Background: an optimization exercise with open tools, aiming at small area, a short achievable clock period and few clock cycles. Do not read the settings as production practice. At most, simulation tests tie the RTL to the original design; equivalence was not proved. Not every run is shown, and edits may drop behaviour that the tests do not exercise. For runs 2 and 4 to 6, only the layout was checked, not whether the RTL still works.

[design/flow/run.sh]
#!/bin/bash
# synth_recipe.tcl (not shown) runs the flow's synth.tcl, then flattens the netlist and writes it again
# the make line also repeats each setting of config.mk as NAME=value (left out here)
make -C /OpenROAD-flow-scripts/flow DESIGN_CONFIG=/design/flow/config.mk WORK_HOME=/design/flow/orfs CLKGATE_MAP_FILE= SYNTH_SCRIPT=/design/flow/synth_recipe.tcl finish
[design/flow/config.mk]
export PLATFORM = sky130hd
export DESIGN_NAME = MPQ
export DESIGN_NICKNAME = MPQ
export VERILOG_FILES = /design/flow/design.v
export SDC_FILE = /design/flow/constraint.sdc
export NUM_CORES = 4
export LEC_CHECK = 0
export CAP_MARGIN = 20
export CORE_MARGIN = 2
export CORE_UTILIZATION = 30
export PLACE_DENSITY = 0.5
export SLEW_MARGIN = 20
[design/flow/constraint.sdc]
create_clock -name core_clock -period 7.0 [get_ports {clk}]
set_input_delay 1.4000 -clock core_clock [delete_from_list [all_inputs] [get_ports {clk}]]
set_output_delay 1.4000 -clock core_clock [all_outputs]
set_load 0.01 [all_outputs]
[design/flow/design.v]
module MPQ(clk,rst,data_valid,data,cmd_valid,cmd,index,value,busy,RAM_valid,RAM_A,RAM_D,done);
input clk;
input rst;
input data_valid;
input [7:0] data;
input cmd_valid;
input [2:0] cmd;
input [7:0] index;
input [7:0] value;
output reg busy;
output reg RAM_valid;
output reg[7:0]RAM_A;
output reg [7:0]RAM_D;
output reg done;
reg [7:0] a [15:0]; 
reg [2:0] cs,ns;
reg [3:0] read_counter;
reg [2:0] up_counter;
reg [2:0] down_counter;
reg [3:0] write_counter,max_heap;
parameter read=3'd0,hold=3'd1,up_build=3'd2,down_build=3'd3,ex_max=3'd4,inc_val=3'd5,ins_val=3'd6,write=3'd7,finish=3'd8; 
always@(posedge clk or posedge rst)begin
	if(rst)begin	
		cs <= read;
	end
	else begin
		cs <= ns;
	end
end
always@(*)begin
	case(cs)
		read:
		begin
			if(read_counter==4'd11)begin 
				ns = hold;
			end
			else begin
				ns = read;
			end
		end
		hold: 
		begin
			if(cmd == 3'd0)begin
				ns = up_build;
			end
			else if(cmd == 3'd1)begin
				ns = ex_max;
			end
			else if(cmd == 3'd2)begin
				ns = inc_val;
			end
			else if(cmd == 3'd3)begin
				ns = ins_val;
			end
			else if(cmd == 3'd4)begin
				ns = write;
			end
			else begin
				ns = hold;
			end
		end
		up_build: 
		begin
			if(up_counter==3'd0)begin
				ns = down_build;
			end
			else begin
				ns = up_build;
			end
		end
		down_build: 
		begin
			if(((down_counter<<1)+4'd1)>=(max_heap-4'd1))begin
				ns = hold;
			end
			else begin
				ns = down_build;
			end
		end
		ex_max:ns=up_build;	 
		inc_val:ns=up_build;		 
		ins_val:ns=up_build;		 
		write: 
		begin
			if(write_counter== max_heap+4'd1)begin
				ns = finish;
			end
			else begin
				ns = write;
			end
		end
		finish:ns = read;
		default:ns = read;
	endcase
end
always@(*)begin
	if(cs==hold) busy = 1'd0;
	else busy = 1'd1;
end
always@(posedge clk or posedge rst)begin
	if(rst)begin
		done<=1'd0;
	end
	else begin
		if(cs==write && write_counter== max_heap+4'd1) done <= 1'd1;
		else done <= 1'd0;
	end
end
always@(*)begin
	if(cs==write) RAM_valid=1'd1;
	else RAM_valid=1'd0;
end
always@(posedge clk or posedge rst)begin
	if(rst)begin
		read_counter<=4'd0;
	end
	else begin
		if(cs==read && read_counter<4'd11)begin 
			read_counter<=read_counter+4'd1;
		end
		else begin
			read_counter<=4'd0;
		end
	end
end
always@(posedge clk or posedge rst)begin
	if(rst)begin
		up_counter<=3'd0;
	end
	else if(cs==hold && cmd ==3'd0)begin 
		up_counter<=(max_heap-4'd1)>>1;  
	end
	else if(cs==ex_max)begin 
		up_counter<=(max_heap-4'd2)>>1;
	end
	else if(cs==inc_val)begin 
		up_counter<=(max_heap-4'd1)>>1;
	end
	else if(cs==ins_val)begin 
		up_counter<=(max_heap)>>1;
	end		
	else if(cs==up_build && ((up_counter<<1)+4'd1)<= max_heap && up_counter>3'd0)begin 
		up_counter<=up_counter-3'd1;
	end
	else begin
		up_counter<=3'd0;
	end
end
always@(posedge clk or posedge rst)begin
	if(rst)begin
		down_counter<=3'd0;
	end
	else if(cs==down_build && down_counter>=3'd0 && ((down_counter<<1)+4'd1)< (max_heap-4'd1))begin 
		down_counter<=down_counter+3'd1;
	end
	else begin
		down_counter<=3'd0;
	end
end
always@(posedge clk or posedge rst)begin
	if(rst)begin
		write_counter<=4'd0;
	end
	else if(cs==hold && cmd==3'd4)begin
		write_counter<=write_counter+4'd1;
	end
	else if(cs==write && write_counter>=4'd0 && write_counter<max_heap+4'd1)begin 
		write_counter<=write_counter+4'd1;
	end
	else if(cs==write && write_counter>=4'd0 && write_counter== max_heap+4'd1)begin 
		write_counter<=4'd0;
	end
	else begin
		write_counter<=write_counter;
	end
end
always@(posedge clk or posedge rst)begin
	if(rst)begin
		max_heap<=4'd0;
	end
	else begin
		if(cs==read)begin
			max_heap<=4'd11;
		end
		else if(cs==ex_max)begin 
			max_heap<=max_heap-4'd1;
		end
		else if(cs==ins_val)begin  
			max_heap<=max_heap+4'd1;
		end
		else begin
			max_heap<=max_heap;
		end
	end
end
always@(posedge clk or posedge rst)begin
	if(rst)begin
		a[0]<=8'd0;
		a[1]<=8'd0;
		a[2]<=8'd0;
		a[3]<=8'd0;
		a[4]<=8'd0;
		a[5]<=8'd0;
		a[6]<=8'd0;
		a[7]<=8'd0;
		a[8]<=8'd0;
		a[9]<=8'd0;
		a[10]<=8'd0;
		a[11]<=8'd0;
		a[12]<=8'd0;
		a[13]<=8'd0;
		a[14]<=8'd0;
		a[15]<=8'd0;
	end
	else begin
		if(cs==read && read_counter>=4'd0 && read_counter<4'd12)begin 
			a[read_counter] <= data;
		end
		else if(cs==up_build)begin 
			if(((up_counter<<1)+4'd1)<= max_heap && a[(up_counter<<1)+4'd1]>a[up_counter] && a[(up_counter<<1)+4'd1]>=a[(up_counter<<1)+4'd2])begin 
				a[up_counter]<=a[(up_counter<<1)+4'd1];
				a[(up_counter<<1)+4'd1]<=a[up_counter];
			end
			else if(((up_counter<<1)+4'd2)<= max_heap && a[(up_counter<<1)+4'd2]>a[up_counter] && a[(up_counter<<1)+4'd2]>a[(up_counter<<1)+4'd1])begin 
				a[up_counter]<=a[(up_counter<<1)+4'd2];
				a[(up_counter<<1)+4'd2]<=a[up_counter];
			end
			else begin
				a[up_counter]<=a[up_counter];
			end
		end
		else if(cs==ex_max)begin
			a[0]<=a[max_heap]; 
			a[max_heap]<=8'd0;
		end
		else if(cs==down_build)begin  
			if(((down_counter<<1)+4'd1) <= max_heap && a[(down_counter<<1)+4'd1]>a[down_counter] && a[(down_counter<<1)+4'd1]>=a[(down_counter<<1)+4'd2])begin 
				a[down_counter]<=a[(down_counter<<1)+4'd1];
				a[(down_counter<<1)+4'd1]<=a[down_counter];
			end
			else if(((down_counter<<1)+4'd2)<= max_heap && a[(down_counter<<1)+4'd2]>a[down_counter] && a[(down_counter<<1)+4'd2]>a[(down_counter<<1)+4'd1])begin 
				a[down_counter]<=a[(down_counter<<1)+4'd2];
				a[(down_counter<<1)+4'd2]<=a[down_counter];
			end
			else begin
				a[down_counter]<=a[down_counter];
			end
		end	
		else if(cs==hold && cmd==3'd2)begin 
			if(value>a[index])begin	
				a[index]<=value;
			end
			else begin
				a[index]<=a[index];
			end
		end
		else if(cs==hold && cmd==3'd3)begin 
			a[max_heap+1]<=value;
		end
		else if(cs==finish)begin
			a[0]<=8'd0;
			a[1]<=8'd0;
			a[2]<=8'd0;
			a[3]<=8'd0;
			a[4]<=8'd0;
			a[5]<=8'd0;
			a[6]<=8'd0;
			a[7]<=8'd0;
			a[8]<=8'd0;
			a[9]<=8'd0;
			a[10]<=8'd0;
			a[11]<=8'd0;
			a[12]<=8'd0;
			a[13]<=8'd0;
			a[14]<=8'd0;
			a[15]<=8'd0;
		end
		else begin
			a[read_counter] <= a[read_counter];
		end
	end
end
always@(posedge clk or posedge rst)begin
	if(rst)begin
		RAM_D<=8'd0;
	end
	else begin
		if(cs==write && write_counter<max_heap+4'd1)begin 
			RAM_D<=a[write_counter];
		end
		else if(cs==hold &&cmd==3'd4)begin
			RAM_D<=a[write_counter];
		end
		else begin
			RAM_D<=RAM_D;
		end
	end
end
always@(posedge clk or posedge rst)begin
	if(rst)begin
		RAM_A<=8'd0;
	end
	else begin
		if(cs==write && write_counter<max_heap+4'd1)begin 
			RAM_A<=RAM_A+8'd1;
		end
		else if(cs==finish)begin
			RAM_A<=8'd0;
		end
		else begin
			RAM_A<=RAM_A;
		end
	end
end
endmodule
==> impl_metrics.json, run 1 <==
{
  "cts_buffers": 17,
  "clk_path_buf_depth": 2,
  "coreArea_sq_mm": 0.0699,
  "avgSynthCellArea_sq_um": 7.80,
  "hp-class": "reg -> reg",
  "grt_pass1_vias": 23852,
  "synth_top_family_by_area": "compound AO/OA/AOI/OAI gates",
  "worstMarginPinSlew_ns": 1.12,
  "final_common_cell": "nand2_1",
  "grt_overflow_total": 0,
  "slew_violations": 0,
  "min_from": "RAM_D[5]",
  "nFillCells": 7509,
  "synthSimpleGateAreaFrac": 0.168,
  "synth_area_sq_mm": 0.0211,
  "numPortBuffers": 43,
  "critical_path.startpoint_type": "register",
  "met1_length_mm": 52.0,
  "fp-row-count": 97,
  "r2r_slack_ns": 0.63,
  "grt_max_degree": 92,
  "synth_edf_count": 0,
  "finalCritPeriodShare": 0.910,
  "antenna_found_initial": 6,
  "drive_above_1_share": 0.162,
  "critical_path.cell_chain": "inv_1 -> ha_1 -> or3_1 -> or3_1 -> nor2_1 -> a31oi_2 -> buf_4 -> inv_1 -> ha_1 -> a211oi_1 -> nor2_1 -> o221ai_2 -> a221o_1 -> nand2_1 -> buf_4 -> a211oi_1 -> o311ai_0 -> o22a_1",
  "status": "finished clean",
  "cts_hold_buf": 0,
  "initial_utilization": 0.302,
  "cts_tree": "done",
  "wl_per_cell_um": 36.4,
  "ant_nets": 0,
  "cpMaxStageDelayCell": "a211oi_1",
  "yosysWarnings": 3,
  "muxShareOfSynthArea": 0.118,
  "gp_congestion": 1.02,
  "end_kind": "register",
  "rr_startpoint": "down_counter[1]",
  "slew_headroom": 0.250,
  "r2r_cells": 18,
  "layout_common_cells": "241 x nand2_1, 195 x nor2_1, 182 x buf_4, 176 x a21oi_1",
  "maxUsedRoutingLayer": "met5",
  "synthXorXnorAreaFrac": 0.00497,
  "die_y_um": 269,
  "first_pass_iters": 10,
  "ys_seq_elements": 166,
  "ys.flop_type": "dfrtp_1",
  "rsz0062_at_grt": "no",
  "cp.arrival_ns": 6.78,
  "fin_skew_ns": 0.0264,
  "utilization": 0.337,
  "dieArea_sq_mm": 0.0726,
  "drc_errors": 0,
  "htreeDepth": 4,
  "hold_viol": 0,
  "insertion_delay_ns": 0.54,
  "clkSinkCount": 166,
  "synth.distinct_cells": 106,
  "slowest_delay_ns": 0.75,
  "cts_root_buf": "clkbuf_16",
  "grt_pass1_wl_mm": 186,
  "seq_area_frac_synth": 0.196,
  "synth.top_cell.area_share": 0.196,
  "io_pins": 50,
  "layout.nets": 2819,
  "regArea_sq_mm": 0.00416,
  "cp_max_fo": 25,
  "fmax_mhz": 157,
  "yosys.area_share.adder": 0.0731,
  "grt_usage": 0.353,
  "rr_endpoint": "a[7][1]",
  "synthTopCellsByArea": "dfrtp_1 20%, mux2_2 7.8%, ha_1 7.2%",
  "path_buf_inv": 4,
  "detailed_place_hpwl_mm": 98.9,
  "finalSetupTns_ns": 0,
  "maxCapViolCount": 0,
  "synth_compound_area_frac": 0.366,
  "drt_iter0_drc": 4103,
  "cp.required_ns": 7.41,
  "synth-async-reset-ratio": 1.00,
  "min_period_ns": 6.37
}
Testbench counts for the RTL of run 1, summed over its fixed seeds: cycles 30,564.
[run 1: synth_stat cells, types with 36 or more instances]
cell	n
a21oi_1	177
o21ai_0	163
nor2_1	195
o211ai_1	60
buf_1	36
a221oi_1	43
mux2i_1	77
a22o_1	37
a222oi_1	78
a211oi_1	49
nor2b_1	40
buf_2	61
a31oi_1	62
ha_1	122
clkbuf_1	182
mux2_2	146
nand3_1	83
nand2_1	241
a22oi_1	83
inv_1	85
nor3_1	45
dfrtp_1	166
[run 1: metrics by stage]
stage | instance area, sq um | std cells | hold slack (ns) | setup WS, ns
after global routing | 23600 | 3618 | 0.523 | 0.516
after CTS | 23600 | 3618 | 0.494 | 0.769
after detailed placement | 22900 | 3586 | 0.476 | 0.790
final | 23600 | 3621 | 0.484 | 0.631
after floorplan | 21100 | 2711 | 0.456 | 1.11
after global placement | 22900 | 3586 | 0.471 | 0.813
[run 1: sequential cells by signal, summed over array words and instances, names as in the netlist]
register and count:
RAM_D 8, read_counter 4, done 1, max_heap 4, up_counter 3, RAM_A 8
a 128, down_counter 3, write_counter 4, cs 3
[run 1: routing by layer]
layer	global-route usage	vias to the layer above
li1	-	10424
met1	0.453	12182
met4	0.194	6
met2	0.534	1806
met5	0	-
met3	0.100	436
[run 1: worst register-to-register path, delay by kind of cell, from the launching register on]
family / cells / cell delay, ns
buffers and inverters: 4 / 0.93
AOI/OAI and AO/OA: 7 / 2.23
DFF: 1 / 0.44
and+or+nand+nor: 5 / 1.87
adders and majority gates: 2 / 0.81
[run 1: final cells by class]
class	instances	area share
Multi-Input combinational cell	2165	0.656
Sequential cell	166	0.176
Timing Repair Buffer	226	0.0768
Clock inverter	15	0.00849
Tap cell	940	0.0499
Inverter	89	0.0144
Antenna cell	3	0.000318
Clock buffer	17	0.0180
[run 1: worst min-delay path by stage]
stage	cells past startpoint	end	slack, ns
final	2	RAM_D[5]	0.48
after floorplan	1	down_counter[0]	0.46
after CTS	2	RAM_D[7]	0.49
after global routing	1	down_counter[0]	0.52
after global placement	1	RAM_A[7]	0.47
after detailed placement	2	RAM_D[7]	0.48
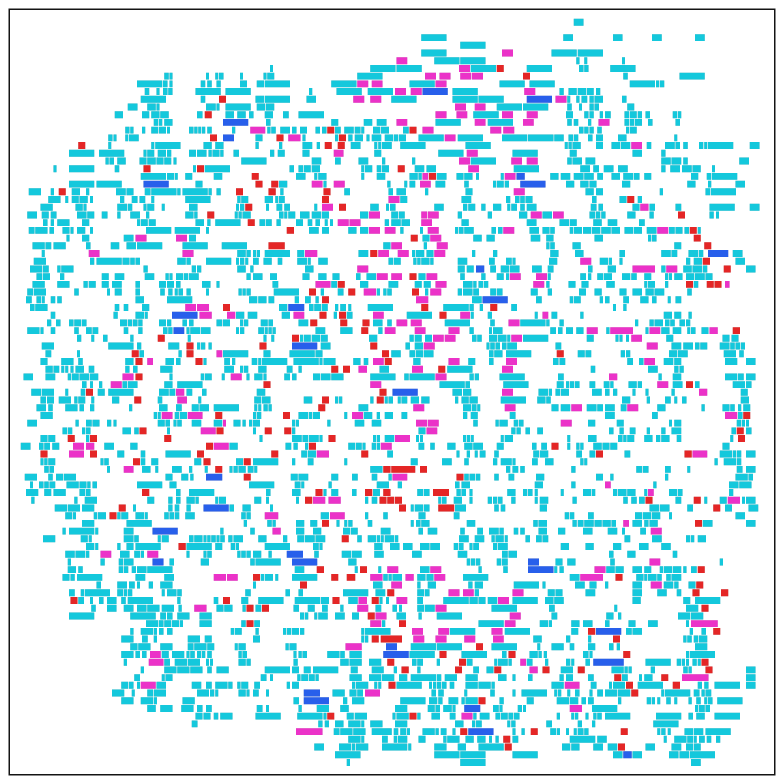
**Above:** run 1 (sizing map).
- blue: x6 and larger (cells 32; share 1.2%; most used clkbuf_16)
- magenta: x2 (cells 213; share 8.0%; most used mux2_2)
- red: x3 and x4 (cells 190; share 7.1%; most used buf_4)
- cyan: x1 and smaller (cells 2243; share 84%; most used nand2_1)
area grow syn2layout: 11.5%
bufs w/o clock: 226
Final Cell Area: 0.0236 sq mm
Worst Slack Setup Final: 0.631 ns

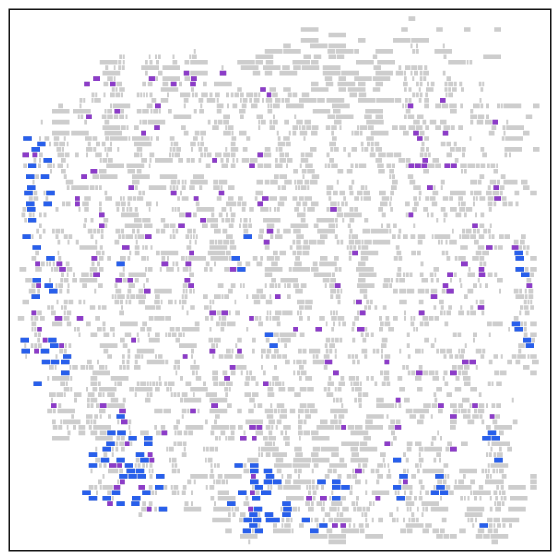
**Above:** run 1 (selected gate families).
- blue: fa/ha/maj cells (cells 123; most used ha_1)
- purple: non-inverting ao/oa cells (cells 157; most used a22o_1; where all over the die)
multi-input combinational area share: 0.656
final non-filler cell total: 3621

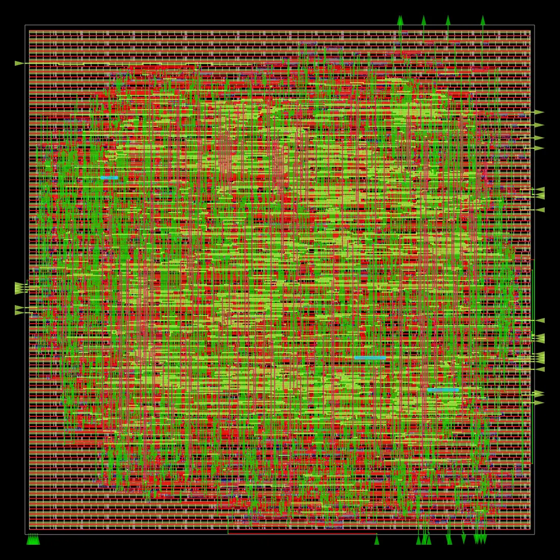
**Above:** run 1 (the routed nets).
met2 WL: 56.3 mm
via count: 24854
final WL: 132 mm

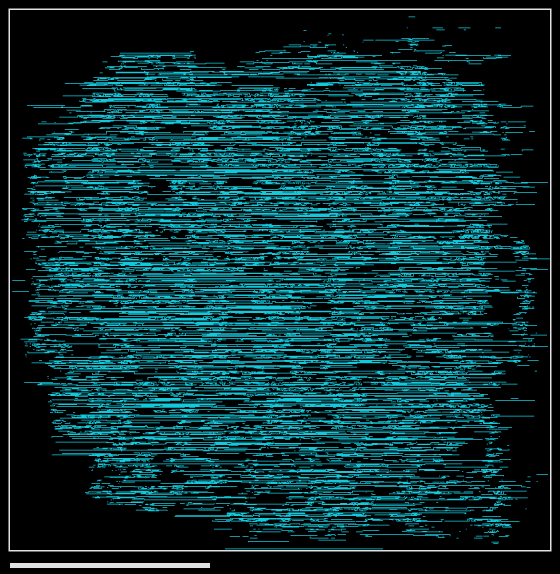
**Above:** run 1 (M1 wires).
The bar under the picture is 100 um long.
- nets with wire on the layer: 2623
- longest straight run: 126 um
- wire length on this layer: 52.0 mm
GR met1 Demand/Resource: 0.453

**Run 1: nets reached from selected ports**

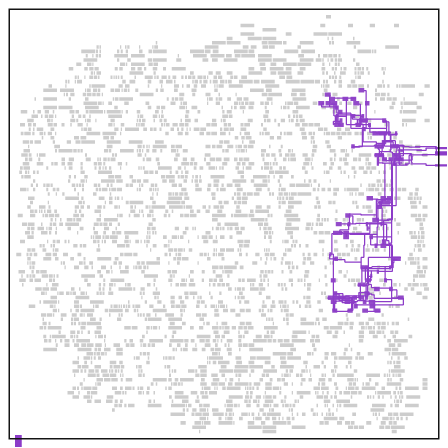

## Run 2: files that changed since run 1, shown whole
==> design/flow/design.v <==
module MPQ(clk,rst,data_valid,data,cmd_valid,cmd,index,value,busy,RAM_valid,RAM_A,RAM_D,done);
input clk;
input rst;
input data_valid;
input [7:0] data;
input cmd_valid;
input [2:0] cmd;
input [7:0] index;
input [7:0] value;
output reg busy;
output reg RAM_valid;
output reg [7:0] RAM_A;
output reg [7:0] RAM_D;
output reg done;
localparam S_LOAD = 3'd0, S_IDLE = 3'd1, S_PRE = 3'd2, S_R1 = 3'd3,
           S_R2 = 3'd4, S_R3 = 3'd5, S_WR = 3'd6;
localparam C_BUILD = 3'd0, C_EXT = 3'd1, C_INC = 3'd2, C_INS = 3'd3, C_WR = 3'd4;
reg [2:0] st;
reg [3:0] cnt;     
reg [3:0] m;       
reg [3:0] rsel;    
reg [7:0] valr;    
reg [2:0] cr;      
reg       pend;    
reg       fixed;   
reg [119:0] A;
wire [7:0] a0 = A[7:0],   a1 = A[15:8],   a2 = A[23:16],  a3 = A[31:24];
wire [7:0] a4 = A[39:32], a5 = A[47:40],  a6 = A[55:48],  a7 = A[63:56];
wire [7:0] a8 = A[71:64], a9 = A[79:72],  a10 = A[87:80], a11 = A[95:88];
wire [7:0] a12 = A[103:96], a13 = A[111:104], a14 = A[119:112];
function gt8;
	input [7:0] a, b;
	reg [7:0] g, l;
	reg [3:0] g2, l2;
	reg [1:0] g4, l4;
	integer i;
	begin
		g = a & ~b;
		l = ~a & b;
		for (i = 0; i < 4; i = i + 1) begin
			g2[i] = g[2*i+1] | (~l[2*i+1] & g[2*i]);
			l2[i] = l[2*i+1] | (~g[2*i+1] & l[2*i]);
		end
		for (i = 0; i < 2; i = i + 1) begin
			g4[i] = g2[2*i+1] | (~l2[2*i+1] & g2[2*i]);
			l4[i] = l2[2*i+1] | (~g2[2*i+1] & l2[2*i]);
		end
		gt8 = g4[1] | (~l4[1] & g4[0]);
	end
endfunction
function [23:0] step;
	input [7:0] U, L, R;
	input lok, rok, en, frc;
	reg sl, sr;
	begin
		sl = en & lok & gt8(L, U) & (~gt8(R, L) | frc);
		sr = en & rok & gt8(R, U) & gt8(R, L);
		step = sl ? {L, U, R} : (sr ? {R, L, U} : {U, L, R});
	end
endfunction
wire is_cmd = (cmd <= 3'd4);
wire issue  = is_cmd & ((st == S_IDLE) | (st == S_R2));
wire en1 = (st == S_R2) | (st == S_R3);
wire en0 = (st == S_R2);
wire en2 = (st == S_R1) | (st == S_R3);
wire r1ext = (st == S_R1) & (cr == C_EXT);
reg [6:0] lok, rok;
always @(*) begin
	case (m)
		4'd0:  begin lok = 7'b0000000; rok = 7'b0000000; end
		4'd1:  begin lok = 7'b0000001; rok = 7'b0000000; end
		4'd2:  begin lok = 7'b0000001; rok = 7'b0000001; end
		4'd3:  begin lok = 7'b0000011; rok = 7'b0000001; end
		4'd4:  begin lok = 7'b0000011; rok = 7'b0000011; end
		4'd5:  begin lok = 7'b0000111; rok = 7'b0000011; end
		4'd6:  begin lok = 7'b0000111; rok = 7'b0000111; end
		4'd7:  begin lok = 7'b0001111; rok = 7'b0000111; end
		4'd8:  begin lok = 7'b0001111; rok = 7'b0001111; end
		4'd9:  begin lok = 7'b0011111; rok = 7'b0001111; end
		4'd10: begin lok = 7'b0011111; rok = 7'b0011111; end
		4'd11: begin lok = 7'b0111111; rok = 7'b0011111; end
		4'd12: begin lok = 7'b0111111; rok = 7'b0111111; end
		4'd13: begin lok = 7'b1111111; rok = 7'b0111111; end
		default: begin lok = 7'b1111111; rok = 7'b1111111; end
	endcase
end
wire f3 = r1ext & (rsel == 4'd8);
wire f4 = r1ext & (rsel == 4'd10);
wire f5 = r1ext & (rsel == 4'd12);
wire f6 = r1ext & (rsel == 4'd14);
wire [23:0] s1 = step(a1, a3, a4, lok[1], rok[1], en1, 1'b0);
wire [23:0] s2 = step(a2, a5, a6, lok[2], rok[2], en1, 1'b0);
wire [23:0] s0 = step(a0, s1[23:16], s2[23:16], lok[0], rok[0], en0, 1'b0);
wire [23:0] s3 = step(s1[15:8], a7,  a8,  lok[3], rok[3], en2, f3);
wire [23:0] s4 = step(s1[7:0],  a9,  a10, lok[4], rok[4], en2, f4);
wire [23:0] s5 = step(s2[15:8], a11, a12, lok[5], rok[5], en2, f5);
wire [23:0] s6 = step(s2[7:0],  a13, a14, lok[6], rok[6], en2, f6);
wire [119:0] N = {s6[7:0], s6[15:8], s5[7:0], s5[15:8], s4[7:0], s4[15:8],
                  s3[7:0], s3[15:8], s6[23:16], s5[23:16], s4[23:16], s3[23:16],
                  s0[7:0], s0[15:8], s0[23:16]};
reg [7:0] rd;
always @(*) begin
	case (rsel)
		4'd0: rd = a0;   4'd1: rd = a1;   4'd2: rd = a2;   4'd3: rd = a3;
		4'd4: rd = a4;   4'd5: rd = a5;   4'd6: rd = a6;   4'd7: rd = a7;
		4'd8: rd = a8;   4'd9: rd = a9;   4'd10: rd = a10; 4'd11: rd = a11;
		4'd12: rd = a12; 4'd13: rd = a13; default: rd = a14;
	endcase
end
wire start = (st == S_PRE) | ((st == S_R3) & pend);
wire wval  = (start & (cr == C_INS)) | ((st == S_PRE) & (cr == C_INC) & gt8(valr, rd));
reg [119:0] An;
integer k;
always @(*) begin
	An = N;
	for (k = 0; k < 15; k = k + 1) begin
		if (st == S_LOAD && cnt == k)
			An[8*k +: 8] = data;
		else if (wval && rsel == k)
			An[8*k +: 8] = valr;
		else if (r1ext && rsel == k)
			An[8*k +: 8] = 8'd0;
		else if (r1ext && k == 0)
			An[8*k +: 8] = rd;
	end
end
always @(posedge clk) begin
	A[95:0] <= An[95:0];
end
always @(posedge clk or posedge rst) begin
	if (rst) A[119:96] <= 24'd0;
	else     A[119:96] <= An[119:96];
end
reg [2:0] nst;
always @(*) begin
	nst = st;
	case (st)
		S_LOAD: if (cnt == 4'd11) nst = S_IDLE;
		S_IDLE: if (is_cmd) begin
			case (cmd)
				C_BUILD: nst = fixed ? S_R2 : S_R1;
				C_WR:    nst = S_WR;
				default: nst = S_PRE;
			endcase
		end
		S_PRE:  nst = ((cr == C_INC) && fixed && rsel <= 4'd6) ? S_R2 : S_R1;
		S_R1:   nst = S_R2;
		S_R2:   nst = S_R3;
		S_R3:   if (pend) begin
			case (cr)
				C_BUILD: nst = S_R2;
				C_INC:   nst = S_PRE;
				C_WR:    nst = S_WR;
				default: nst = S_R1;
			endcase
		end else nst = S_IDLE;
		S_WR:   if (RAM_A[3:0] == m) nst = S_LOAD;
		default: nst = S_LOAD;
	endcase
end
always @(posedge clk or posedge rst) begin
	if (rst) begin
		st <= S_LOAD;
		cnt <= 4'd0;
		pend <= 1'b0;
		fixed <= 1'b0;
		busy <= 1'b1;
		RAM_valid <= 1'b0;
		done <= 1'b0;
	end else begin
		st <= nst;
		busy <= ~((nst == S_IDLE) | (nst == S_R2));
		done <= 1'b0;
		if (st == S_LOAD) begin
			cnt <= cnt + 4'd1;
			fixed <= 1'b0;
		end else
			cnt <= 4'd0;
		if (st == S_R3) begin
			fixed <= 1'b1;
			pend <= 1'b0;
		end
		if (issue) begin
			if (st == S_R2) pend <= 1'b1;
			if (cmd == C_WR) RAM_valid <= 1'b1;
		end
		if (st == S_WR && RAM_A[3:0] == m) begin
			RAM_valid <= 1'b0;
			done <= 1'b1;
		end
	end
end
always @(posedge clk) begin
	if (st == S_LOAD && cnt == 4'd11) m <= 4'd11;
	if (issue) begin
		cr <= cmd;
		valr <= value;
		case (cmd)
			C_EXT:   rsel <= m;
			C_INC:   rsel <= index[3:0];
			C_INS:   rsel <= m + 4'd1;
			default: rsel <= 4'd1;
		endcase
		if (cmd == C_WR) begin
			RAM_A <= 8'd0;
			RAM_D <= N[7:0];
		end
	end
	if (start) begin
		if (cr == C_INS) m <= m + 4'd1;
		if (cr == C_EXT) m <= m - 4'd1;
	end
	if (st == S_R3 && pend && cr == C_WR) begin
		RAM_A <= 8'd1;
		RAM_D <= N[15:8];
		rsel <= 4'd2;
	end
	if (st == S_WR && RAM_A[3:0] != m) begin
		RAM_A <= RAM_A + 8'd1;
		RAM_D <= rd;
		rsel <= rsel + 4'd1;
	end
end
endmodule
==> design/flow/config.mk <==
export PLATFORM = sky130hd
export DESIGN_NAME = MPQ
export DESIGN_NICKNAME = MPQ
export VERILOG_FILES = /design/flow/design.v
export SDC_FILE = /design/flow/constraint.sdc
export NUM_CORES = 4
export LEC_CHECK = 0
export CAP_MARGIN = 20
export CORE_MARGIN = 2
export CORE_UTILIZATION = 30
export PLACE_DENSITY = 0.5
export SETUP_SLACK_MARGIN = 3.0
export SLEW_MARGIN = 20
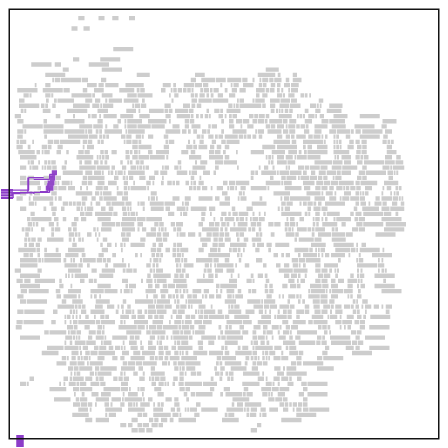
**Above:** run 2 (nets reached from selected ports).
- purple: index (direction input; edge 4 left, 4 bottom; end cells 4; buffers 4; wire 101 um)
Top Ports: 50
port bufs: 43

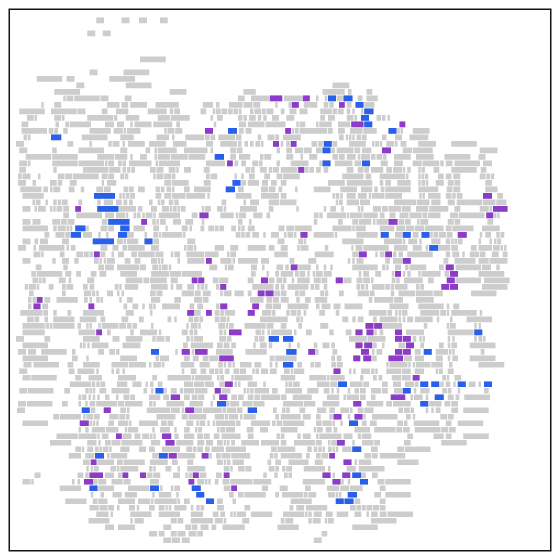
**Above:** run 2 (selected gate families).
- blue: fa/ha/maj cells (cells 62; most used maj3_1)
- purple: non-inverting ao/oa cells (cells 104; most used a21o_1)
multi-input combinational area share: 0.556
commonest non-fill, non-tap cell in the layout: nand2_1
final non-filler cell total: 2662

==> impl_metrics.json, run 2 <==
{
  "cts_root_buf": "clkbuf_16",
  "layout.nets": 2024,
  "die_y_um": 226,
  "cp.required_ns": 7.29,
  "cpMaxStageDelayCell": "dfxtp_2",
  "ant_nets": 0,
  "finalCritPeriodShare": 0.622,
  "synth-async-reset-ratio": 0.200,
  "die_w_um": 226,
  "hold_slack_ns": 0.533,
  "grt_overflow_total": 0,
  "ys_seq_elements": 180,
  "critical_path.cell_chain": "inv_2 -> o21ai_0 -> a311o_1 -> buf_4 -> a211oi_4 -> buf_4 -> a211oi_2 -> a311oi_4 -> buf_6 -> a21boi_4 -> maj3_2 -> a21oi_2 -> o32a_1 -> maj3_2 -> nand2b_4 -> buf_12 -> mux2i_4 -> o211ai_1",
  "seq_area_frac_synth": 0.304,
  "min_from": "cnt[0]",
  "dieArea_sq_mm": 0.0511,
  "dp_slack_ns": 1.58,
  "drive_above_1_share": 0.337,
  "gp_congestion": 0.948,
  "first_pass_iters": 8,
  "nFillCells": 4741,
  "top_register": "A",
  "maxCapViolCount": 0,
  "synth_edf_count": 71,
  "initial_utilization": 0.303,
  "hold_viol": 0,
  "slew_violations": 0,
  "largest_reg_flops": 120,
  "grt_max_degree": 37,
  "ys_top_cells_by_count": "184 x nand2_1, 125 x nor2_1, 124 x a21oi_1",
  "r2r_slack_ns": 2.64,
  "avgSynthCellArea_sq_um": 8.10,
  "coreArea_sq_mm": 0.0487,
  "grt_pass1_vias": 16035,
  "hp-class": "reg -> reg",
  "rsz0062_at_grt": "yes",
  "rr_endpoint": "RAM_D[0]",
  "fmax_mhz": 230,
  "slowest_delay_ns": 0.42,
  "critical_path.startpoint_type": "register",
  "cts_tree": "done",
  "min_period_ns": 4.36,
  "grt_pass1_wl_mm": 107,
  "worstSetupPathType": "reg -> reg",
  "worstMarginPinSlew_ns": 0.970,
  "area_growth_pct": 39.1,
  "yosysWarnings": 1,
  "slew_headroom": 0.352,
  "synth_area_sq_mm": 0.0148,
  "synth.top_cell.area_share": 0.144,
  "detailed_place_hpwl_mm": 47.2,
  "insertion_delay_ns": 0.48,
  "end_kind": "register",
  "fp-row-count": 81,
  "htreeDepth": 4,
  "synthTopCellsByArea": "edfxtp_1 14%, dfxtp_1 9.9%, dfrtp_1 5.9%",
  "layout_common_cells": "175 x nand2_1, 152 x buf_4, 114 x nor2_1, 95 x a21oi_1, 82 x inv_1",
  "rr_startpoint": "A[51]",
  "utilization": 0.422,
  "fin_skew_ns": 0.0124,
  "r2r_cells": 18,
  "clk_path_buf_depth": 2,
  "drc_errors": 0,
  "setup_slack_ns": 2.64,
  "clkSinkCount": 180,
  "antenna_found_initial": 2,
  "cp_max_fo": 8,
  "status": "finished clean",
  "dp_cells": 2423,
  "dpl-instance-area_sq_mm": 0.0159,
  "synth.distinct_cells": 98,
  "final_area_sq_mm": 0.0206,
  "ys.flop_type": "dfxtp_1",
  "finalSetupTns_ns": 0,
  "cts_buffers": 17,
  "drt_iter0_drc": 2162,
  "cp.arrival_ns": 4.65,
  "yosysMostFrequentCell": "nand2_1"
}
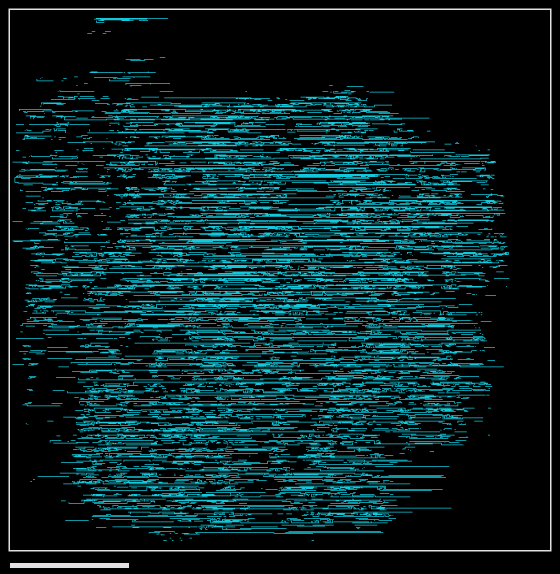
**Above:** run 2 (M1 wires).
The bar under the picture is 50 um long.
GR met1 Demand/Resource: 0.370
final WL: 73.9 mm
via count: 16904

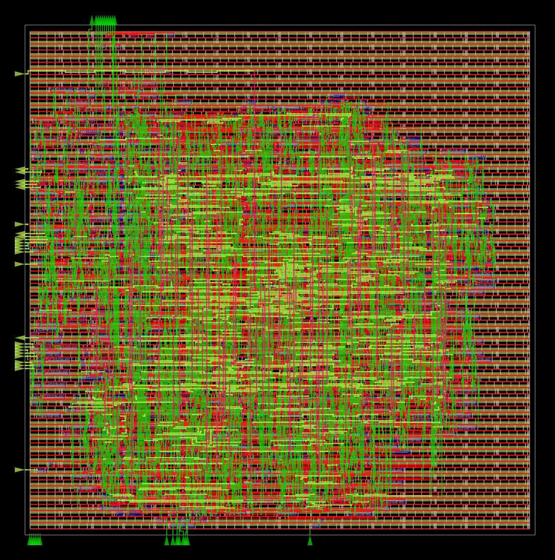
**Above:** run 2 (the routed nets).
GRT Util Overall: 0.284
Avg WL per Cell: 27.7 um
met2 WL: 32.9 mm

run 2: cell types whose count changed in the layout (fill, tap and decap cells not counted), moves of 49 or more:
cell      delta
mux2_2     -136
dfrtp_1    -135
ha_1       -114
o21ai_0     -94
a21oi_1     -81
nor2_1      -81
edfxtp_1    +71
nand2_1     -66
a222oi_1    -57
buf_6       +55
mux2i_1     -51
a31oi_1     -50
nand3_1     -49
run 2: cell families (layout without fill, tap and decap cells):
logic type                 Yosys count  count (layout)  synth area share
xor gates and xnor gates            19              19            0.0113
AOI/OAI and AO/OA                  706             710             0.336
buffers and inverters              238             402            0.0648
other                                0               3                 0
DFF                                180             180             0.304
and+or+nand+nor                    530             532             0.172
muxes                               90              90            0.0674
adders and majority gates           62              62            0.0443
run 2: area by class of cell:
| cell class | instances | area [sq um] | share of cell area |
|---|---|---|---|
| diodes | 3 | 7.51 | 0.000365 |
| clock buffers | 18 | 429 | 0.0209 |
| clock inverters | 14 | 125 | 0.00608 |
| inverters | 89 | 339 | 0.0165 |
| multi-input cells | 1413 | 11400 | 0.556 |
| flip-flops and latches | 180 | 4580 | 0.223 |
| well taps | 664 | 831 | 0.0404 |
| repair buffers | 281 | 2820 | 0.137 |
run 2: critical path, delay by kind of cell (launching register included):
| kind | cells | cell delay, ns |
|---|---|---|
| fa+ha+maj | 2 | 0.56 |
| simple gates | 1 | 0.18 |
| compound gates | 9 | 1.99 |
| mux | 1 | 0.19 |
| flops | 1 | 0.42 |
| buf+inv | 5 | 0.82 |
run 2: repair_timing:
action	4_1_cts	5_1_grt
hold buffers	0	0
buffers inserted	145	47
setup endpoints to repair	185	184
pin swaps	119	98
cloned	9	3
resized for setup	380	212
run 2: layer usage:
layer / global-route usage / up-vias / routed length [um]
met1: 0.370 / 8320 / 29300
met2: 0.443 / 1074 / 32900
met4: 0.146 / 0 / 4150
li1: - / 7244 / -
met3: 0.0566 / 266 / 7480
met5: 0 / - / 0
run 2: worst min path at each step:
stage	to	slack (ns)	depth (start not counted)
3_3_place_gp	RAM_valid	0.51	2
6_report	cnt[0]	0.53	1
3_5_place_dp	cnt[0]	0.51	1
5_1_grt	RAM_valid	0.57	2
2_1_floorplan	cnt[0]	0.48	1
4_1_cts	cnt[0]	0.52	1
==> run 3: a larger rewrite; changed files in full <==
==> design/flow/design.v <==
module MPQ(clk,rst,data_valid,data,cmd_valid,cmd,index,value,busy,RAM_valid,RAM_A,RAM_D,done);
input clk;
input rst;
input data_valid;
input [7:0] data;
input cmd_valid;
input [2:0] cmd;
input [7:0] index;
input [7:0] value;
output reg busy;
output reg RAM_valid;
output reg [7:0] RAM_A;
output reg [7:0] RAM_D;
output reg done;
localparam S_LOAD = 3'd0, S_IDLE = 3'd1, S_PRE = 3'd2, S_R1 = 3'd3,
           S_R2 = 3'd4, S_R3 = 3'd5, S_WR = 3'd6;
localparam C_BUILD = 3'd0, C_EXT = 3'd1, C_INC = 3'd2, C_INS = 3'd3, C_WR = 3'd4;
reg [2:0] st;
reg [3:0] cnt;     
reg [3:0] m;       
reg [3:0] rsel;    
reg [7:0] valr;    
reg [2:0] cr;      
reg       pend;    
reg       fixed;   
reg [119:0] A;
wire [7:0] a0 = A[7:0],   a1 = A[15:8],   a2 = A[23:16],  a3 = A[31:24];
wire [7:0] a4 = A[39:32], a5 = A[47:40],  a6 = A[55:48],  a7 = A[63:56];
wire [7:0] a8 = A[71:64], a9 = A[79:72],  a10 = A[87:80], a11 = A[95:88];
wire [7:0] a12 = A[103:96], a13 = A[111:104], a14 = A[119:112];
function [23:0] step;
	input [7:0] U, L, R;
	input lok, rok, en, frc;
	reg sl, sr;
	begin
		sl = en & lok & (L > U) & ((L >= R) | frc);
		sr = en & rok & (R > U) & ~(L >= R);
		step = sl ? {L, U, R} : (sr ? {R, L, U} : {U, L, R});
	end
endfunction
wire is_cmd = (cmd <= 3'd4);
wire issue  = is_cmd & ((st == S_IDLE) | (st == S_R2));
wire en1 = (st == S_R2) | (st == S_R3);
wire en0 = (st == S_R2);
wire en2 = (st == S_R1) | (st == S_R3);
wire r1ext = (st == S_R1) & (cr == C_EXT);
wire [6:0] lok, rok;
genvar g;
generate
	for (g = 0; g < 7; g = g + 1) begin : okg
		assign lok[g] = (2*g+1 <= m);
		assign rok[g] = (2*g+2 <= m);
	end
endgenerate
wire f3 = r1ext & (rsel == 4'd8);
wire f4 = r1ext & (rsel == 4'd10);
wire f5 = r1ext & (rsel == 4'd12);
wire f6 = r1ext & (rsel == 4'd14);
wire [23:0] s1 = step(a1, a3, a4, lok[1], rok[1], en1, 1'b0);
wire [23:0] s2 = step(a2, a5, a6, lok[2], rok[2], en1, 1'b0);
wire [23:0] s0 = step(a0, s1[23:16], s2[23:16], lok[0], rok[0], en0, 1'b0);
wire [23:0] s3 = step(s1[15:8], a7,  a8,  lok[3], rok[3], en2, f3);
wire [23:0] s4 = step(s1[7:0],  a9,  a10, lok[4], rok[4], en2, f4);
wire [23:0] s5 = step(s2[15:8], a11, a12, lok[5], rok[5], en2, f5);
wire [23:0] s6 = step(s2[7:0],  a13, a14, lok[6], rok[6], en2, f6);
wire [119:0] N = {s6[7:0], s6[15:8], s5[7:0], s5[15:8], s4[7:0], s4[15:8],
                  s3[7:0], s3[15:8], s6[23:16], s5[23:16], s4[23:16], s3[23:16],
                  s0[7:0], s0[15:8], s0[23:16]};
reg [7:0] rd;
always @(*) begin
	case (rsel)
		4'd0: rd = a0;   4'd1: rd = a1;   4'd2: rd = a2;   4'd3: rd = a3;
		4'd4: rd = a4;   4'd5: rd = a5;   4'd6: rd = a6;   4'd7: rd = a7;
		4'd8: rd = a8;   4'd9: rd = a9;   4'd10: rd = a10; 4'd11: rd = a11;
		4'd12: rd = a12; 4'd13: rd = a13; default: rd = a14;
	endcase
end
wire start = (st == S_PRE) | ((st == S_R3) & pend);
wire wval  = (start & (cr == C_INS)) | ((st == S_PRE) & (cr == C_INC) & (valr > rd));
reg [119:0] An;
integer k;
always @(*) begin
	An = N;
	for (k = 0; k < 15; k = k + 1) begin
		if (st == S_LOAD && cnt == k)
			An[8*k +: 8] = data;
		else if (wval && rsel == k)
			An[8*k +: 8] = valr;
		else if (r1ext && rsel == k)
			An[8*k +: 8] = 8'd0;
		else if (r1ext && k == 0)
			An[8*k +: 8] = rd;
	end
end
always @(posedge clk) begin
	A[95:0] <= An[95:0];
end
always @(posedge clk or posedge rst) begin
	if (rst) A[119:96] <= 24'd0;
	else     A[119:96] <= An[119:96];
end
reg [2:0] nst;
always @(*) begin
	nst = st;
	case (st)
		S_LOAD: if (cnt == 4'd11) nst = S_IDLE;
		S_IDLE: if (is_cmd) begin
			case (cmd)
				C_BUILD: nst = fixed ? S_R2 : S_R1;
				C_WR:    nst = S_WR;
				default: nst = S_PRE;
			endcase
		end
		S_PRE:  nst = ((cr == C_INC) && fixed && rsel <= 4'd6) ? S_R2 : S_R1;
		S_R1:   nst = S_R2;
		S_R2:   nst = S_R3;
		S_R3:   if (pend) begin
			case (cr)
				C_BUILD: nst = S_R2;
				C_INC:   nst = S_PRE;
				C_WR:    nst = S_WR;
				default: nst = S_R1;
			endcase
		end else nst = S_IDLE;
		S_WR:   if (RAM_A[3:0] == m) nst = S_LOAD;
		default: nst = S_LOAD;
	endcase
end
always @(posedge clk or posedge rst) begin
	if (rst) begin
		st <= S_LOAD;
		cnt <= 4'd0;
		m <= 4'd11;
		rsel <= 4'd0;
		valr <= 8'd0;
		cr <= 3'd0;
		pend <= 1'b0;
		fixed <= 1'b0;
		busy <= 1'b1;
		RAM_valid <= 1'b0;
		RAM_A <= 8'd0;
		RAM_D <= 8'd0;
		done <= 1'b0;
	end else begin
		st <= nst;
		busy <= ~((nst == S_IDLE) | (nst == S_R2));
		done <= 1'b0;
		if (st == S_LOAD) begin
			cnt <= cnt + 4'd1;
			fixed <= 1'b0;
			if (cnt == 4'd11) m <= 4'd11;
		end else
			cnt <= 4'd0;
		if (st == S_R3) begin
			fixed <= 1'b1;
			pend <= 1'b0;
		end
		if (issue) begin
			cr <= cmd;
			valr <= value;
			if (st == S_R2) pend <= 1'b1;
			case (cmd)
				C_EXT:   rsel <= m;
				C_INC:   rsel <= index[3:0];
				C_INS:   rsel <= m + 4'd1;
				default: rsel <= 4'd1;
			endcase
			if (cmd == C_WR) begin
				RAM_valid <= 1'b1;
				RAM_A <= 8'd0;
				RAM_D <= N[7:0];
			end
		end
		if (start) begin
			if (cr == C_INS) m <= m + 4'd1;
			if (cr == C_EXT) m <= m - 4'd1;
		end
		if (st == S_R3 && pend && cr == C_WR) begin
			RAM_A <= 8'd1;
			RAM_D <= N[15:8];
			rsel <= 4'd2;
		end
		if (st == S_WR) begin
			if (RAM_A[3:0] == m) begin
				RAM_valid <= 1'b0;
				done <= 1'b1;
			end else begin
				RAM_A <= RAM_A + 8'd1;
				RAM_D <= rd;
				rsel <= rsel + 4'd1;
			end
		end
	end
end
endmodule
==> design/flow/config.mk <==
export PLATFORM = sky130hd
export DESIGN_NAME = MPQ
export DESIGN_NICKNAME = MPQ
export VERILOG_FILES = /design/flow/design.v
export SDC_FILE = /design/flow/constraint.sdc
export NUM_CORES = 4
export LEC_CHECK = 0
export CAP_MARGIN = 20
export CORE_MARGIN = 2
export CORE_UTILIZATION = 30
export PLACE_DENSITY = 0.5
export SLEW_MARGIN = 20
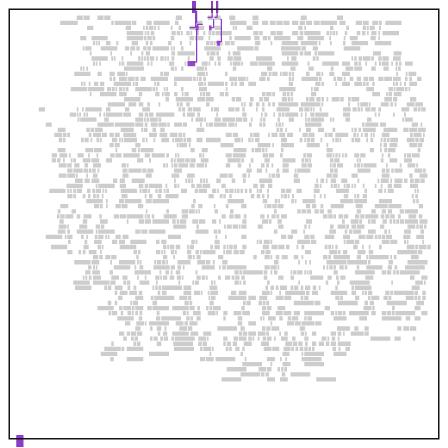
**Above:** run 3 (nets reached from selected ports).
- purple: index (direction input; edge 4 top, 4 bottom; end cells 4; buffers 4; wire 80.2 um)

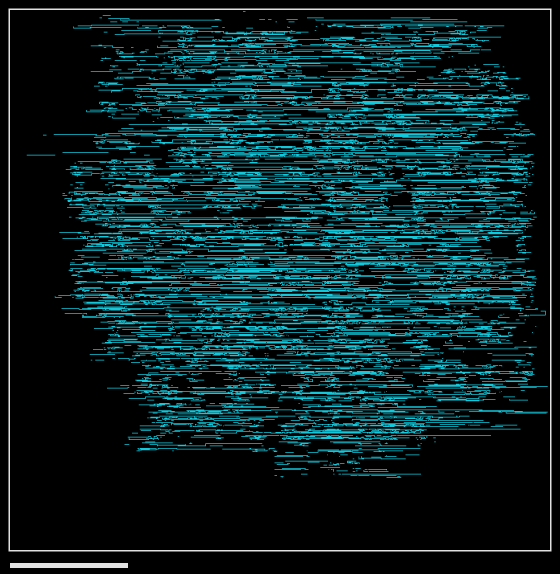
**Above:** run 3 (M1 wires).
The bar under the picture is 50 um long.
- main direction: horizontal
- longest straight run: 71.8 um
via count: 15665
GR met1 Demand/Resource: 0.360
final WL: 69.3 mm

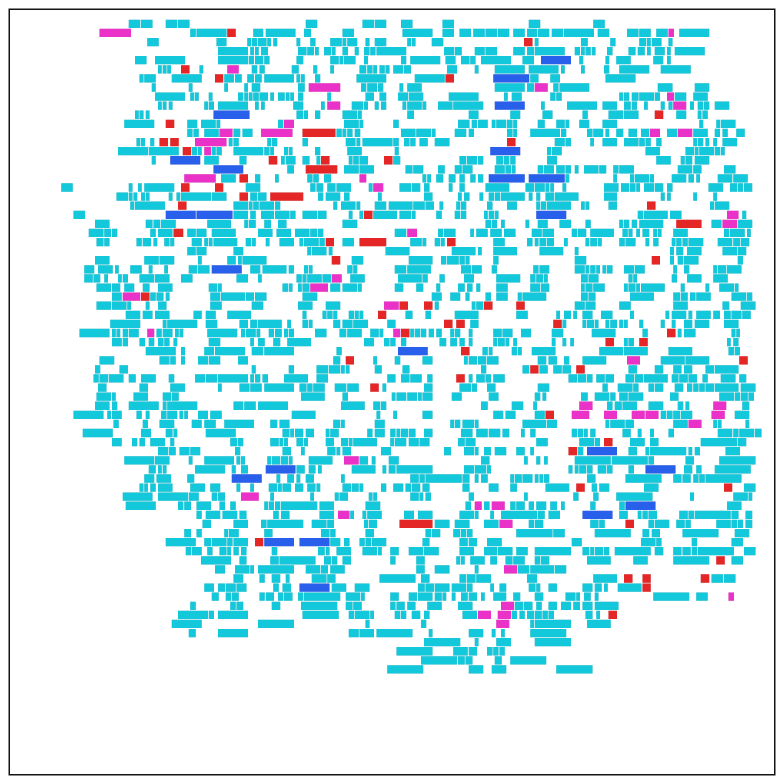
**Above:** run 3 (sizing map).
- cyan: x1 and smaller (cells 1701; share 93%; most used ha_1)
- magenta: x2 (cells 48; share 2.6%; most used mux2_2)
- red: x3 and x4 (cells 65; share 3.5%; most used buf_4)
- blue: x6 and larger (cells 23; share 1.3%; most used clkbuf_16)
Final Cell Area: 0.0170 sq mm
area grow syn2layout: 12.6%
Worst Slack Setup Final: 1.10 ns

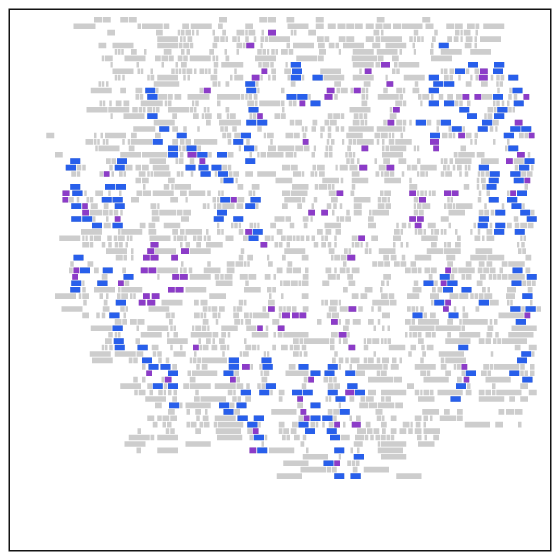
**Above:** run 3 (selected gate families).
- purple: non-inverting ao/oa cells (cells 107; most used a21o_1)
- blue: fa/ha/maj cells (cells 190; most used ha_1)
commonest non-fill, non-tap cell in the layout: ha_1
final non-filler cell total: 2509
multi-input combinational area share: 0.595

==> impl_metrics.json, run 3 <==
{
  "cts_buffers": 17,
  "insertion_delay_ns": 0.47,
  "synth.distinct_cells": 91,
  "maxUsedRoutingLayer": "met5",
  "finalCritPeriodShare": 0.843,
  "finalSetupTns_ns": 0,
  "nFillCells": 5243,
  "met1_length_mm": 29.8,
  "drt_iter0_drc": 2133,
  "slew_violations": 0,
  "slew_headroom": 0.179,
  "worstSetupPathType": "reg -> reg",
  "fmax_mhz": 170,
  "grt_pass1_vias": 15179,
  "gp_congestion": 0.967,
  "status": "finished clean",
  "cts_setup_buffers": 0,
  "wl_met2_mm": 29.2,
  "rsz0062_at_grt": "no",
  "initial_utilization": 0.303,
  "maxCapViolCount": 0,
  "avgSynthCellArea_sq_um": 8.34,
  "detailed_place_hpwl_mm": 51.2,
  "r2r_cells": 16,
  "antenna_found_initial": 2,
  "ys.flop_type": "dfrtp_1",
  "largest_reg_flops": 120,
  "fin_skew_ns": 0.00805,
  "dp_slack_ns": 1.23,
  "hp-class": "reg -> reg",
  "cp.required_ns": 7.33,
  "wl_met3_mm": 6.88,
  "wl_per_cell_um": 27.6,
  "critical_path.startpoint_type": "register",
  "yosysMostFrequentCell": "ha_1",
  "antennaDiodeCount": 0,
  "grt_use_met2": 0.392,
  "cp.arrival_ns": 6.23,
  "seq_area_frac_synth": 0.271,
  "grt_max_degree": 60,
  "synth.top_cell.area_share": 0.157,
  "ys_seq_elements": 167,
  "worstMarginPinSlew_ns": 1.23,
  "fp-row-count": 82,
  "layout_common_cells": "190 x ha_1, 143 x nor2_1, 138 x nand2_1, 122 x inv_1, 97 x a21oi_1",
  "ys_top_cells_by_count": "190 x ha_1, 144 x nor2_1, 138 x nand2_1",
  "top_register": "A",
  "end_kind": "register",
  "layout.nets": 2045,
  "cts_hold_buf": 0,
  "drive_above_1_share": 0.0740,
  "htreeDepth": 4,
  "ant_nets": 0,
  "synthTopCellsByArea": "ha_1 16%, dfrtp_1 11%, edfxtp_1 7.9%",
  "synth-async-reset-ratio": 0.425,
  "dieArea_sq_mm": 0.0522,
  "synth_edf_count": 40,
  "die_y_um": 229,
  "io_pins": 50,
  "clk_path_buf_depth": 2,
  "cts_root_buf": "clkbuf_16",
  "grt_busiest_layer": "met2",
  "min_period_ns": 5.90,
  "slowest_delay_ns": 0.80,
  "cts_tree": "done",
  "critical_path.cell_chain": "ha_1 -> o21ai_1 -> nand2_1 -> o21ai_0 -> a2111oi_4 -> mux2i_1 -> nand2_1 -> o21ai_1 -> ha_1 -> a211oi_1 -> o21ai_0 -> a211oi_1 -> o311a_1 -> nor2_1 -> a221oi_1 -> a22oi_1",
  "cpMaxStageDelayCell": "a2111oi_4",
  "grt_usage": 0.262,
  "utilization": 0.341,
  "coreArea_sq_mm": 0.0500,
  "drc_errors": 0,
  "yosysWarnings": 1
}
Testbench counts for the RTL of run 3, summed over its fixed seeds: cycles 10,421.
==> run 3: cell types whose count changed after synthesis, sizes merged, moves of 17 or more <==
cell / before / now
o211ai: 53 / 25
nor2: 127 / 144
a21oi: 126 / 99
dfrtp: 35 / 67
inv: 87 / 123
nand2: 187 / 140
maj3: 51 / 0
ha: 11 / 190
clkbuf: 98 / 61
edfxtp: 71 / 40
dfxtp: 73 / 56
mux2i: 63 / 46
nand4: 6 / 34
==> run 3: path summary, 6_finish.rpt <==
check                      slack (ns)      start         to
max in group asynchronous        4.68        rst      A[96]
hold reg to reg                  0.50  RAM_valid  RAM_valid
min in group asynchronous        1.17        rst   RAM_A[5]
setup / recovery                 1.10       m[1]   RAM_D[3]
hold / removal                   0.50  RAM_valid  RAM_valid
setup reg to reg                 1.10       m[1]   RAM_D[3]
==> run 3: per-stage QoR <==
| stage | cell area, sq um | instances | hold slack (ns) |
|---|---|---|---|
| floorplan | 15100 | 1813 | 0.479 |
| global placement | 16400 | 2477 | 0.483 |
| detailed placement | 16400 | 2477 | 0.487 |
| CTS | 17000 | 2509 | 0.502 |
| global route | 17000 | 2509 | 0.555 |
| finish | 17000 | 2509 | 0.495 |
==> run 3: layout make-up <==
cell class | count | area [sq um] | share of cell area
Multi-Input combinational cell | 1418 | 10100 | 0.595
Sequential cell | 167 | 4110 | 0.241
Tap cell | 672 | 841 | 0.0494
Timing Repair Buffer | 97 | 831 | 0.0488
Inverter | 123 | 463 | 0.0272
Clock buffer | 19 | 454 | 0.0267
Clock inverter | 13 | 200 | 0.0118
==> run 3: worst max-delay path, delay by kind of cell, from the launching register on <==
family,cells,cell delay [ns]
AO/OA/AOI/OAI,10,3.49
adder cells (fa/ha/maj),2,0.86
flip-flops,1,0.71
multiplexers,1,0.38
AND/OR/NAND/NOR,3,0.31
==> run 3: kinds of logic (layout without fill, tap and decap cells) <==
group,after synthesis,in the layout,share of synthesized area
compound gates,641,641,0.299
simple gates,509,509,0.160
buf+inv,228,252,0.0600
fa+ha+maj,190,190,0.157
flops,167,167,0.271
mux,63,63,0.0439
xor+xnor,15,15,0.00869
## Run 4: files that changed since run 3, shown whole
==> design/flow/design.v <==
module MPQ(clk,rst,data_valid,data,cmd_valid,cmd,index,value,busy,RAM_valid,RAM_A,RAM_D,done);
input clk;
input rst;
input data_valid;
input [7:0] data;
input cmd_valid;
input [2:0] cmd;
input [7:0] index;
input [7:0] value;
output reg busy;
output reg RAM_valid;
output [7:0] RAM_A;
output reg [7:0] RAM_D;
output reg done;
localparam S_LOAD = 3'd0, S_IDLE = 3'd1, S_PRE = 3'd2, S_R1 = 3'd3,
           S_R2 = 3'd4, S_R3 = 3'd5, S_WR = 3'd6;
localparam C_BUILD = 3'd0, C_EXT = 3'd1, C_INC = 3'd2, C_INS = 3'd3, C_WR = 3'd4;
reg [2:0] st;
reg [3:0] m;       
reg [3:0] rsel;    
reg [3:0] wa;      
reg [7:0] valr;    
reg [2:0] cr;      
reg       pend;    
reg       fixed;   
assign RAM_A = {4'd0, wa};
reg [119:0] A;
wire [7:0] a0 = A[7:0],   a1 = A[15:8],   a2 = A[23:16],  a3 = A[31:24];
wire [7:0] a4 = A[39:32], a5 = A[47:40],  a6 = A[55:48],  a7 = A[63:56];
wire [7:0] a8 = A[71:64], a9 = A[79:72],  a10 = A[87:80], a11 = A[95:88];
wire [7:0] a12 = A[103:96], a13 = A[111:104], a14 = A[119:112];
function gt8;
	input [7:0] a, b;
	reg [7:0] g, l;
	reg [3:0] g2, l2;
	reg [1:0] g4, l4;
	integer i;
	begin
		g = a & ~b;
		l = ~a & b;
		for (i = 0; i < 4; i = i + 1) begin
			g2[i] = g[2*i+1] | (~l[2*i+1] & g[2*i]);
			l2[i] = l[2*i+1] | (~g[2*i+1] & l[2*i]);
		end
		for (i = 0; i < 2; i = i + 1) begin
			g4[i] = g2[2*i+1] | (~l2[2*i+1] & g2[2*i]);
			l4[i] = l2[2*i+1] | (~g2[2*i+1] & l2[2*i]);
		end
		gt8 = g4[1] | (~l4[1] & g4[0]);
	end
endfunction
function [7:0] pick;
	input s0, s1, s2, s3, s4, s5, s6;
	input [7:0] v0, v1, v2, v3, v4, v5, v6;
	begin
		pick = ({8{s0}} & v0) | ({8{s1}} & v1) | ({8{s2}} & v2) | ({8{s3}} & v3) |
		       ({8{s4}} & v4) | ({8{s5}} & v5) | ({8{s6}} & v6);
	end
endfunction
wire r1 = (st == S_R1);
wire r2 = (st == S_R2);
wire r3 = (st == S_R3);
wire en1 = r2 | r3;           
wire en0 = r2;                
wire en2 = r1 | r3;           
wire r1ext = r1 & (cr == C_EXT);
reg [6:0] lok, rok;
always @(*) begin
	case (m)
		4'd0:  begin lok = 7'b0000000; rok = 7'b0000000; end
		4'd1:  begin lok = 7'b0000001; rok = 7'b0000000; end
		4'd2:  begin lok = 7'b0000001; rok = 7'b0000001; end
		4'd3:  begin lok = 7'b0000011; rok = 7'b0000001; end
		4'd4:  begin lok = 7'b0000011; rok = 7'b0000011; end
		4'd5:  begin lok = 7'b0000111; rok = 7'b0000011; end
		4'd6:  begin lok = 7'b0000111; rok = 7'b0000111; end
		4'd7:  begin lok = 7'b0001111; rok = 7'b0000111; end
		4'd8:  begin lok = 7'b0001111; rok = 7'b0001111; end
		4'd9:  begin lok = 7'b0011111; rok = 7'b0001111; end
		4'd10: begin lok = 7'b0011111; rok = 7'b0011111; end
		4'd11: begin lok = 7'b0111111; rok = 7'b0011111; end
		4'd12: begin lok = 7'b0111111; rok = 7'b0111111; end
		4'd13: begin lok = 7'b1111111; rok = 7'b0111111; end
		default: begin lok = 7'b1111111; rok = 7'b1111111; end
	endcase
end
wire c31 = gt8(a3, a1), c41 = gt8(a4, a1), c43 = gt8(a4, a3);
wire c52 = gt8(a5, a2), c62 = gt8(a6, a2), c65 = gt8(a6, a5);
wire c10 = gt8(a1, a0), c30 = gt8(a3, a0), c40 = gt8(a4, a0);
wire c20 = gt8(a2, a0), c50 = gt8(a5, a0), c60 = gt8(a6, a0);
wire c21 = gt8(a2, a1), c23 = gt8(a2, a3), c24 = gt8(a2, a4);
wire c51 = gt8(a5, a1), c53 = gt8(a5, a3), c54 = gt8(a5, a4);
wire c61 = gt8(a6, a1), c63 = gt8(a6, a3), c64 = gt8(a6, a4);
wire c73 = gt8(a7, a3),   c83 = gt8(a8, a3),    c87 = gt8(a8, a7);
wire c71 = gt8(a7, a1),   c81 = gt8(a8, a1);
wire c94 = gt8(a9, a4),   c104 = gt8(a10, a4),  c109 = gt8(a10, a9);
wire c91 = gt8(a9, a1),   c101 = gt8(a10, a1);
wire c115 = gt8(a11, a5), c125 = gt8(a12, a5),  c1211 = gt8(a12, a11);
wire c112 = gt8(a11, a2), c122 = gt8(a12, a2);
wire c136 = gt8(a13, a6), c146 = gt8(a14, a6),  c1413 = gt8(a14, a13);
wire c132 = gt8(a13, a2), c142 = gt8(a14, a2);
wire sl1 = en1 & lok[1] & c31 & ~c43;
wire sr1 = en1 & rok[1] & c41 & c43;
wire n1  = ~sl1 & ~sr1;
wire sl2 = en1 & lok[2] & c52 & ~c65;
wire sr2 = en1 & rok[2] & c62 & c65;
wire n2  = ~sl2 & ~sr2;
wire b1g0 = (n1 & c10) | (sl1 & c30) | (sr1 & c40);
wire b2g0 = (n2 & c20) | (sl2 & c50) | (sr2 & c60);
wire b2g1 = (n2 & ((n1 & c21) | (sl1 & c23) | (sr1 & c24))) |
            (sl2 & ((n1 & c51) | (sl1 & c53) | (sr1 & c54))) |
            (sr2 & ((n1 & c61) | (sl1 & c63) | (sr1 & c64)));
wire sl0 = en0 & lok[0] & b1g0 & ~b2g1;
wire sr0 = en0 & rok[0] & b2g0 & b2g1;
wire n0  = ~sl0 & ~sr0;
wire f3 = r1ext & (rsel == 4'd8);
wire f4 = r1ext & (rsel == 4'd10);
wire f5 = r1ext & (rsel == 4'd12);
wire f6 = r1ext & (rsel == 4'd14);
wire sl3 = en2 & lok[3] & (sl1 ? c71 : c73) & (~c87 | f3);
wire sr3 = en2 & rok[3] & (sl1 ? c81 : c83) & c87;
wire n3  = ~sl3 & ~sr3;
wire sl4 = en2 & lok[4] & (sr1 ? c91 : c94) & (~c109 | f4);
wire sr4 = en2 & rok[4] & (sr1 ? c101 : c104) & c109;
wire n4  = ~sl4 & ~sr4;
wire sl5 = en2 & lok[5] & (sl2 ? c112 : c115) & (~c1211 | f5);
wire sr5 = en2 & rok[5] & (sl2 ? c122 : c125) & c1211;
wire n5  = ~sl5 & ~sr5;
wire sl6 = en2 & lok[6] & (sr2 ? c132 : c136) & (~c1413 | f6);
wire sr6 = en2 & rok[6] & (sr2 ? c142 : c146) & c1413;
wire n6  = ~sl6 & ~sr6;
wire [7:0] n_0 = pick(n0, sl0 & n1, sl0 & sl1, sl0 & sr1, sr0 & n2, sr0 & sl2, sr0 & sr2,
                      a0, a1, a3, a4, a2, a5, a6);
wire [7:0] n_1 = pick(sl0, ~sl0 & n1, ~sl0 & sl1, ~sl0 & sr1, 1'b0, 1'b0, 1'b0,
                      a0, a1, a3, a4, 8'd0, 8'd0, 8'd0);
wire [7:0] n_2 = pick(sr0, ~sr0 & n2, ~sr0 & sl2, ~sr0 & sr2, 1'b0, 1'b0, 1'b0,
                      a0, a2, a5, a6, 8'd0, 8'd0, 8'd0);
wire [7:0] n_3 = pick(sl3, sr3, n3 & ~sl1, n3 & sl1, 1'b0, 1'b0, 1'b0,
                      a7, a8, a3, a1, 8'd0, 8'd0, 8'd0);
wire [7:0] n_4 = pick(sl4, sr4, n4 & ~sr1, n4 & sr1, 1'b0, 1'b0, 1'b0,
                      a9, a10, a4, a1, 8'd0, 8'd0, 8'd0);
wire [7:0] n_5 = pick(sl5, sr5, n5 & ~sl2, n5 & sl2, 1'b0, 1'b0, 1'b0,
                      a11, a12, a5, a2, 8'd0, 8'd0, 8'd0);
wire [7:0] n_6 = pick(sl6, sr6, n6 & ~sr2, n6 & sr2, 1'b0, 1'b0, 1'b0,
                      a13, a14, a6, a2, 8'd0, 8'd0, 8'd0);
wire [7:0] n_7  = pick(~sl3, sl3 & ~sl1, sl3 & sl1, 1'b0, 1'b0, 1'b0, 1'b0,
                       a7, a3, a1, 8'd0, 8'd0, 8'd0, 8'd0);
wire [7:0] n_8  = pick(~sr3, sr3 & ~sl1, sr3 & sl1, 1'b0, 1'b0, 1'b0, 1'b0,
                       a8, a3, a1, 8'd0, 8'd0, 8'd0, 8'd0);
wire [7:0] n_9  = pick(~sl4, sl4 & ~sr1, sl4 & sr1, 1'b0, 1'b0, 1'b0, 1'b0,
                       a9, a4, a1, 8'd0, 8'd0, 8'd0, 8'd0);
wire [7:0] n_10 = pick(~sr4, sr4 & ~sr1, sr4 & sr1, 1'b0, 1'b0, 1'b0, 1'b0,
                       a10, a4, a1, 8'd0, 8'd0, 8'd0, 8'd0);
wire [7:0] n_11 = pick(~sl5, sl5 & ~sl2, sl5 & sl2, 1'b0, 1'b0, 1'b0, 1'b0,
                       a11, a5, a2, 8'd0, 8'd0, 8'd0, 8'd0);
wire [7:0] n_12 = pick(~sr5, sr5 & ~sl2, sr5 & sl2, 1'b0, 1'b0, 1'b0, 1'b0,
                       a12, a5, a2, 8'd0, 8'd0, 8'd0, 8'd0);
wire [7:0] n_13 = pick(~sl6, sl6 & ~sr2, sl6 & sr2, 1'b0, 1'b0, 1'b0, 1'b0,
                       a13, a6, a2, 8'd0, 8'd0, 8'd0, 8'd0);
wire [7:0] n_14 = pick(~sr6, sr6 & ~sr2, sr6 & sr2, 1'b0, 1'b0, 1'b0, 1'b0,
                       a14, a6, a2, 8'd0, 8'd0, 8'd0, 8'd0);
wire [119:0] N = {n_14, n_13, n_12, n_11, n_10, n_9, n_8, n_7, n_6, n_5, n_4, n_3, n_2, n_1, n_0};
reg [7:0] rd;
always @(*) begin
	case (rsel)
		4'd0: rd = a0;   4'd1: rd = a1;   4'd2: rd = a2;   4'd3: rd = a3;
		4'd4: rd = a4;   4'd5: rd = a5;   4'd6: rd = a6;   4'd7: rd = a7;
		4'd8: rd = a8;   4'd9: rd = a9;   4'd10: rd = a10; 4'd11: rd = a11;
		4'd12: rd = a12; 4'd13: rd = a13; default: rd = a14;
	endcase
end
wire is_cmd = (cmd <= 3'd4);
wire issue  = is_cmd & ((st == S_IDLE) | r2);
wire start  = (st == S_PRE) | (r3 & pend);
wire ld     = (st == S_LOAD);
wire wval   = (start & (cr == C_INS)) | ((st == S_PRE) & (cr == C_INC) & gt8(valr, rd));
wire wone   = ld | wval | r1ext;
wire [7:0] bus = ld ? data : (r1ext ? 8'd0 : valr);
reg [119:0] An;
integer k;
always @(*) begin
	An = N;
	for (k = 0; k < 15; k = k + 1) begin
		if (wone && rsel == k)
			An[8*k +: 8] = bus;
		else if (r1ext && k == 0)
			An[8*k +: 8] = rd;
	end
end
always @(posedge clk) begin
	A[95:0] <= An[95:0];
end
always @(posedge clk or posedge rst) begin
	if (rst) A[119:96] <= 24'd0;
	else     A[119:96] <= An[119:96];
end
reg [2:0] nst;
always @(*) begin
	nst = st;
	case (st)
		S_LOAD: if (rsel == 4'd11) nst = S_IDLE;
		S_IDLE: if (is_cmd) begin
			case (cmd)
				C_BUILD: nst = fixed ? S_R2 : S_R1;
				C_WR:    nst = S_WR;
				default: nst = S_PRE;
			endcase
		end
		S_PRE:  nst = ((cr == C_INC) && fixed && (rsel <= 4'd6)) ? S_R2 : S_R1;
		S_R1:   nst = S_R2;
		S_R2:   nst = S_R3;
		S_R3:   if (pend) begin
			case (cr)
				C_BUILD: nst = S_R2;
				C_INC:   nst = S_PRE;
				C_WR:    nst = S_WR;
				default: nst = S_R1;
			endcase
		end else nst = S_IDLE;
		S_WR:   if (wa == m) nst = S_LOAD;
		default: nst = S_LOAD;
	endcase
end
always @(posedge clk or posedge rst) begin
	if (rst) begin
		st <= S_LOAD;
		rsel <= 4'd0;
		pend <= 1'b0;
		fixed <= 1'b0;
		busy <= 1'b1;
		RAM_valid <= 1'b0;
		done <= 1'b0;
	end else begin
		st <= nst;
		busy <= ~((nst == S_IDLE) | (nst == S_R2));
		done <= 1'b0;
		if (ld) begin
			rsel <= rsel + 4'd1;
			fixed <= 1'b0;
		end
		if (r3) begin
			fixed <= 1'b1;
			pend <= 1'b0;
		end
		if (issue) begin
			if (r2) pend <= 1'b1;
			if (cmd == C_WR) RAM_valid <= 1'b1;
			case (cmd)
				C_EXT:   rsel <= m;
				C_INC:   rsel <= index[3:0];
				C_INS:   rsel <= m + 4'd1;
				default: rsel <= 4'd1;
			endcase
		end
		if (r3 && pend && cr == C_WR)
			rsel <= 4'd2;
		if (st == S_WR) begin
			if (wa == m) begin
				RAM_valid <= 1'b0;
				done <= 1'b1;
				rsel <= 4'd0;
			end else
				rsel <= rsel + 4'd1;
		end
	end
end
always @(posedge clk) begin
	if (ld && rsel == 4'd11) m <= 4'd11;
	if (issue) begin
		cr <= cmd;
		valr <= value;
		if (cmd == C_WR) begin
			wa <= 4'd0;
			RAM_D <= n_0;
		end
	end
	if (start) begin
		if (cr == C_INS) m <= m + 4'd1;
		if (cr == C_EXT) m <= m - 4'd1;
	end
	if (r3 && pend && cr == C_WR) begin
		wa <= 4'd1;
		RAM_D <= n_1;
	end
	if (st == S_WR && wa != m) begin
		wa <= wa + 4'd1;
		RAM_D <= rd;
	end
end
endmodule
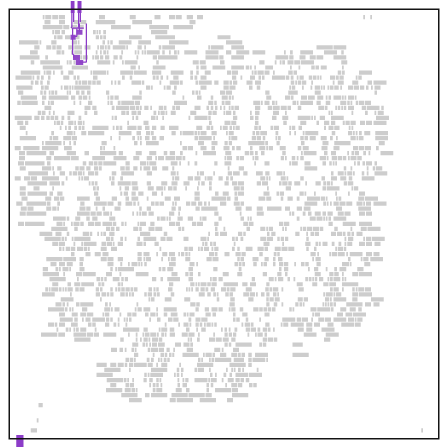
**Above:** run 4 (nets reached from selected ports).
- purple: index (direction input; edge 4 top, 4 bottom; end cells 4; buffers 4; wire 89.4 um)
port bufs: 39

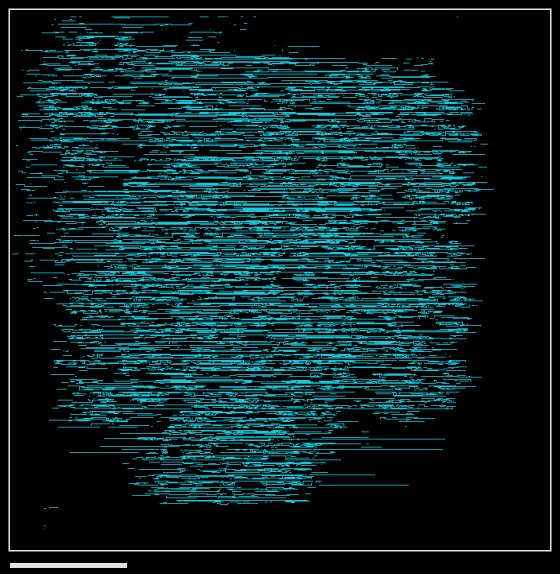
**Above:** run 4 (M1 wires).
The bar under the picture is 50 um long.
- nets with wire on the layer: 1844
- longest straight run: 71.8 um
- main direction: horizontal
- share of all routed wire: 42%
via count: 16924
GR met1 Demand/Resource: 0.361
final WL: 73.0 mm

==> impl_metrics.json, run 4 <==
{
  "cts_buffers": 17,
  "initial_utilization": 0.302,
  "regArea_sq_mm": 0.00385,
  "holdPathEnd": "RAM_valid",
  "drt_iter0_drc": 2413,
  "yosysMostFrequentCell": "nand2_1",
  "gp_congestion": 1.02,
  "antenna_found_initial": 1,
  "coreArea_sq_mm": 0.0511,
  "fmax_mhz": 178,
  "dp_cells": 2578,
  "avgSynthCellArea_sq_um": 7.72,
  "antennaDiodeCount": 0,
  "die_y_um": 231,
  "synthTopCellsByArea": "dfxtp_1 15%, mux2i_1 7.9%, dfrtp_1 5.7%",
  "critical_path.startpoint_type": "register",
  "slew_headroom": 0.258,
  "seq_area_frac_synth": 0.249,
  "r2r_cells": 13,
  "grt_pass1_vias": 15803,
  "ys_seq_elements": 172,
  "worstSetupPathType": "reg -> reg",
  "drc_errors": 0,
  "synth.top_cell.area_share": 0.146,
  "cp.required_ns": 7.40,
  "cts_tree": "done",
  "synth-async-reset-ratio": 0.209,
  "r2r_slack_ns": 1.38,
  "finalNonFillerCells": 2610,
  "min_period_ns": 5.62,
  "maxCapViolCount": 0,
  "ant_nets": 0,
  "clk_path_buf_depth": 2,
  "drive_above_1_share": 0.0793,
  "status": "finished clean",
  "htreeDepth": 4,
  "rsz0062_at_grt": "no",
  "rr_startpoint": "rsel[0]",
  "detailed_place_hpwl_mm": 51.0
}
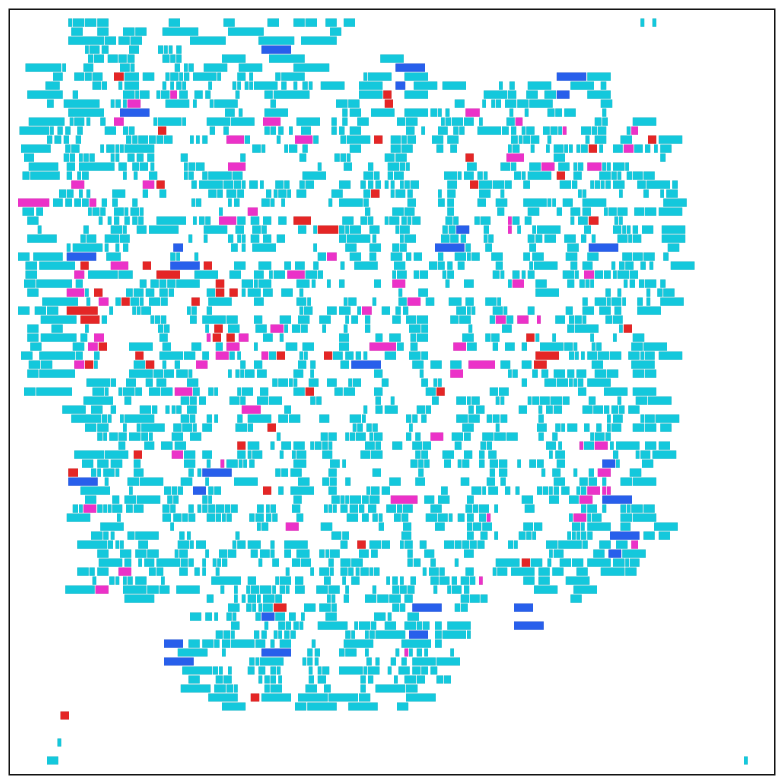
**Above:** run 4 (sizing map).
- magenta: x2 (cells 73; share 3.8%)
- red: x3 and x4 (cells 52; share 2.7%; most used buf_4)
- cyan: x1 and smaller (cells 1777; share 92%; most used nand2_1)
- blue: x6 and larger (cells 28; share 1.5%; most used clkbuf_16)
Final Cell Area: 0.0169 sq mm
Worst Slack Setup Final: 1.38 ns
bufs w/o clock: 80
area grow syn2layout: 9.07%

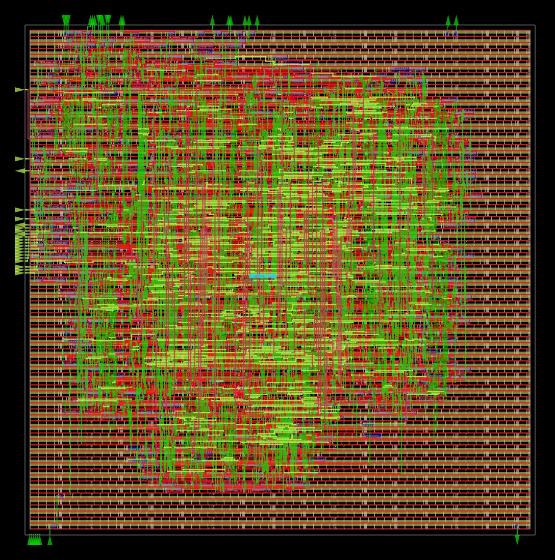
**Above:** run 4 (the routed nets).
met2 WL: 31.1 mm
Avg WL per Cell: 28.0 um

[run 4: layout make-up]
cell class / count / share of cell area
clock buffer: 18 / 0.0255
clock inverter: 14 / 0.00950
inverter: 116 / 0.0258
multi-input combinational: 1530 / 0.619
sequential: 172 / 0.229
tap: 680 / 0.0505
timing repair buffer: 80 / 0.0414
[run 4: stage by stage]
stage / utilization
5_1_grt: 0.330
6_report: 0.330
3_3_place_gp: 0.318
4_1_cts: 0.330
3_5_place_dp: 0.318
2_1_floorplan: -
[run 4: cell families after synthesis]
kind of cell | share of synthesized area
AOI/OAI and AO/OA | 0.328
xor gates and xnor gates | 0.00680
adders and majority gates | 0.0643
buffers and inverters | 0.0813
DFF | 0.249
muxes | 0.0929
other | 0.000243
and+or+nand+nor | 0.177
[run 4: worst max-delay path by stage]
stage | startpoint | end | slack (ns) | cells past startpoint
floorplan | rsel[0] | A[16] | 3.52 | 14
global placement | rsel[0] | A[16] | 1.85 | 13
detailed placement | rsel[0] | A[16] | 1.80 | 13
CTS | rsel[0] | A[16] | 1.77 | 13
global route | rsel[0] | A[16] | 1.37 | 13
finish | rsel[0] | A[16] | 1.38 | 13
[run 4: worst max-delay path: stages, from the launching register on]
cell and delay, ns:
dfrtp_1 0.42, inv_1 0.13, ha_1 0.62, clkinv_1 0.77, o21ai_0 0.38, a22oi_1 0.12
o2111ai_1 0.26, o21ai_1 0.30, maj3_1 0.41, a21o_1 0.19, a211oi_4 0.72, nor3_1 0.28
nand2_1 0.50, mux2_2 0.39
[run 4: layer usage]
metal / global-route usage / vias to the layer above / wire (um)
li1: - / 7357 / -
met5: 0 / - / 10
met4: 0.144 / 2 / 3820
met1: 0.361 / 8230 / 30400
met2: 0.399 / 1132 / 31100
met3: 0.0589 / 203 / 7610
==> run 5, diff against run 4 <==
--- a/design/flow/config.mk
+++ b/design/flow/config.mk
@@ -6,4 +6,5 @@
 export NUM_CORES = 4
 export LEC_CHECK = 0
+export ABC_AREA = 1
 export CAP_MARGIN = 20
 export CORE_MARGIN = 2
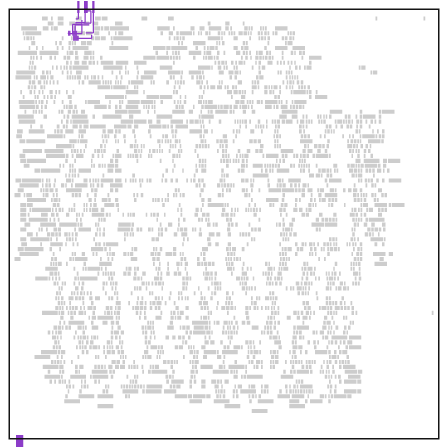
**Above:** run 5 (nets reached from selected ports).
- purple: index (direction input; edge 4 top, 4 bottom; end cells 4; buffers 4; wire 97.4 um)

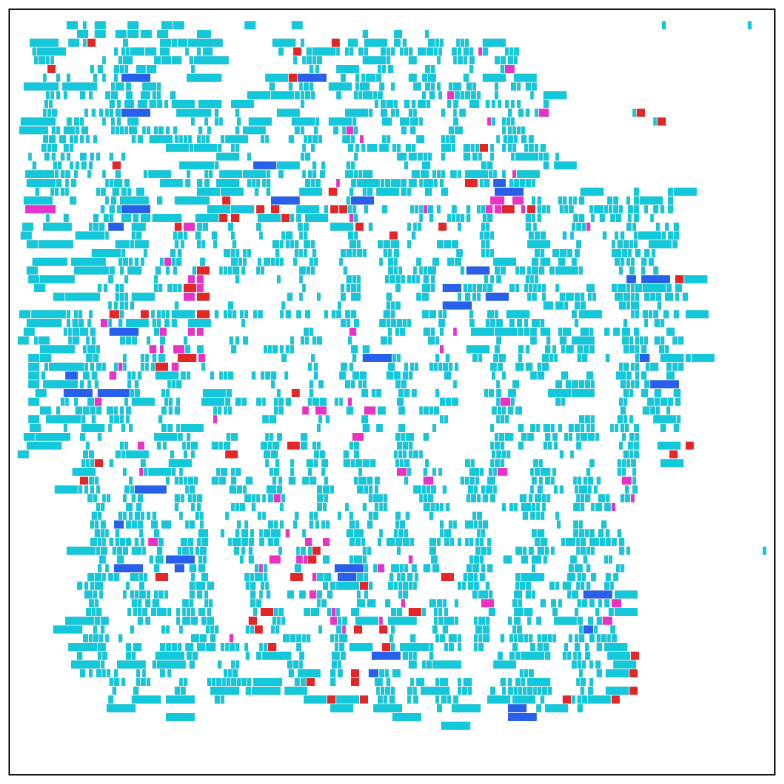
**Above:** run 5 (sizing map).
- red: x3 and x4 (cells 65; share 2.4%; most used buf_4)
- cyan: x1 and smaller (cells 2574; share 94%; most used nand2_1)
- magenta: x2 (cells 76; share 2.8%; most used inv_2)
- blue: x6 and larger (cells 36; share 1.3%; most used clkbuf_16)
area grow syn2layout: 8.75%
Worst Slack Setup Final: 1.99 ns
bufs w/o clock: 88

==> impl_metrics.json, run 5 <==
{
  "critical_path.cell_chain": "inv_1 -> nand2_1 -> nand2_1 -> nor2_1 -> nand3_1 -> nand2_2 -> nand3_2 -> inv_2 -> nand2_1 -> nand3_1 -> nand2_1 -> nand3_2 -> nor2_2 -> buf_4 -> nand2_1 -> nor2_1 -> nor2_1 -> nand2_1 -> nand2_1 -> nand3_1",
  "clk_path_buf_depth": 2,
  "synth_compound_area_frac": 0.233,
  "initial_utilization": 0.303,
  "seq_area_frac_synth": 0.236,
  "cts_tree": "done",
  "die_y_um": 237,
  "path_buf_inv": 3,
  "slew_headroom": 0.183,
  "coreArea_sq_mm": 0.0538,
  "startpoint": "A[39]",
  "rr_startpoint": "A[39]",
  "cp.required_ns": 7.25,
  "yosys.area_share.adder": 0.00536,
  "crit_end": "RAM_D[0]",
  "status": "finished clean",
  "drt-total-wl_mm": 85.8,
  "numPortBuffers": 39,
  "synth-async-reset-ratio": 0.209,
  "synth.top_cell.area_share": 0.175,
  "drt_iter0_drc": 2816,
  "wl_met2_mm": 36.5,
  "ys_seq_elements": 172,
  "grt_pass1_vias": 19261,
  "synthTopCellsByArea": "nand2_1 18%, dfxtp_1 14%, nor2_1 7.4%",
  "slowest_delay_ns": 0.89,
  "vias": 20851,
  "cpMaxStageDelayCell": "dfxtp_1",
  "rsz0062_at_grt": "no",
  "yosysMostFrequentCell": "nand2_1",
  "avgSynthCellArea_sq_um": 5.85,
  "cp_common_cell": "nand2_1",
  "ant_nets": 0,
  "htreeDepth": 4,
  "synthSimpleGateAreaFrac": 0.403,
  "utilization": 0.330,
  "critPathTopFamily": "simple AND/OR/NAND/NOR gates",
  "r2r_slack_ns": 1.99,
  "drc_errors": 0
}
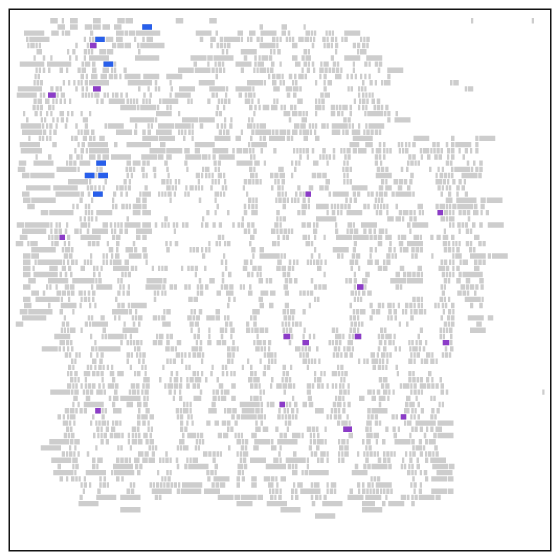
**Above:** run 5 (selected gate families).
- blue: fa/ha/maj cells (cells 7; most used ha_1)
- purple: non-inverting ao/oa cells (cells 15)
multi-input combinational area share: 0.596
final non-filler cell total: 3448
commonest non-fill, non-tap cell in the layout: nand2_1

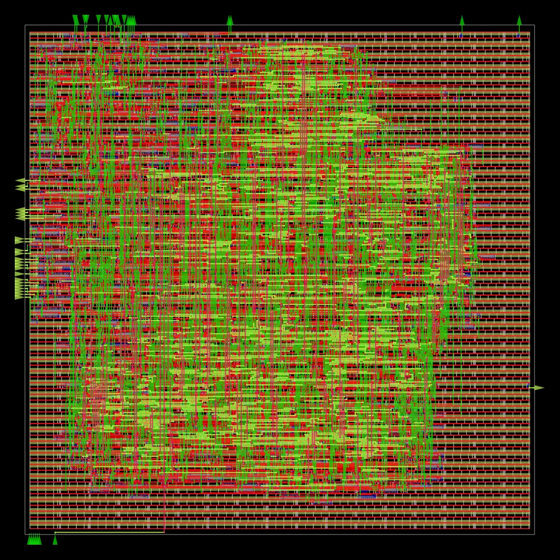
**Above:** run 5 (the routed nets).
met3 WL: 10.2 mm
M1 WL: 33.8 mm
top layer in use: met4

==> run 5: cell count changes after synthesis, sizes merged, moves of 72 or more <==
cell   delta
maj3     -89
o22ai    +72
nand2   +612
a21oi    -75
mux2i   -122
nor2    +196
inv     +161
o21ai   +170
nand3   +174
==> run 5: worst min path at each step <==
stage / endpoint / depth (start not counted)
floorplan: pend / 2
global placement: RAM_valid / 2
detailed placement: RAM_valid / 2
CTS: RAM_valid / 2
global route: RAM_valid / 2
finish: RAM_valid / 2
==> run 5: cells by family after synthesis <==
group                      after synthesis
xor gates and xnor gates                11
DFF                                    172
AOI/OAI and AO/OA                      643
adders and majority gates                7
buffers and inverters                  440
and+or+nand+nor                       1516
other                                    1
==> run 5: worst min-delay path, stage by stage, from the launching register on <==
cell,delay [ns]
dfrtp_1,0.36
o22ai_1,0.09
inv_1,0.04
==> run 5: layout make-up <==
class | instances | area [sq um]
Tap cell | 696 | 871
Multi-Input combinational cell | 2181 | 10600
Antenna cell | 1 | 2.50
Fill cell | 6046 | 36100
Inverter | 278 | 1050
Clock buffer | 19 | 464
Timing Repair Buffer | 88 | 798
Sequential cell | 172 | 3850
Clock inverter | 13 | 140
==> run 5: through the flow <==
stage               cells  worst slack (ns)  hold WS [ns]  area, sq um
floorplan            2793              3.98         0.487        16300
global placement     3413              2.26         0.493        17100
detailed placement   3414              2.22         0.507        17100
CTS                  3446              2.21         0.526        17700
global route         3447              1.82         0.541        17800
finish               3448              1.99         0.516        17800
==> run 5: routing by layer <==
metal / track usage / up-vias
li1: - / 9339
met1: 0.386 / 9662
met2: 0.452 / 1527
met3: 0.0634 / 323
met4: 0.185 / 0
met5: 0 / -
==> run 6, diff against run 5 <==
--- a/design/flow/design.v
+++ b/design/flow/design.v
@@ -18,5 +18,5 @@
 reg [2:0] st;
 reg [3:0] m;       
-reg [3:0] rsel;    
+reg [14:0] os;     
 reg [3:0] wa;      
 reg [7:0] valr;    
@@ -63,5 +63,6 @@
 wire en1 = r2 | r3;           
 wire en0 = r2;                
-wire en2 = r1 | r3;           
+wire ib  = (st == S_IDLE) & ~fixed & (cmd == C_BUILD);
+wire en2 = r1 | r3 | ib;      
 wire r1ext = r1 & (cr == C_EXT);
 reg [6:0] lok, rok;
@@ -114,8 +115,8 @@
 wire sr0 = en0 & rok[0] & b2g0 & b2g1;
 wire n0  = ~sl0 & ~sr0;
-wire f3 = r1ext & (rsel == 4'd8);
-wire f4 = r1ext & (rsel == 4'd10);
-wire f5 = r1ext & (rsel == 4'd12);
-wire f6 = r1ext & (rsel == 4'd14);
+wire f3 = r1ext & os[8];
+wire f4 = r1ext & os[10];
+wire f5 = r1ext & os[12];
+wire f6 = r1ext & os[14];
 wire sl3 = en2 & lok[3] & (sl1 ? c71 : c73) & (~c87 | f3);
 wire sr3 = en2 & rok[3] & (sl1 ? c81 : c83) & c87;
@@ -162,11 +163,16 @@
 wire [119:0] N = {n_14, n_13, n_12, n_11, n_10, n_9, n_8, n_7, n_6, n_5, n_4, n_3, n_2, n_1, n_0};
 reg [7:0] rd;
-always @(*) begin
-	case (rsel)
-		4'd0: rd = a0;   4'd1: rd = a1;   4'd2: rd = a2;   4'd3: rd = a3;
-		4'd4: rd = a4;   4'd5: rd = a5;   4'd6: rd = a6;   4'd7: rd = a7;
-		4'd8: rd = a8;   4'd9: rd = a9;   4'd10: rd = a10; 4'd11: rd = a11;
-		4'd12: rd = a12; 4'd13: rd = a13; default: rd = a14;
-	endcase
+integer j;
+always @(*) begin
+	rd = 8'd0;
+	for (j = 0; j < 15; j = j + 1)
+		rd = rd | ({8{os[j]}} & A[8*j +: 8]);
+end
+reg [14:0] moh, ioh;
+always @(*) begin
+	for (j = 0; j < 15; j = j + 1) begin
+		moh[j] = (m == j);
+		ioh[j] = (index[3:0] == j);
+	end
 end
 wire is_cmd = (cmd <= 3'd4);
@@ -174,7 +180,7 @@
 wire start  = (st == S_PRE) | (r3 & pend);
 wire ld     = (st == S_LOAD);
-wire wval   = (start & (cr == C_INS)) | ((st == S_PRE) & (cr == C_INC) & gt8(valr, rd));
-wire wone   = ld | wval | r1ext;
-wire [7:0] bus = ld ? data : (r1ext ? 8'd0 : valr);
+wire pinc   = (st == S_PRE) & (cr == C_INC);
+wire wone   = ld | (start & (cr == C_INS)) | pinc | r1ext;
+wire [7:0] bus = ld ? data : (r1ext ? 8'd0 : ((pinc & ~gt8(valr, rd)) ? rd : valr));
 reg [119:0] An;
 integer k;
@@ -182,5 +188,5 @@
 	An = N;
 	for (k = 0; k < 15; k = k + 1) begin
-		if (wone && rsel == k)
+		if (wone && os[k])
 			An[8*k +: 8] = bus;
 		else if (r1ext && k == 0)
@@ -199,13 +205,13 @@
 	nst = st;
 	case (st)
-		S_LOAD: if (rsel == 4'd11) nst = S_IDLE;
+		S_LOAD: if (os[11]) nst = S_IDLE;
 		S_IDLE: if (is_cmd) begin
 			case (cmd)
-				C_BUILD: nst = fixed ? S_R2 : S_R1;
+				C_BUILD: nst = S_R2;
 				C_WR:    nst = S_WR;
 				default: nst = S_PRE;
 			endcase
 		end
-		S_PRE:  nst = ((cr == C_INC) && fixed && (rsel <= 4'd6)) ? S_R2 : S_R1;
+		S_PRE:  nst = ((cr == C_INC) && fixed && (|os[6:0])) ? S_R2 : S_R1;
 		S_R1:   nst = S_R2;
 		S_R2:   nst = S_R3;
@@ -225,5 +231,5 @@
 	if (rst) begin
 		st <= S_LOAD;
-		rsel <= 4'd0;
+		os <= 15'd1;
 		pend <= 1'b0;
 		fixed <= 1'b0;
@@ -236,5 +242,5 @@
 		done <= 1'b0;
 		if (ld) begin
-			rsel <= rsel + 4'd1;
+			os <= {os[13:0], 1'b0};
 			fixed <= 1'b0;
 		end
@@ -247,24 +253,24 @@
 			if (cmd == C_WR) RAM_valid <= 1'b1;
 			case (cmd)
-				C_EXT:   rsel <= m;
-				C_INC:   rsel <= index[3:0];
-				C_INS:   rsel <= m + 4'd1;
-				default: rsel <= 4'd1;
+				C_EXT:   os <= moh;
+				C_INC:   os <= ioh;
+				C_INS:   os <= {moh[13:0], 1'b0};
+				default: os <= 15'd2;
 			endcase
 		end
 		if (r3 && pend && cr == C_WR)
-			rsel <= 4'd2;
+			os <= 15'd4;
 		if (st == S_WR) begin
 			if (wa == m) begin
 				RAM_valid <= 1'b0;
 				done <= 1'b1;
-				rsel <= 4'd0;
+				os <= 15'd1;
 			end else
-				rsel <= rsel + 4'd1;
+				os <= {os[13:0], 1'b0};
 		end
 	end
 end
 always @(posedge clk) begin
-	if (ld && rsel == 4'd11) m <= 4'd11;
+	if (ld && os[11]) m <= 4'd11;
 	if (issue) begin
 		cr <= cmd;
--- a/design/flow/config.mk
+++ b/design/flow/config.mk
@@ -11,3 +11,4 @@
 export CORE_UTILIZATION = 30
 export PLACE_DENSITY = 0.5
+export SETUP_SLACK_MARGIN = 3.0
 export SLEW_MARGIN = 20
==> impl_metrics.json, run 6 <==
{
  "numPortBuffers": 39,
  "clkSinkCount": 183,
  "rr_endpoint": "A[14]",
  "synth.top_cell.area_share": 0.200,
  "initial_utilization": 0.303,
  "grt_pass1_vias": 19843,
  "grt_max_degree": 48,
  "grt_use_met3": 0.0742,
  "seq_area_frac_synth": 0.236,
  "holdPathEnd": "pend",
  "rsz0062_at_grt": "no",
  "avgSynthCellArea_sq_um": 5.72,
  "setup_viol": 0,
  "drc_errors": 0,
  "synthTopCellsByArea": "nand2_1 20%, dfxtp_1 13%, nand3_1 8.2%",
  "critical_path.cell_chain": "buf_4 -> inv_2 -> o21ai_0 -> nor3_1 -> nand2_1 -> inv_1 -> nand2_1 -> o21ai_0 -> nand2_1 -> nand2_1 -> nand3_2 -> nand2_2 -> nand2_1 -> nand3_1 -> nand2_1 -> inv_4 -> a21oi_1",
  "first_pass_iters": 8,
  "htreeDepth": 4,
  "top_regs": "A: 120 flops, os: 15 flops",
  "die_w_um": 245,
  "grt_usage": 0.315,
  "clk_path_buf_depth": 2,
  "r2r_slack_ns": 3.01,
  "final_common_cell": "nand2_1",
  "yosysMostFrequentCell": "nand2_1",
  "ys_seq_elements": 183,
  "grt_busiest_layer": "met2",
  "layout.nets": 3064,
  "synth-async-reset-ratio": 0.257,
  "dp_cells": 3749,
  "min_period_ns": 3.99,
  "end_kind": "register",
  "drt_iter0_drc": 3265,
  "ant_nets": 0,
  "yosysTopAreaCell": "nand2_1",
  "cp_common_cell": "nand2_1",
  "die_y_um": 245,
  "status": "finished clean",
  "slew_headroom": 0.241,
  "holdPathStages": 2,
  "cts_tree": "done",
  "grt_use_met2": 0.462,
  "fmax_mhz": 251,
  "slowest_delay_ns": 0.43,
  "coreArea_sq_mm": 0.0577,
  "cpMaxStageDelayCell": "inv_4",
  "cp.required_ns": 7.39,
  "rr_startpoint": "A[11]"
}
[run 6: cell type report]
cell class / instances / area (sq um)
antenna: 1 / 2.50
clock buffer: 17 / 425
clock inverter: 15 / 194
fill: 6595 / 38200
inverter: 303 / 1210
multi-input combinational: 2398 / 11500
sequential: 183 / 4140
tap: 765 / 957
timing repair buffer: 124 / 1060
timing repair inverter: 1 / 7.51
[run 6: critical path: cells and delay by family, from the launching register on]
family / cells / cell delay (ns)
buf+inv: 4 / 1.18
flops: 1 / 0.31
compound gates: 3 / 0.43
simple gates: 10 / 1.91
[run 6: worst max path at each step]
stage | start | to
3_5_place_dp | cmd[0] | A[113]
3_3_place_gp | cmd[1] | A[114]
2_1_floorplan | cmd[1] | RAM_D[0]
6_report | A[11] | A[14]
4_1_cts | os[1] | A[105]
5_1_grt | cmd[0] | A[28]
[run 6: routing by layer]
metal	vias to the layer above	wire [um]
li1	10171	-
met1	10453	38900
met2	1534	40200
met3	370	11100
met4	2	6500
met5	-	15
[run 6: logic make-up (layout without fill, tap and decap cells)]
| group | count (synthesis) | in the layout | share of synthesized area |
|---|---|---|---|
| AO/OA/AOI/OAI | 527 | 527 | 0.180 |
| XOR/XNOR | 9 | 9 | 0.00451 |
| other | 1 | 5 | 0.000215 |
| AND/OR/NAND/NOR | 1851 | 1853 | 0.459 |
| buffers and inverters | 482 | 460 | 0.116 |
| flip-flops | 183 | 183 | 0.236 |
| adder cells (fa/ha/maj) | 5 | 5 | 0.00358 |
[run 6: timing repair]
| item | 4_1_cts | 5_1_grt |
|---|---|---|
| setup buffers | 3 | 19 |
| endpoints found under the setup margin | 87 | 129 |
| gates resized for setup | 18 | 58 |
| pin swaps | 1 | 5 |
| gates cloned | 1 | 2 |
[run 6: through the flow]
step | area [sq um] | utilization | hold WS [ns] | worst slack, ns
floorplan | 17500 | - | 0.475 | 3.52
detailed placement | 18400 | 0.320 | 0.508 | 1.90
global placement | 18400 | 0.320 | 0.514 | 1.95
global route | 19500 | 0.338 | 0.568 | 3.00
finish | 19500 | 0.338 | 0.529 | 3.01
CTS | 19100 | 0.332 | 0.533 | 3.00
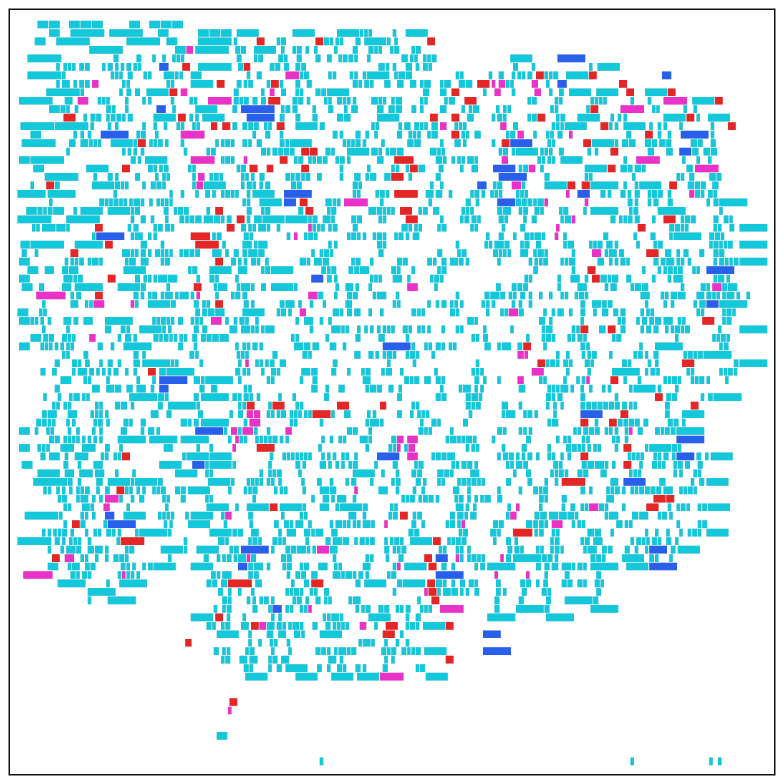
**Above:** run 6 (sizing map).
bufs w/o clock: 124
Final Cell Area: 0.0195 sq mm
area grow syn2layout: 11.5%
Worst Slack Setup Final: 3.01 ns

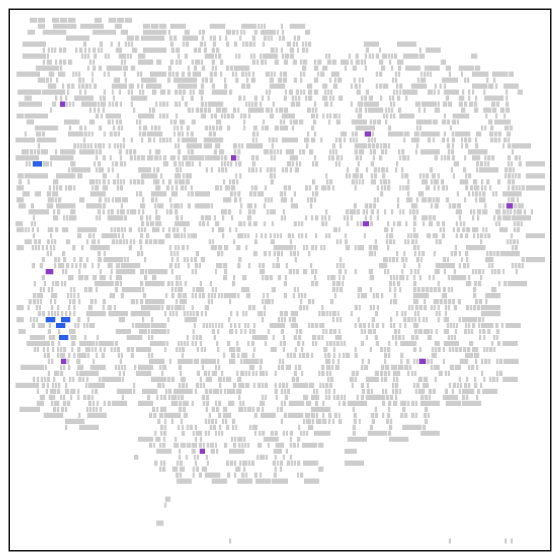
**Above:** run 6 (selected gate families).
- blue: fa/ha/maj cells (cells 5; most used ha_1; where middle left)
- purple: non-inverting ao/oa cells (cells 9)
final non-filler cell total: 3807
multi-input combinational area share: 0.590

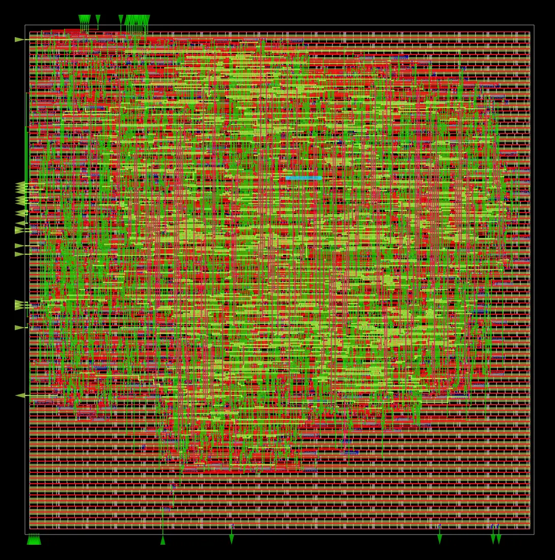
**Above:** run 6 (the routed nets).
met2 WL: 40.2 mm
via count: 22530
top layer in use: met5
Avg WL per Cell: 25.4 um

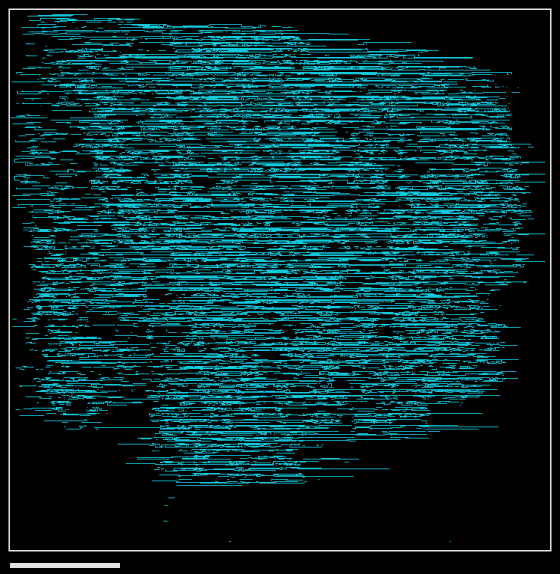
**Above:** run 6 (M1 wires).
The bar under the picture is 50 um long.
final WL: 96.7 mm
GR met1 Demand/Resource: 0.415

==> run 7, diff against run 6 <==
--- a/design/flow/design.v
+++ b/design/flow/design.v
@@ -11,10 +11,9 @@
 output reg RAM_valid;
 output [7:0] RAM_A;
-output reg [7:0] RAM_D;
+output [7:0] RAM_D;
 output reg done;
-localparam S_LOAD = 3'd0, S_IDLE = 3'd1, S_PRE = 3'd2, S_R1 = 3'd3,
-           S_R2 = 3'd4, S_R3 = 3'd5, S_WR = 3'd6;
+localparam S_LOAD = 0, S_IDLE = 1, S_PRE = 2, S_R1 = 3, S_R2 = 4, S_R3 = 5, S_WR = 6;
 localparam C_BUILD = 3'd0, C_EXT = 3'd1, C_INC = 3'd2, C_INS = 3'd3, C_WR = 3'd4;
-reg [2:0] st;
+reg [6:0] st;
 reg [3:0] m;       
 reg [14:0] os;     
@@ -25,4 +24,7 @@
 reg       fixed;   
 assign RAM_A = {4'd0, wa};
+reg [7:0] wd;
+reg       wf;
+assign RAM_D = wf ? a0 : wd;
 reg [119:0] A;
 wire [7:0] a0 = A[7:0],   a1 = A[15:8],   a2 = A[23:16],  a3 = A[31:24];
@@ -58,10 +60,10 @@
 	end
 endfunction
-wire r1 = (st == S_R1);
-wire r2 = (st == S_R2);
-wire r3 = (st == S_R3);
+wire r1 = st[S_R1];
+wire r2 = st[S_R2];
+wire r3 = st[S_R3];
 wire en1 = r2 | r3;           
 wire en0 = r2;                
-wire ib  = (st == S_IDLE) & ~fixed & (cmd == C_BUILD);
+wire ib  = st[S_IDLE] & ~fixed & (cmd == C_BUILD);
 wire en2 = r1 | r3 | ib;      
 wire r1ext = r1 & (cr == C_EXT);
@@ -177,8 +179,8 @@
 end
 wire is_cmd = (cmd <= 3'd4);
-wire issue  = is_cmd & ((st == S_IDLE) | r2);
-wire start  = (st == S_PRE) | (r3 & pend);
-wire ld     = (st == S_LOAD);
-wire pinc   = (st == S_PRE) & (cr == C_INC);
+wire issue  = is_cmd & (st[S_IDLE] | r2);
+wire start  = st[S_PRE] | (r3 & pend);
+wire ld     = st[S_LOAD];
+wire pinc   = st[S_PRE] & (cr == C_INC);
 wire wone   = ld | (start & (cr == C_INS)) | pinc | r1ext;
 wire [7:0] bus = ld ? data : (r1ext ? 8'd0 : ((pinc & ~gt8(valr, rd)) ? rd : valr));
@@ -201,34 +203,20 @@
 	else     A[119:96] <= An[119:96];
 end
-reg [2:0] nst;
-always @(*) begin
-	nst = st;
-	case (st)
-		S_LOAD: if (os[11]) nst = S_IDLE;
-		S_IDLE: if (is_cmd) begin
-			case (cmd)
-				C_BUILD: nst = S_R2;
-				C_WR:    nst = S_WR;
-				default: nst = S_PRE;
-			endcase
-		end
-		S_PRE:  nst = ((cr == C_INC) && fixed && (|os[6:0])) ? S_R2 : S_R1;
-		S_R1:   nst = S_R2;
-		S_R2:   nst = S_R3;
-		S_R3:   if (pend) begin
-			case (cr)
-				C_BUILD: nst = S_R2;
-				C_INC:   nst = S_PRE;
-				C_WR:    nst = S_WR;
-				default: nst = S_R1;
-			endcase
-		end else nst = S_IDLE;
-		S_WR:   if (wa == m) nst = S_LOAD;
-		default: nst = S_LOAD;
-	endcase
-end
+wire wlast = (wa == m);
+wire skip1 = (cr == C_INC) & fixed & (|os[6:0]);
+wire [6:0] nst;
+assign nst[S_LOAD] = (st[S_LOAD] & ~os[11]) | (st[S_WR] & wlast);
+assign nst[S_IDLE] = (st[S_LOAD] & os[11]) | (st[S_IDLE] & ~is_cmd) | (r3 & ~pend);
+assign nst[S_PRE]  = (st[S_IDLE] & is_cmd & (cmd != C_BUILD) & (cmd != C_WR)) |
+                     (r3 & pend & (cr == C_INC));
+assign nst[S_R1]   = (st[S_PRE] & ~skip1) | (r3 & pend & ((cr == C_EXT) | (cr == C_INS)));
+assign nst[S_R2]   = r1 | (st[S_IDLE] & (cmd == C_BUILD)) | (st[S_PRE] & skip1) |
+                     (r3 & pend & (cr == C_BUILD));
+assign nst[S_R3]   = r2;
+assign nst[S_WR]   = (st[S_IDLE] & (cmd == C_WR)) | (r3 & pend & (cr == C_WR)) |
+                     (st[S_WR] & ~wlast);
 always @(posedge clk or posedge rst) begin
 	if (rst) begin
-		st <= S_LOAD;
+		st <= 7'd1 << S_LOAD;
 		os <= 15'd1;
 		pend <= 1'b0;
@@ -237,7 +225,9 @@
 		RAM_valid <= 1'b0;
 		done <= 1'b0;
+		wf <= 1'b0;
 	end else begin
+		wf <= issue & (cmd == C_WR);
 		st <= nst;
-		busy <= ~((nst == S_IDLE) | (nst == S_R2));
+		busy <= ~(nst[S_IDLE] | nst[S_R2]);
 		done <= 1'b0;
 		if (ld) begin
@@ -261,6 +251,6 @@
 		if (r3 && pend && cr == C_WR)
 			os <= 15'd4;
-		if (st == S_WR) begin
-			if (wa == m) begin
+		if (st[S_WR]) begin
+			if (wlast) begin
 				RAM_valid <= 1'b0;
 				done <= 1'b1;
@@ -276,8 +266,5 @@
 		cr <= cmd;
 		valr <= value;
-		if (cmd == C_WR) begin
-			wa <= 4'd0;
-			RAM_D <= n_0;
-		end
+		if (cmd == C_WR) wa <= 4'd0;
 	end
 	if (start) begin
@@ -287,9 +274,9 @@
 	if (r3 && pend && cr == C_WR) begin
 		wa <= 4'd1;
-		RAM_D <= n_1;
-	end
-	if (st == S_WR && wa != m) begin
+		wd <= n_1;
+	end
+	if (st[S_WR] && !wlast) begin
 		wa <= wa + 4'd1;
-		RAM_D <= rd;
+		wd <= rd;
 	end
 end
--- a/design/flow/config.mk
+++ b/design/flow/config.mk
@@ -6,5 +6,4 @@
 export NUM_CORES = 4
 export LEC_CHECK = 0
-export ABC_AREA = 1
 export CAP_MARGIN = 20
 export CORE_MARGIN = 2
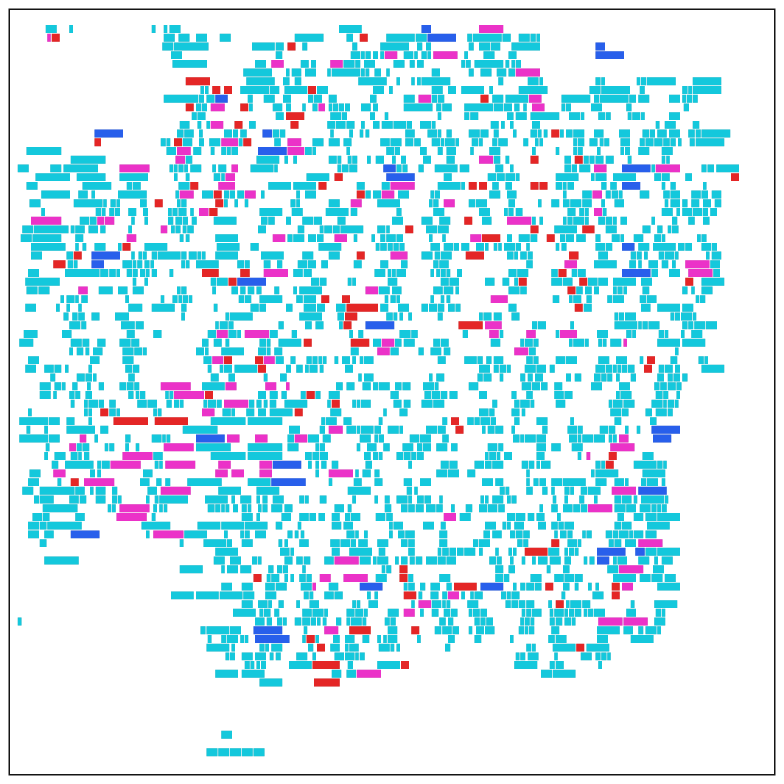
**Above:** run 7 (sizing map).
Final Cell Area: 0.0183 sq mm
bufs w/o clock: 111
area grow syn2layout: 11.0%
Worst Slack Setup Final: 3.05 ns

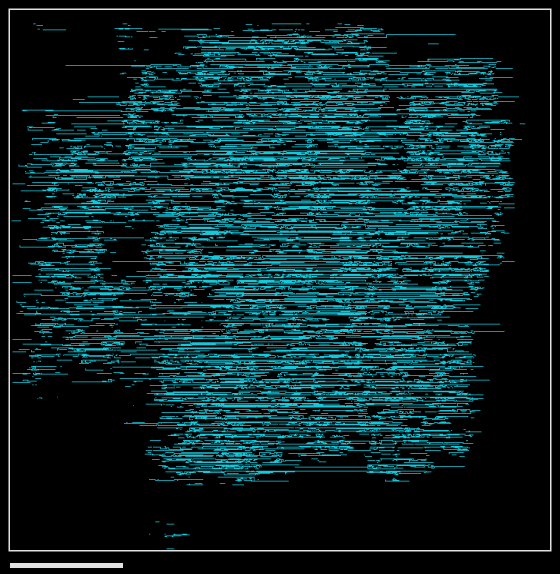
**Above:** run 7 (M1 wires).
The bar under the picture is 50 um long.
- nets with wire on the layer: 2025
- share of all routed wire: 41%
- wire length on this layer: 33.5 mm
final WL: 81.5 mm
GR met1 Demand/Resource: 0.378
via count: 18491

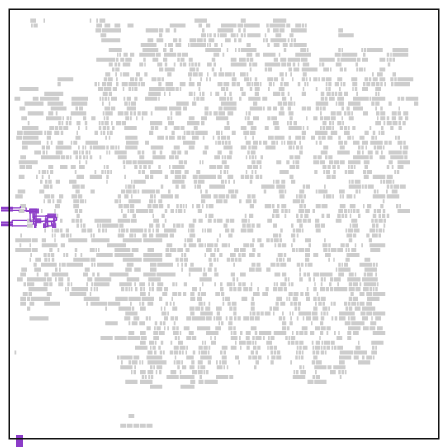
**Above:** run 7 (nets reached from selected ports).
- purple: index (direction input; edge 4 left, 4 bottom; end cells 12; buffers 4; wire 128 um)

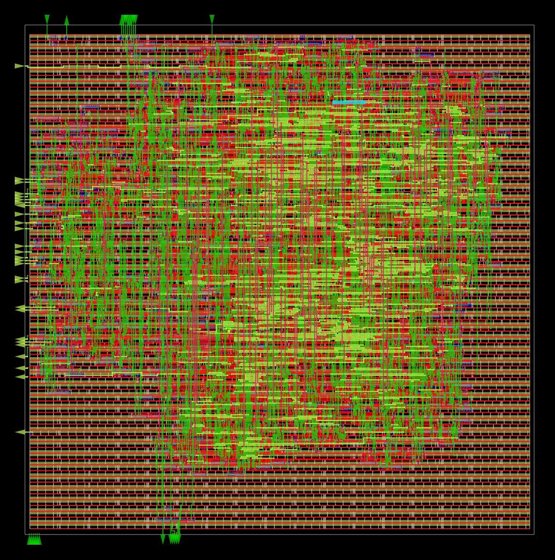
**Above:** run 7 (the routed nets).
met3 WL: 8.62 mm
met2 WL: 35.0 mm
GRT Util Overall: 0.281
Avg WL per Cell: 28.9 um

==> impl_metrics.json, run 7 <==
{
  "status": "finished clean",
  "finalSetupTns_ns": 0,
  "grt_pass1_vias": 16641,
  "numPortBuffers": 39,
  "cts_tree": "done",
  "end_kind": "register",
  "first_pass_iters": 7,
  "rsz0062_at_grt": "yes",
  "yosysTopAreaCell": "dfxtp_1",
  "avgSynthCellArea_sq_um": 7.54,
  "setup_viol": 0,
  "clkSinkCount": 188,
  "antennaDiodeCount": 0,
  "cp.required_ns": 7.40,
  "utilization": 0.338,
  "maxCapViolCount": 0,
  "worstMarginPinSlew_ns": 1.15,
  "synth-async-reset-ratio": 0.277,
  "synthTopCellsByArea": "dfxtp_1 14%, dfrtp_1 7.4%, nand2_1 5.4%",
  "layout.nets": 2145,
  "die_w_um": 238,
  "coreArea_sq_mm": 0.0541,
  "slew_headroom": 0.233,
  "ys_seq_elements": 188,
  "antenna_found_initial": 2,
  "dp_slack_ns": 1.93,
  "gp_congestion": 0.980,
  "grt_max_degree": 53,
  "layout_common_cells": "237 x nand2_1, 157 x nor2_1, 125 x o21ai_0, 120 x a21oi_1, 102 x inv_1",
  "synth.top_cell.area_share": 0.137,
  "htreeDepth": 4,
  "met1_length_mm": 33.5,
  "drc_errors": 0,
  "clk_pin_slew_ns": 0.08,
  "ant_nets": 0,
  "hold_slack_ns": 0.500,
  "drt_iter0_drc": 2651,
  "top_regs": "A: 120 flops, os: 15 flops",
  "min_period_ns": 3.95,
  "grt_overflow_total": 0,
  "final_common_cell": "nand2_1",
  "r2r_cells": 12,
  "initial_utilization": 0.305,
  "insertion_delay_ns": 0.52,
  "clk_path_buf_depth": 2,
  "seq_area_frac_synth": 0.258,
  "die_y_um": 238,
  "synth.distinct_cells": 99,
  "dpl-instance-area_sq_mm": 0.0173,
  "holdPathStages": 2,
  "yosysMostFrequentCell": "nand2_1",
  "fmax_mhz": 253,
  "maxUsedRoutingLayer": "met5"
}
Testbench counts for the RTL of run 7, summed over its fixed seeds: cycles 10,229.
[run 7: critical path, cell delays in order (launching register included)]
cell      delay, ns
dfrtp_4        0.61
a222oi_1       0.80
nand3_2        0.31
o21ai_2        0.23
o21ai_0        0.12
a311oi_2       0.27
buf_4          0.18
a31oi_2        0.20
mux2_2         0.35
a22oi_2        0.16
buf_6          0.30
nand2_1        0.08
a22o_1         0.20
[run 7: timing repair]
| action | CTS | global route |
|---|---|---|
| pin swaps | 5 | 7 |
| resized for setup | 41 | 45 |
| setup buffers | 16 | 6 |
| endpoints found under the setup margin | 125 | 122 |
| endpoints found under the hold margin | 0 | 0 |
[run 7: path summary, 6_finish.rpt]
| path | start | to | slack [ns] |
|---|---|---|---|
| min | RAM_valid | RAM_valid | 0.50 |
| min reg2reg | RAM_valid | RAM_valid | 0.50 |
| min in group asynchronous | rst | st[5] | 1.42 |
| max | os[5] | A[27] | 3.05 |
| max in group asynchronous | rst | os[5] | 5.03 |
| max reg2reg | os[5] | A[27] | 3.05 |
[run 7: stage by stage]
step | std cells
6_report | 2818
3_3_place_gp | 2764
3_5_place_dp | 2764
4_1_cts | 2812
2_1_floorplan | 2192
5_1_grt | 2818
[run 7: layout make-up]
class / count / area, sq um
Clock inverter: 15 / 195
Clock buffer: 17 / 425
Timing Repair Buffer: 111 / 965
Sequential cell: 188 / 4310
Inverter: 116 / 454
Multi-Input combinational cell: 1675 / 11100
Fill cell: 5707 / 35800
Tap cell: 696 / 871
[run 7: layer usage]
metal	global-route usage	vias to the layer above
met3	0.0604	226
met4	0.145	2
met2	0.422	1215
li1	-	8029
met5	0	-
met1	0.378	9019
[run 7: cell families (layout without fill, tap and decap cells)]
kind of cell,Yosys count,after routing,share of synthesized area
AO/OA/AOI/OAI,771,771,0.330
buffers and inverters,329,259,0.0817
flip-flops,188,188,0.258
other,1,4,0.000227
adder cells (fa/ha/maj),87,87,0.0540
AND/OR/NAND/NOR,700,700,0.206
multiplexers,106,106,0.0660
XOR/XNOR,7,7,0.00372
--- run 8: outline of the changes from run 7 ---
design/flow/design.v: 283 -> 257 lines; modules unchanged: 0
  MPQ: edited, 283 -> 257 lines
--- a/design/flow/config.mk
+++ b/design/flow/config.mk
@@ -10,4 +10,4 @@
 export CORE_UTILIZATION = 30
 export PLACE_DENSITY = 0.5
-export SETUP_SLACK_MARGIN = 3.0
+export SETUP_SLACK_MARGIN = 4.0
 export SLEW_MARGIN = 20
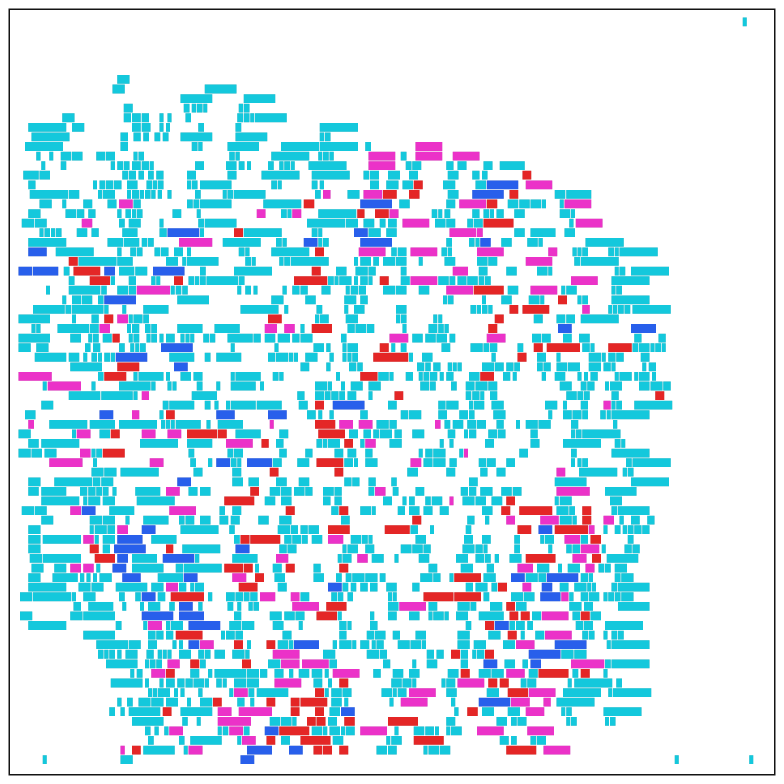
**Above:** run 8 (sizing map).
- blue: x6 and larger (cells 60; share 3.7%; most used buf_6)
- red: x3 and x4 (cells 132; share 8.1%; most used buf_4)
- magenta: x2 (cells 123; share 7.5%; most used dfxtp_2)
- cyan: x1 and smaller (cells 1320; share 81%; most used nand2_1)
area grow syn2layout: 19.0%
Worst Slack Setup Final: 3.95 ns
Final Cell Area: 0.0162 sq mm

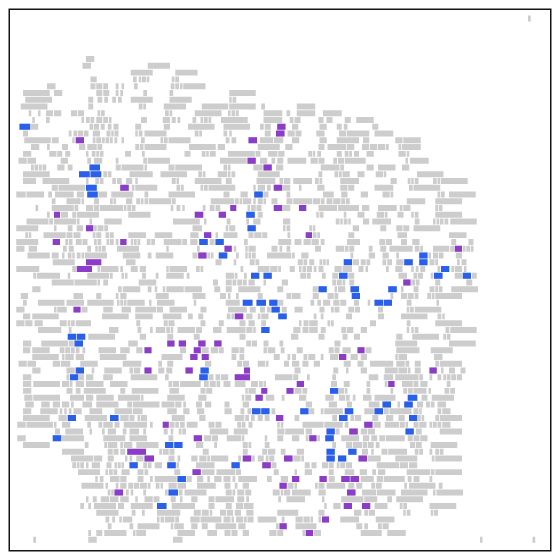
**Above:** run 8 (selected gate families).
final non-filler cell total: 2235
multi-input combinational area share: 0.507

==> impl_metrics.json, run 8 <==
{
  "holdPathEnd": "st[5]",
  "final_common_cell": "nand2_1",
  "yosysMostFrequentCell": "nand2_1",
  "cts_tree": "done",
  "r2r_cells": 10,
  "initial_utilization": 0.302,
  "nNonClkBuffers": 137,
  "grt_max_degree": 55,
  "ant_nets": 0,
  "seq_cell_count": 198,
  "utilization": 0.359,
  "grt_pass1_vias": 12961,
  "rr_endpoint": "A[45]",
  "status": "finished clean",
  "regArea_sq_mm": 0.00497,
  "synthTopCellsByArea": "edfxtp_1 14%, dfxtp_1 12%, dfrtp_1 9.4%",
  "numPortBuffers": 39,
  "antennaDiodeCount": 0,
  "layout.nets": 1659,
  "setup_viol": 0,
  "die_w_um": 217,
  "dp_cells": 2123,
  "finalSetupTns_ns": 0,
  "clk_path_buf_depth": 2,
  "sh_seq_area": 0.307,
  "startpoint": "wf",
  "ys_seq_elements": 198,
  "holdPathStages": 0,
  "cp.required_ns": 5.60,
  "buffer_area_frac": 0.0802,
  "maxCapViolCount": 0,
  "min_period_ns": 3.05,
  "synth.top_cell.area_share": 0.139,
  "slew_headroom": 0.460,
  "worstMarginPinSlew_ns": 0.808
}
Testbench counts for the RTL of run 8, summed over its fixed seeds: cycles 12,661.
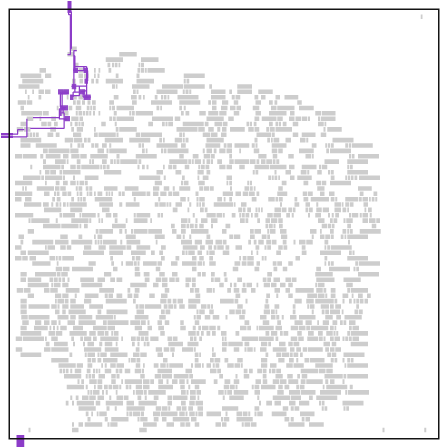
**Above:** run 8 (nets reached from selected ports).
- purple: index (direction input; edge 4 bottom, 2 left, 2 top; end cells 15; buffers 4; wire 255 um)

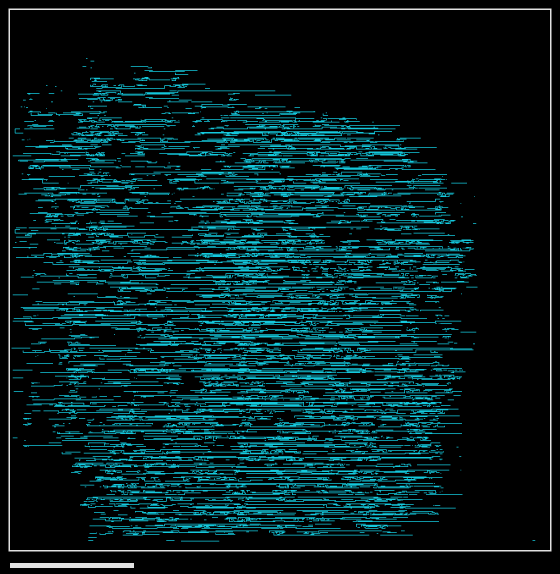
**Above:** run 8 (M1 wires).
The bar under the picture is 50 um long.
final WL: 60.1 mm
via count: 14000
GR met1 Demand/Resource: 0.337

[run 8: cell types whose count changed after synthesis, moves of 18 or more]
cell,before,now
a31oi_1,34,11
clkbuf_1,142,95
dfxtp_1,113,81
edfxtp_1,23,63
mux2i_1,86,29
nand2_1,237,139
nand3_1,30,50
nor2_1,158,102
nor3_1,44,9
o21ai_0,128,82
o21ai_1,25,2
o31ai_1,31,7
or3_1,20,2
[run 8: kinds of logic after synthesis]
family / after synthesis / synth area share
AOI/OAI and AO/OA: 569 / 0.301
and+or+nand+nor: 473 / 0.178
buffers and inverters: 239 / 0.0719
DFF: 198 / 0.358
adders and majority gates: 70 / 0.0528
muxes: 44 / 0.0338
xor gates and xnor gates: 7 / 0.00451
other: 1 / 0.000276
[run 8: timing repair]
item,in CTS,in global routing
resized for setup,141,84
pin swaps,15,28
setup endpoints to repair,194,130
hold endpoints to repair,0,0
cloned,2,0
setup buffers,49,29
[run 8: worst max-delay path, delay by kind of cell (launching register included)]
| kind | cells | cell delay, ns |
|---|---|---|
| buf+inv | 3 | 0.36 |
| flops | 1 | 0.45 |
| mux | 1 | 0.36 |
[run 8: metal layers]
| metal | vias up | GRT usage | wire [um] |
|---|---|---|---|
| met4 | 0 | 0.103 | 2670 |
| met1 | 6799 | 0.337 | 24200 |
| met3 | 170 | 0.0574 | 6710 |
| li1 | 6112 | - | - |
| met2 | 919 | 0.387 | 26400 |
| met5 | - | 0 | 0 |

what the ideal ports hide:
Ports are ideal in the flow. The routed layouts listed here were re-timed in OpenROAD. Step 1 sets driving cells, clkbuf_16 on the clock port and buf_2 on the other inputs (assumed; they add their load-dependent delay and slew). Step 2 moves the port delays by t, midway between the first and last clock arrival at a register: inputs arrive t later, outputs are due t later. That takes back most of the time a late clock gives input paths. Slacks: no drivers / after step 1 / after step 2; pairs: no drivers / after step 1.
run	shift t [ns]	slack for setup (ns)	worst setup path after step 2
run 1	0.586	0.631 / 0.631 / 0.631	register to register
run 2	0.530	2.644 / 2.644 / 2.644	register to register
run 3	0.512	1.101 / 1.101 / 1.101	register to register
run 4	0.560	1.379 / 1.379 / 1.379	register to register
run 5	0.577	1.993 / 1.993 / 1.993	register to register
run 6	0.593	3.010 / 3.010 / 2.621	input to register
run 7	0.565	3.045 / 3.045 / 2.674	input to register
run 8	0.520	3.955 / 3.903 / 3.536	input to register
After both steps setup and hold are still met in every run listed. For run 8, which loses most, drivers alone change the setup slack by -0.052 ns; drivers and shift together by -0.419 ns.
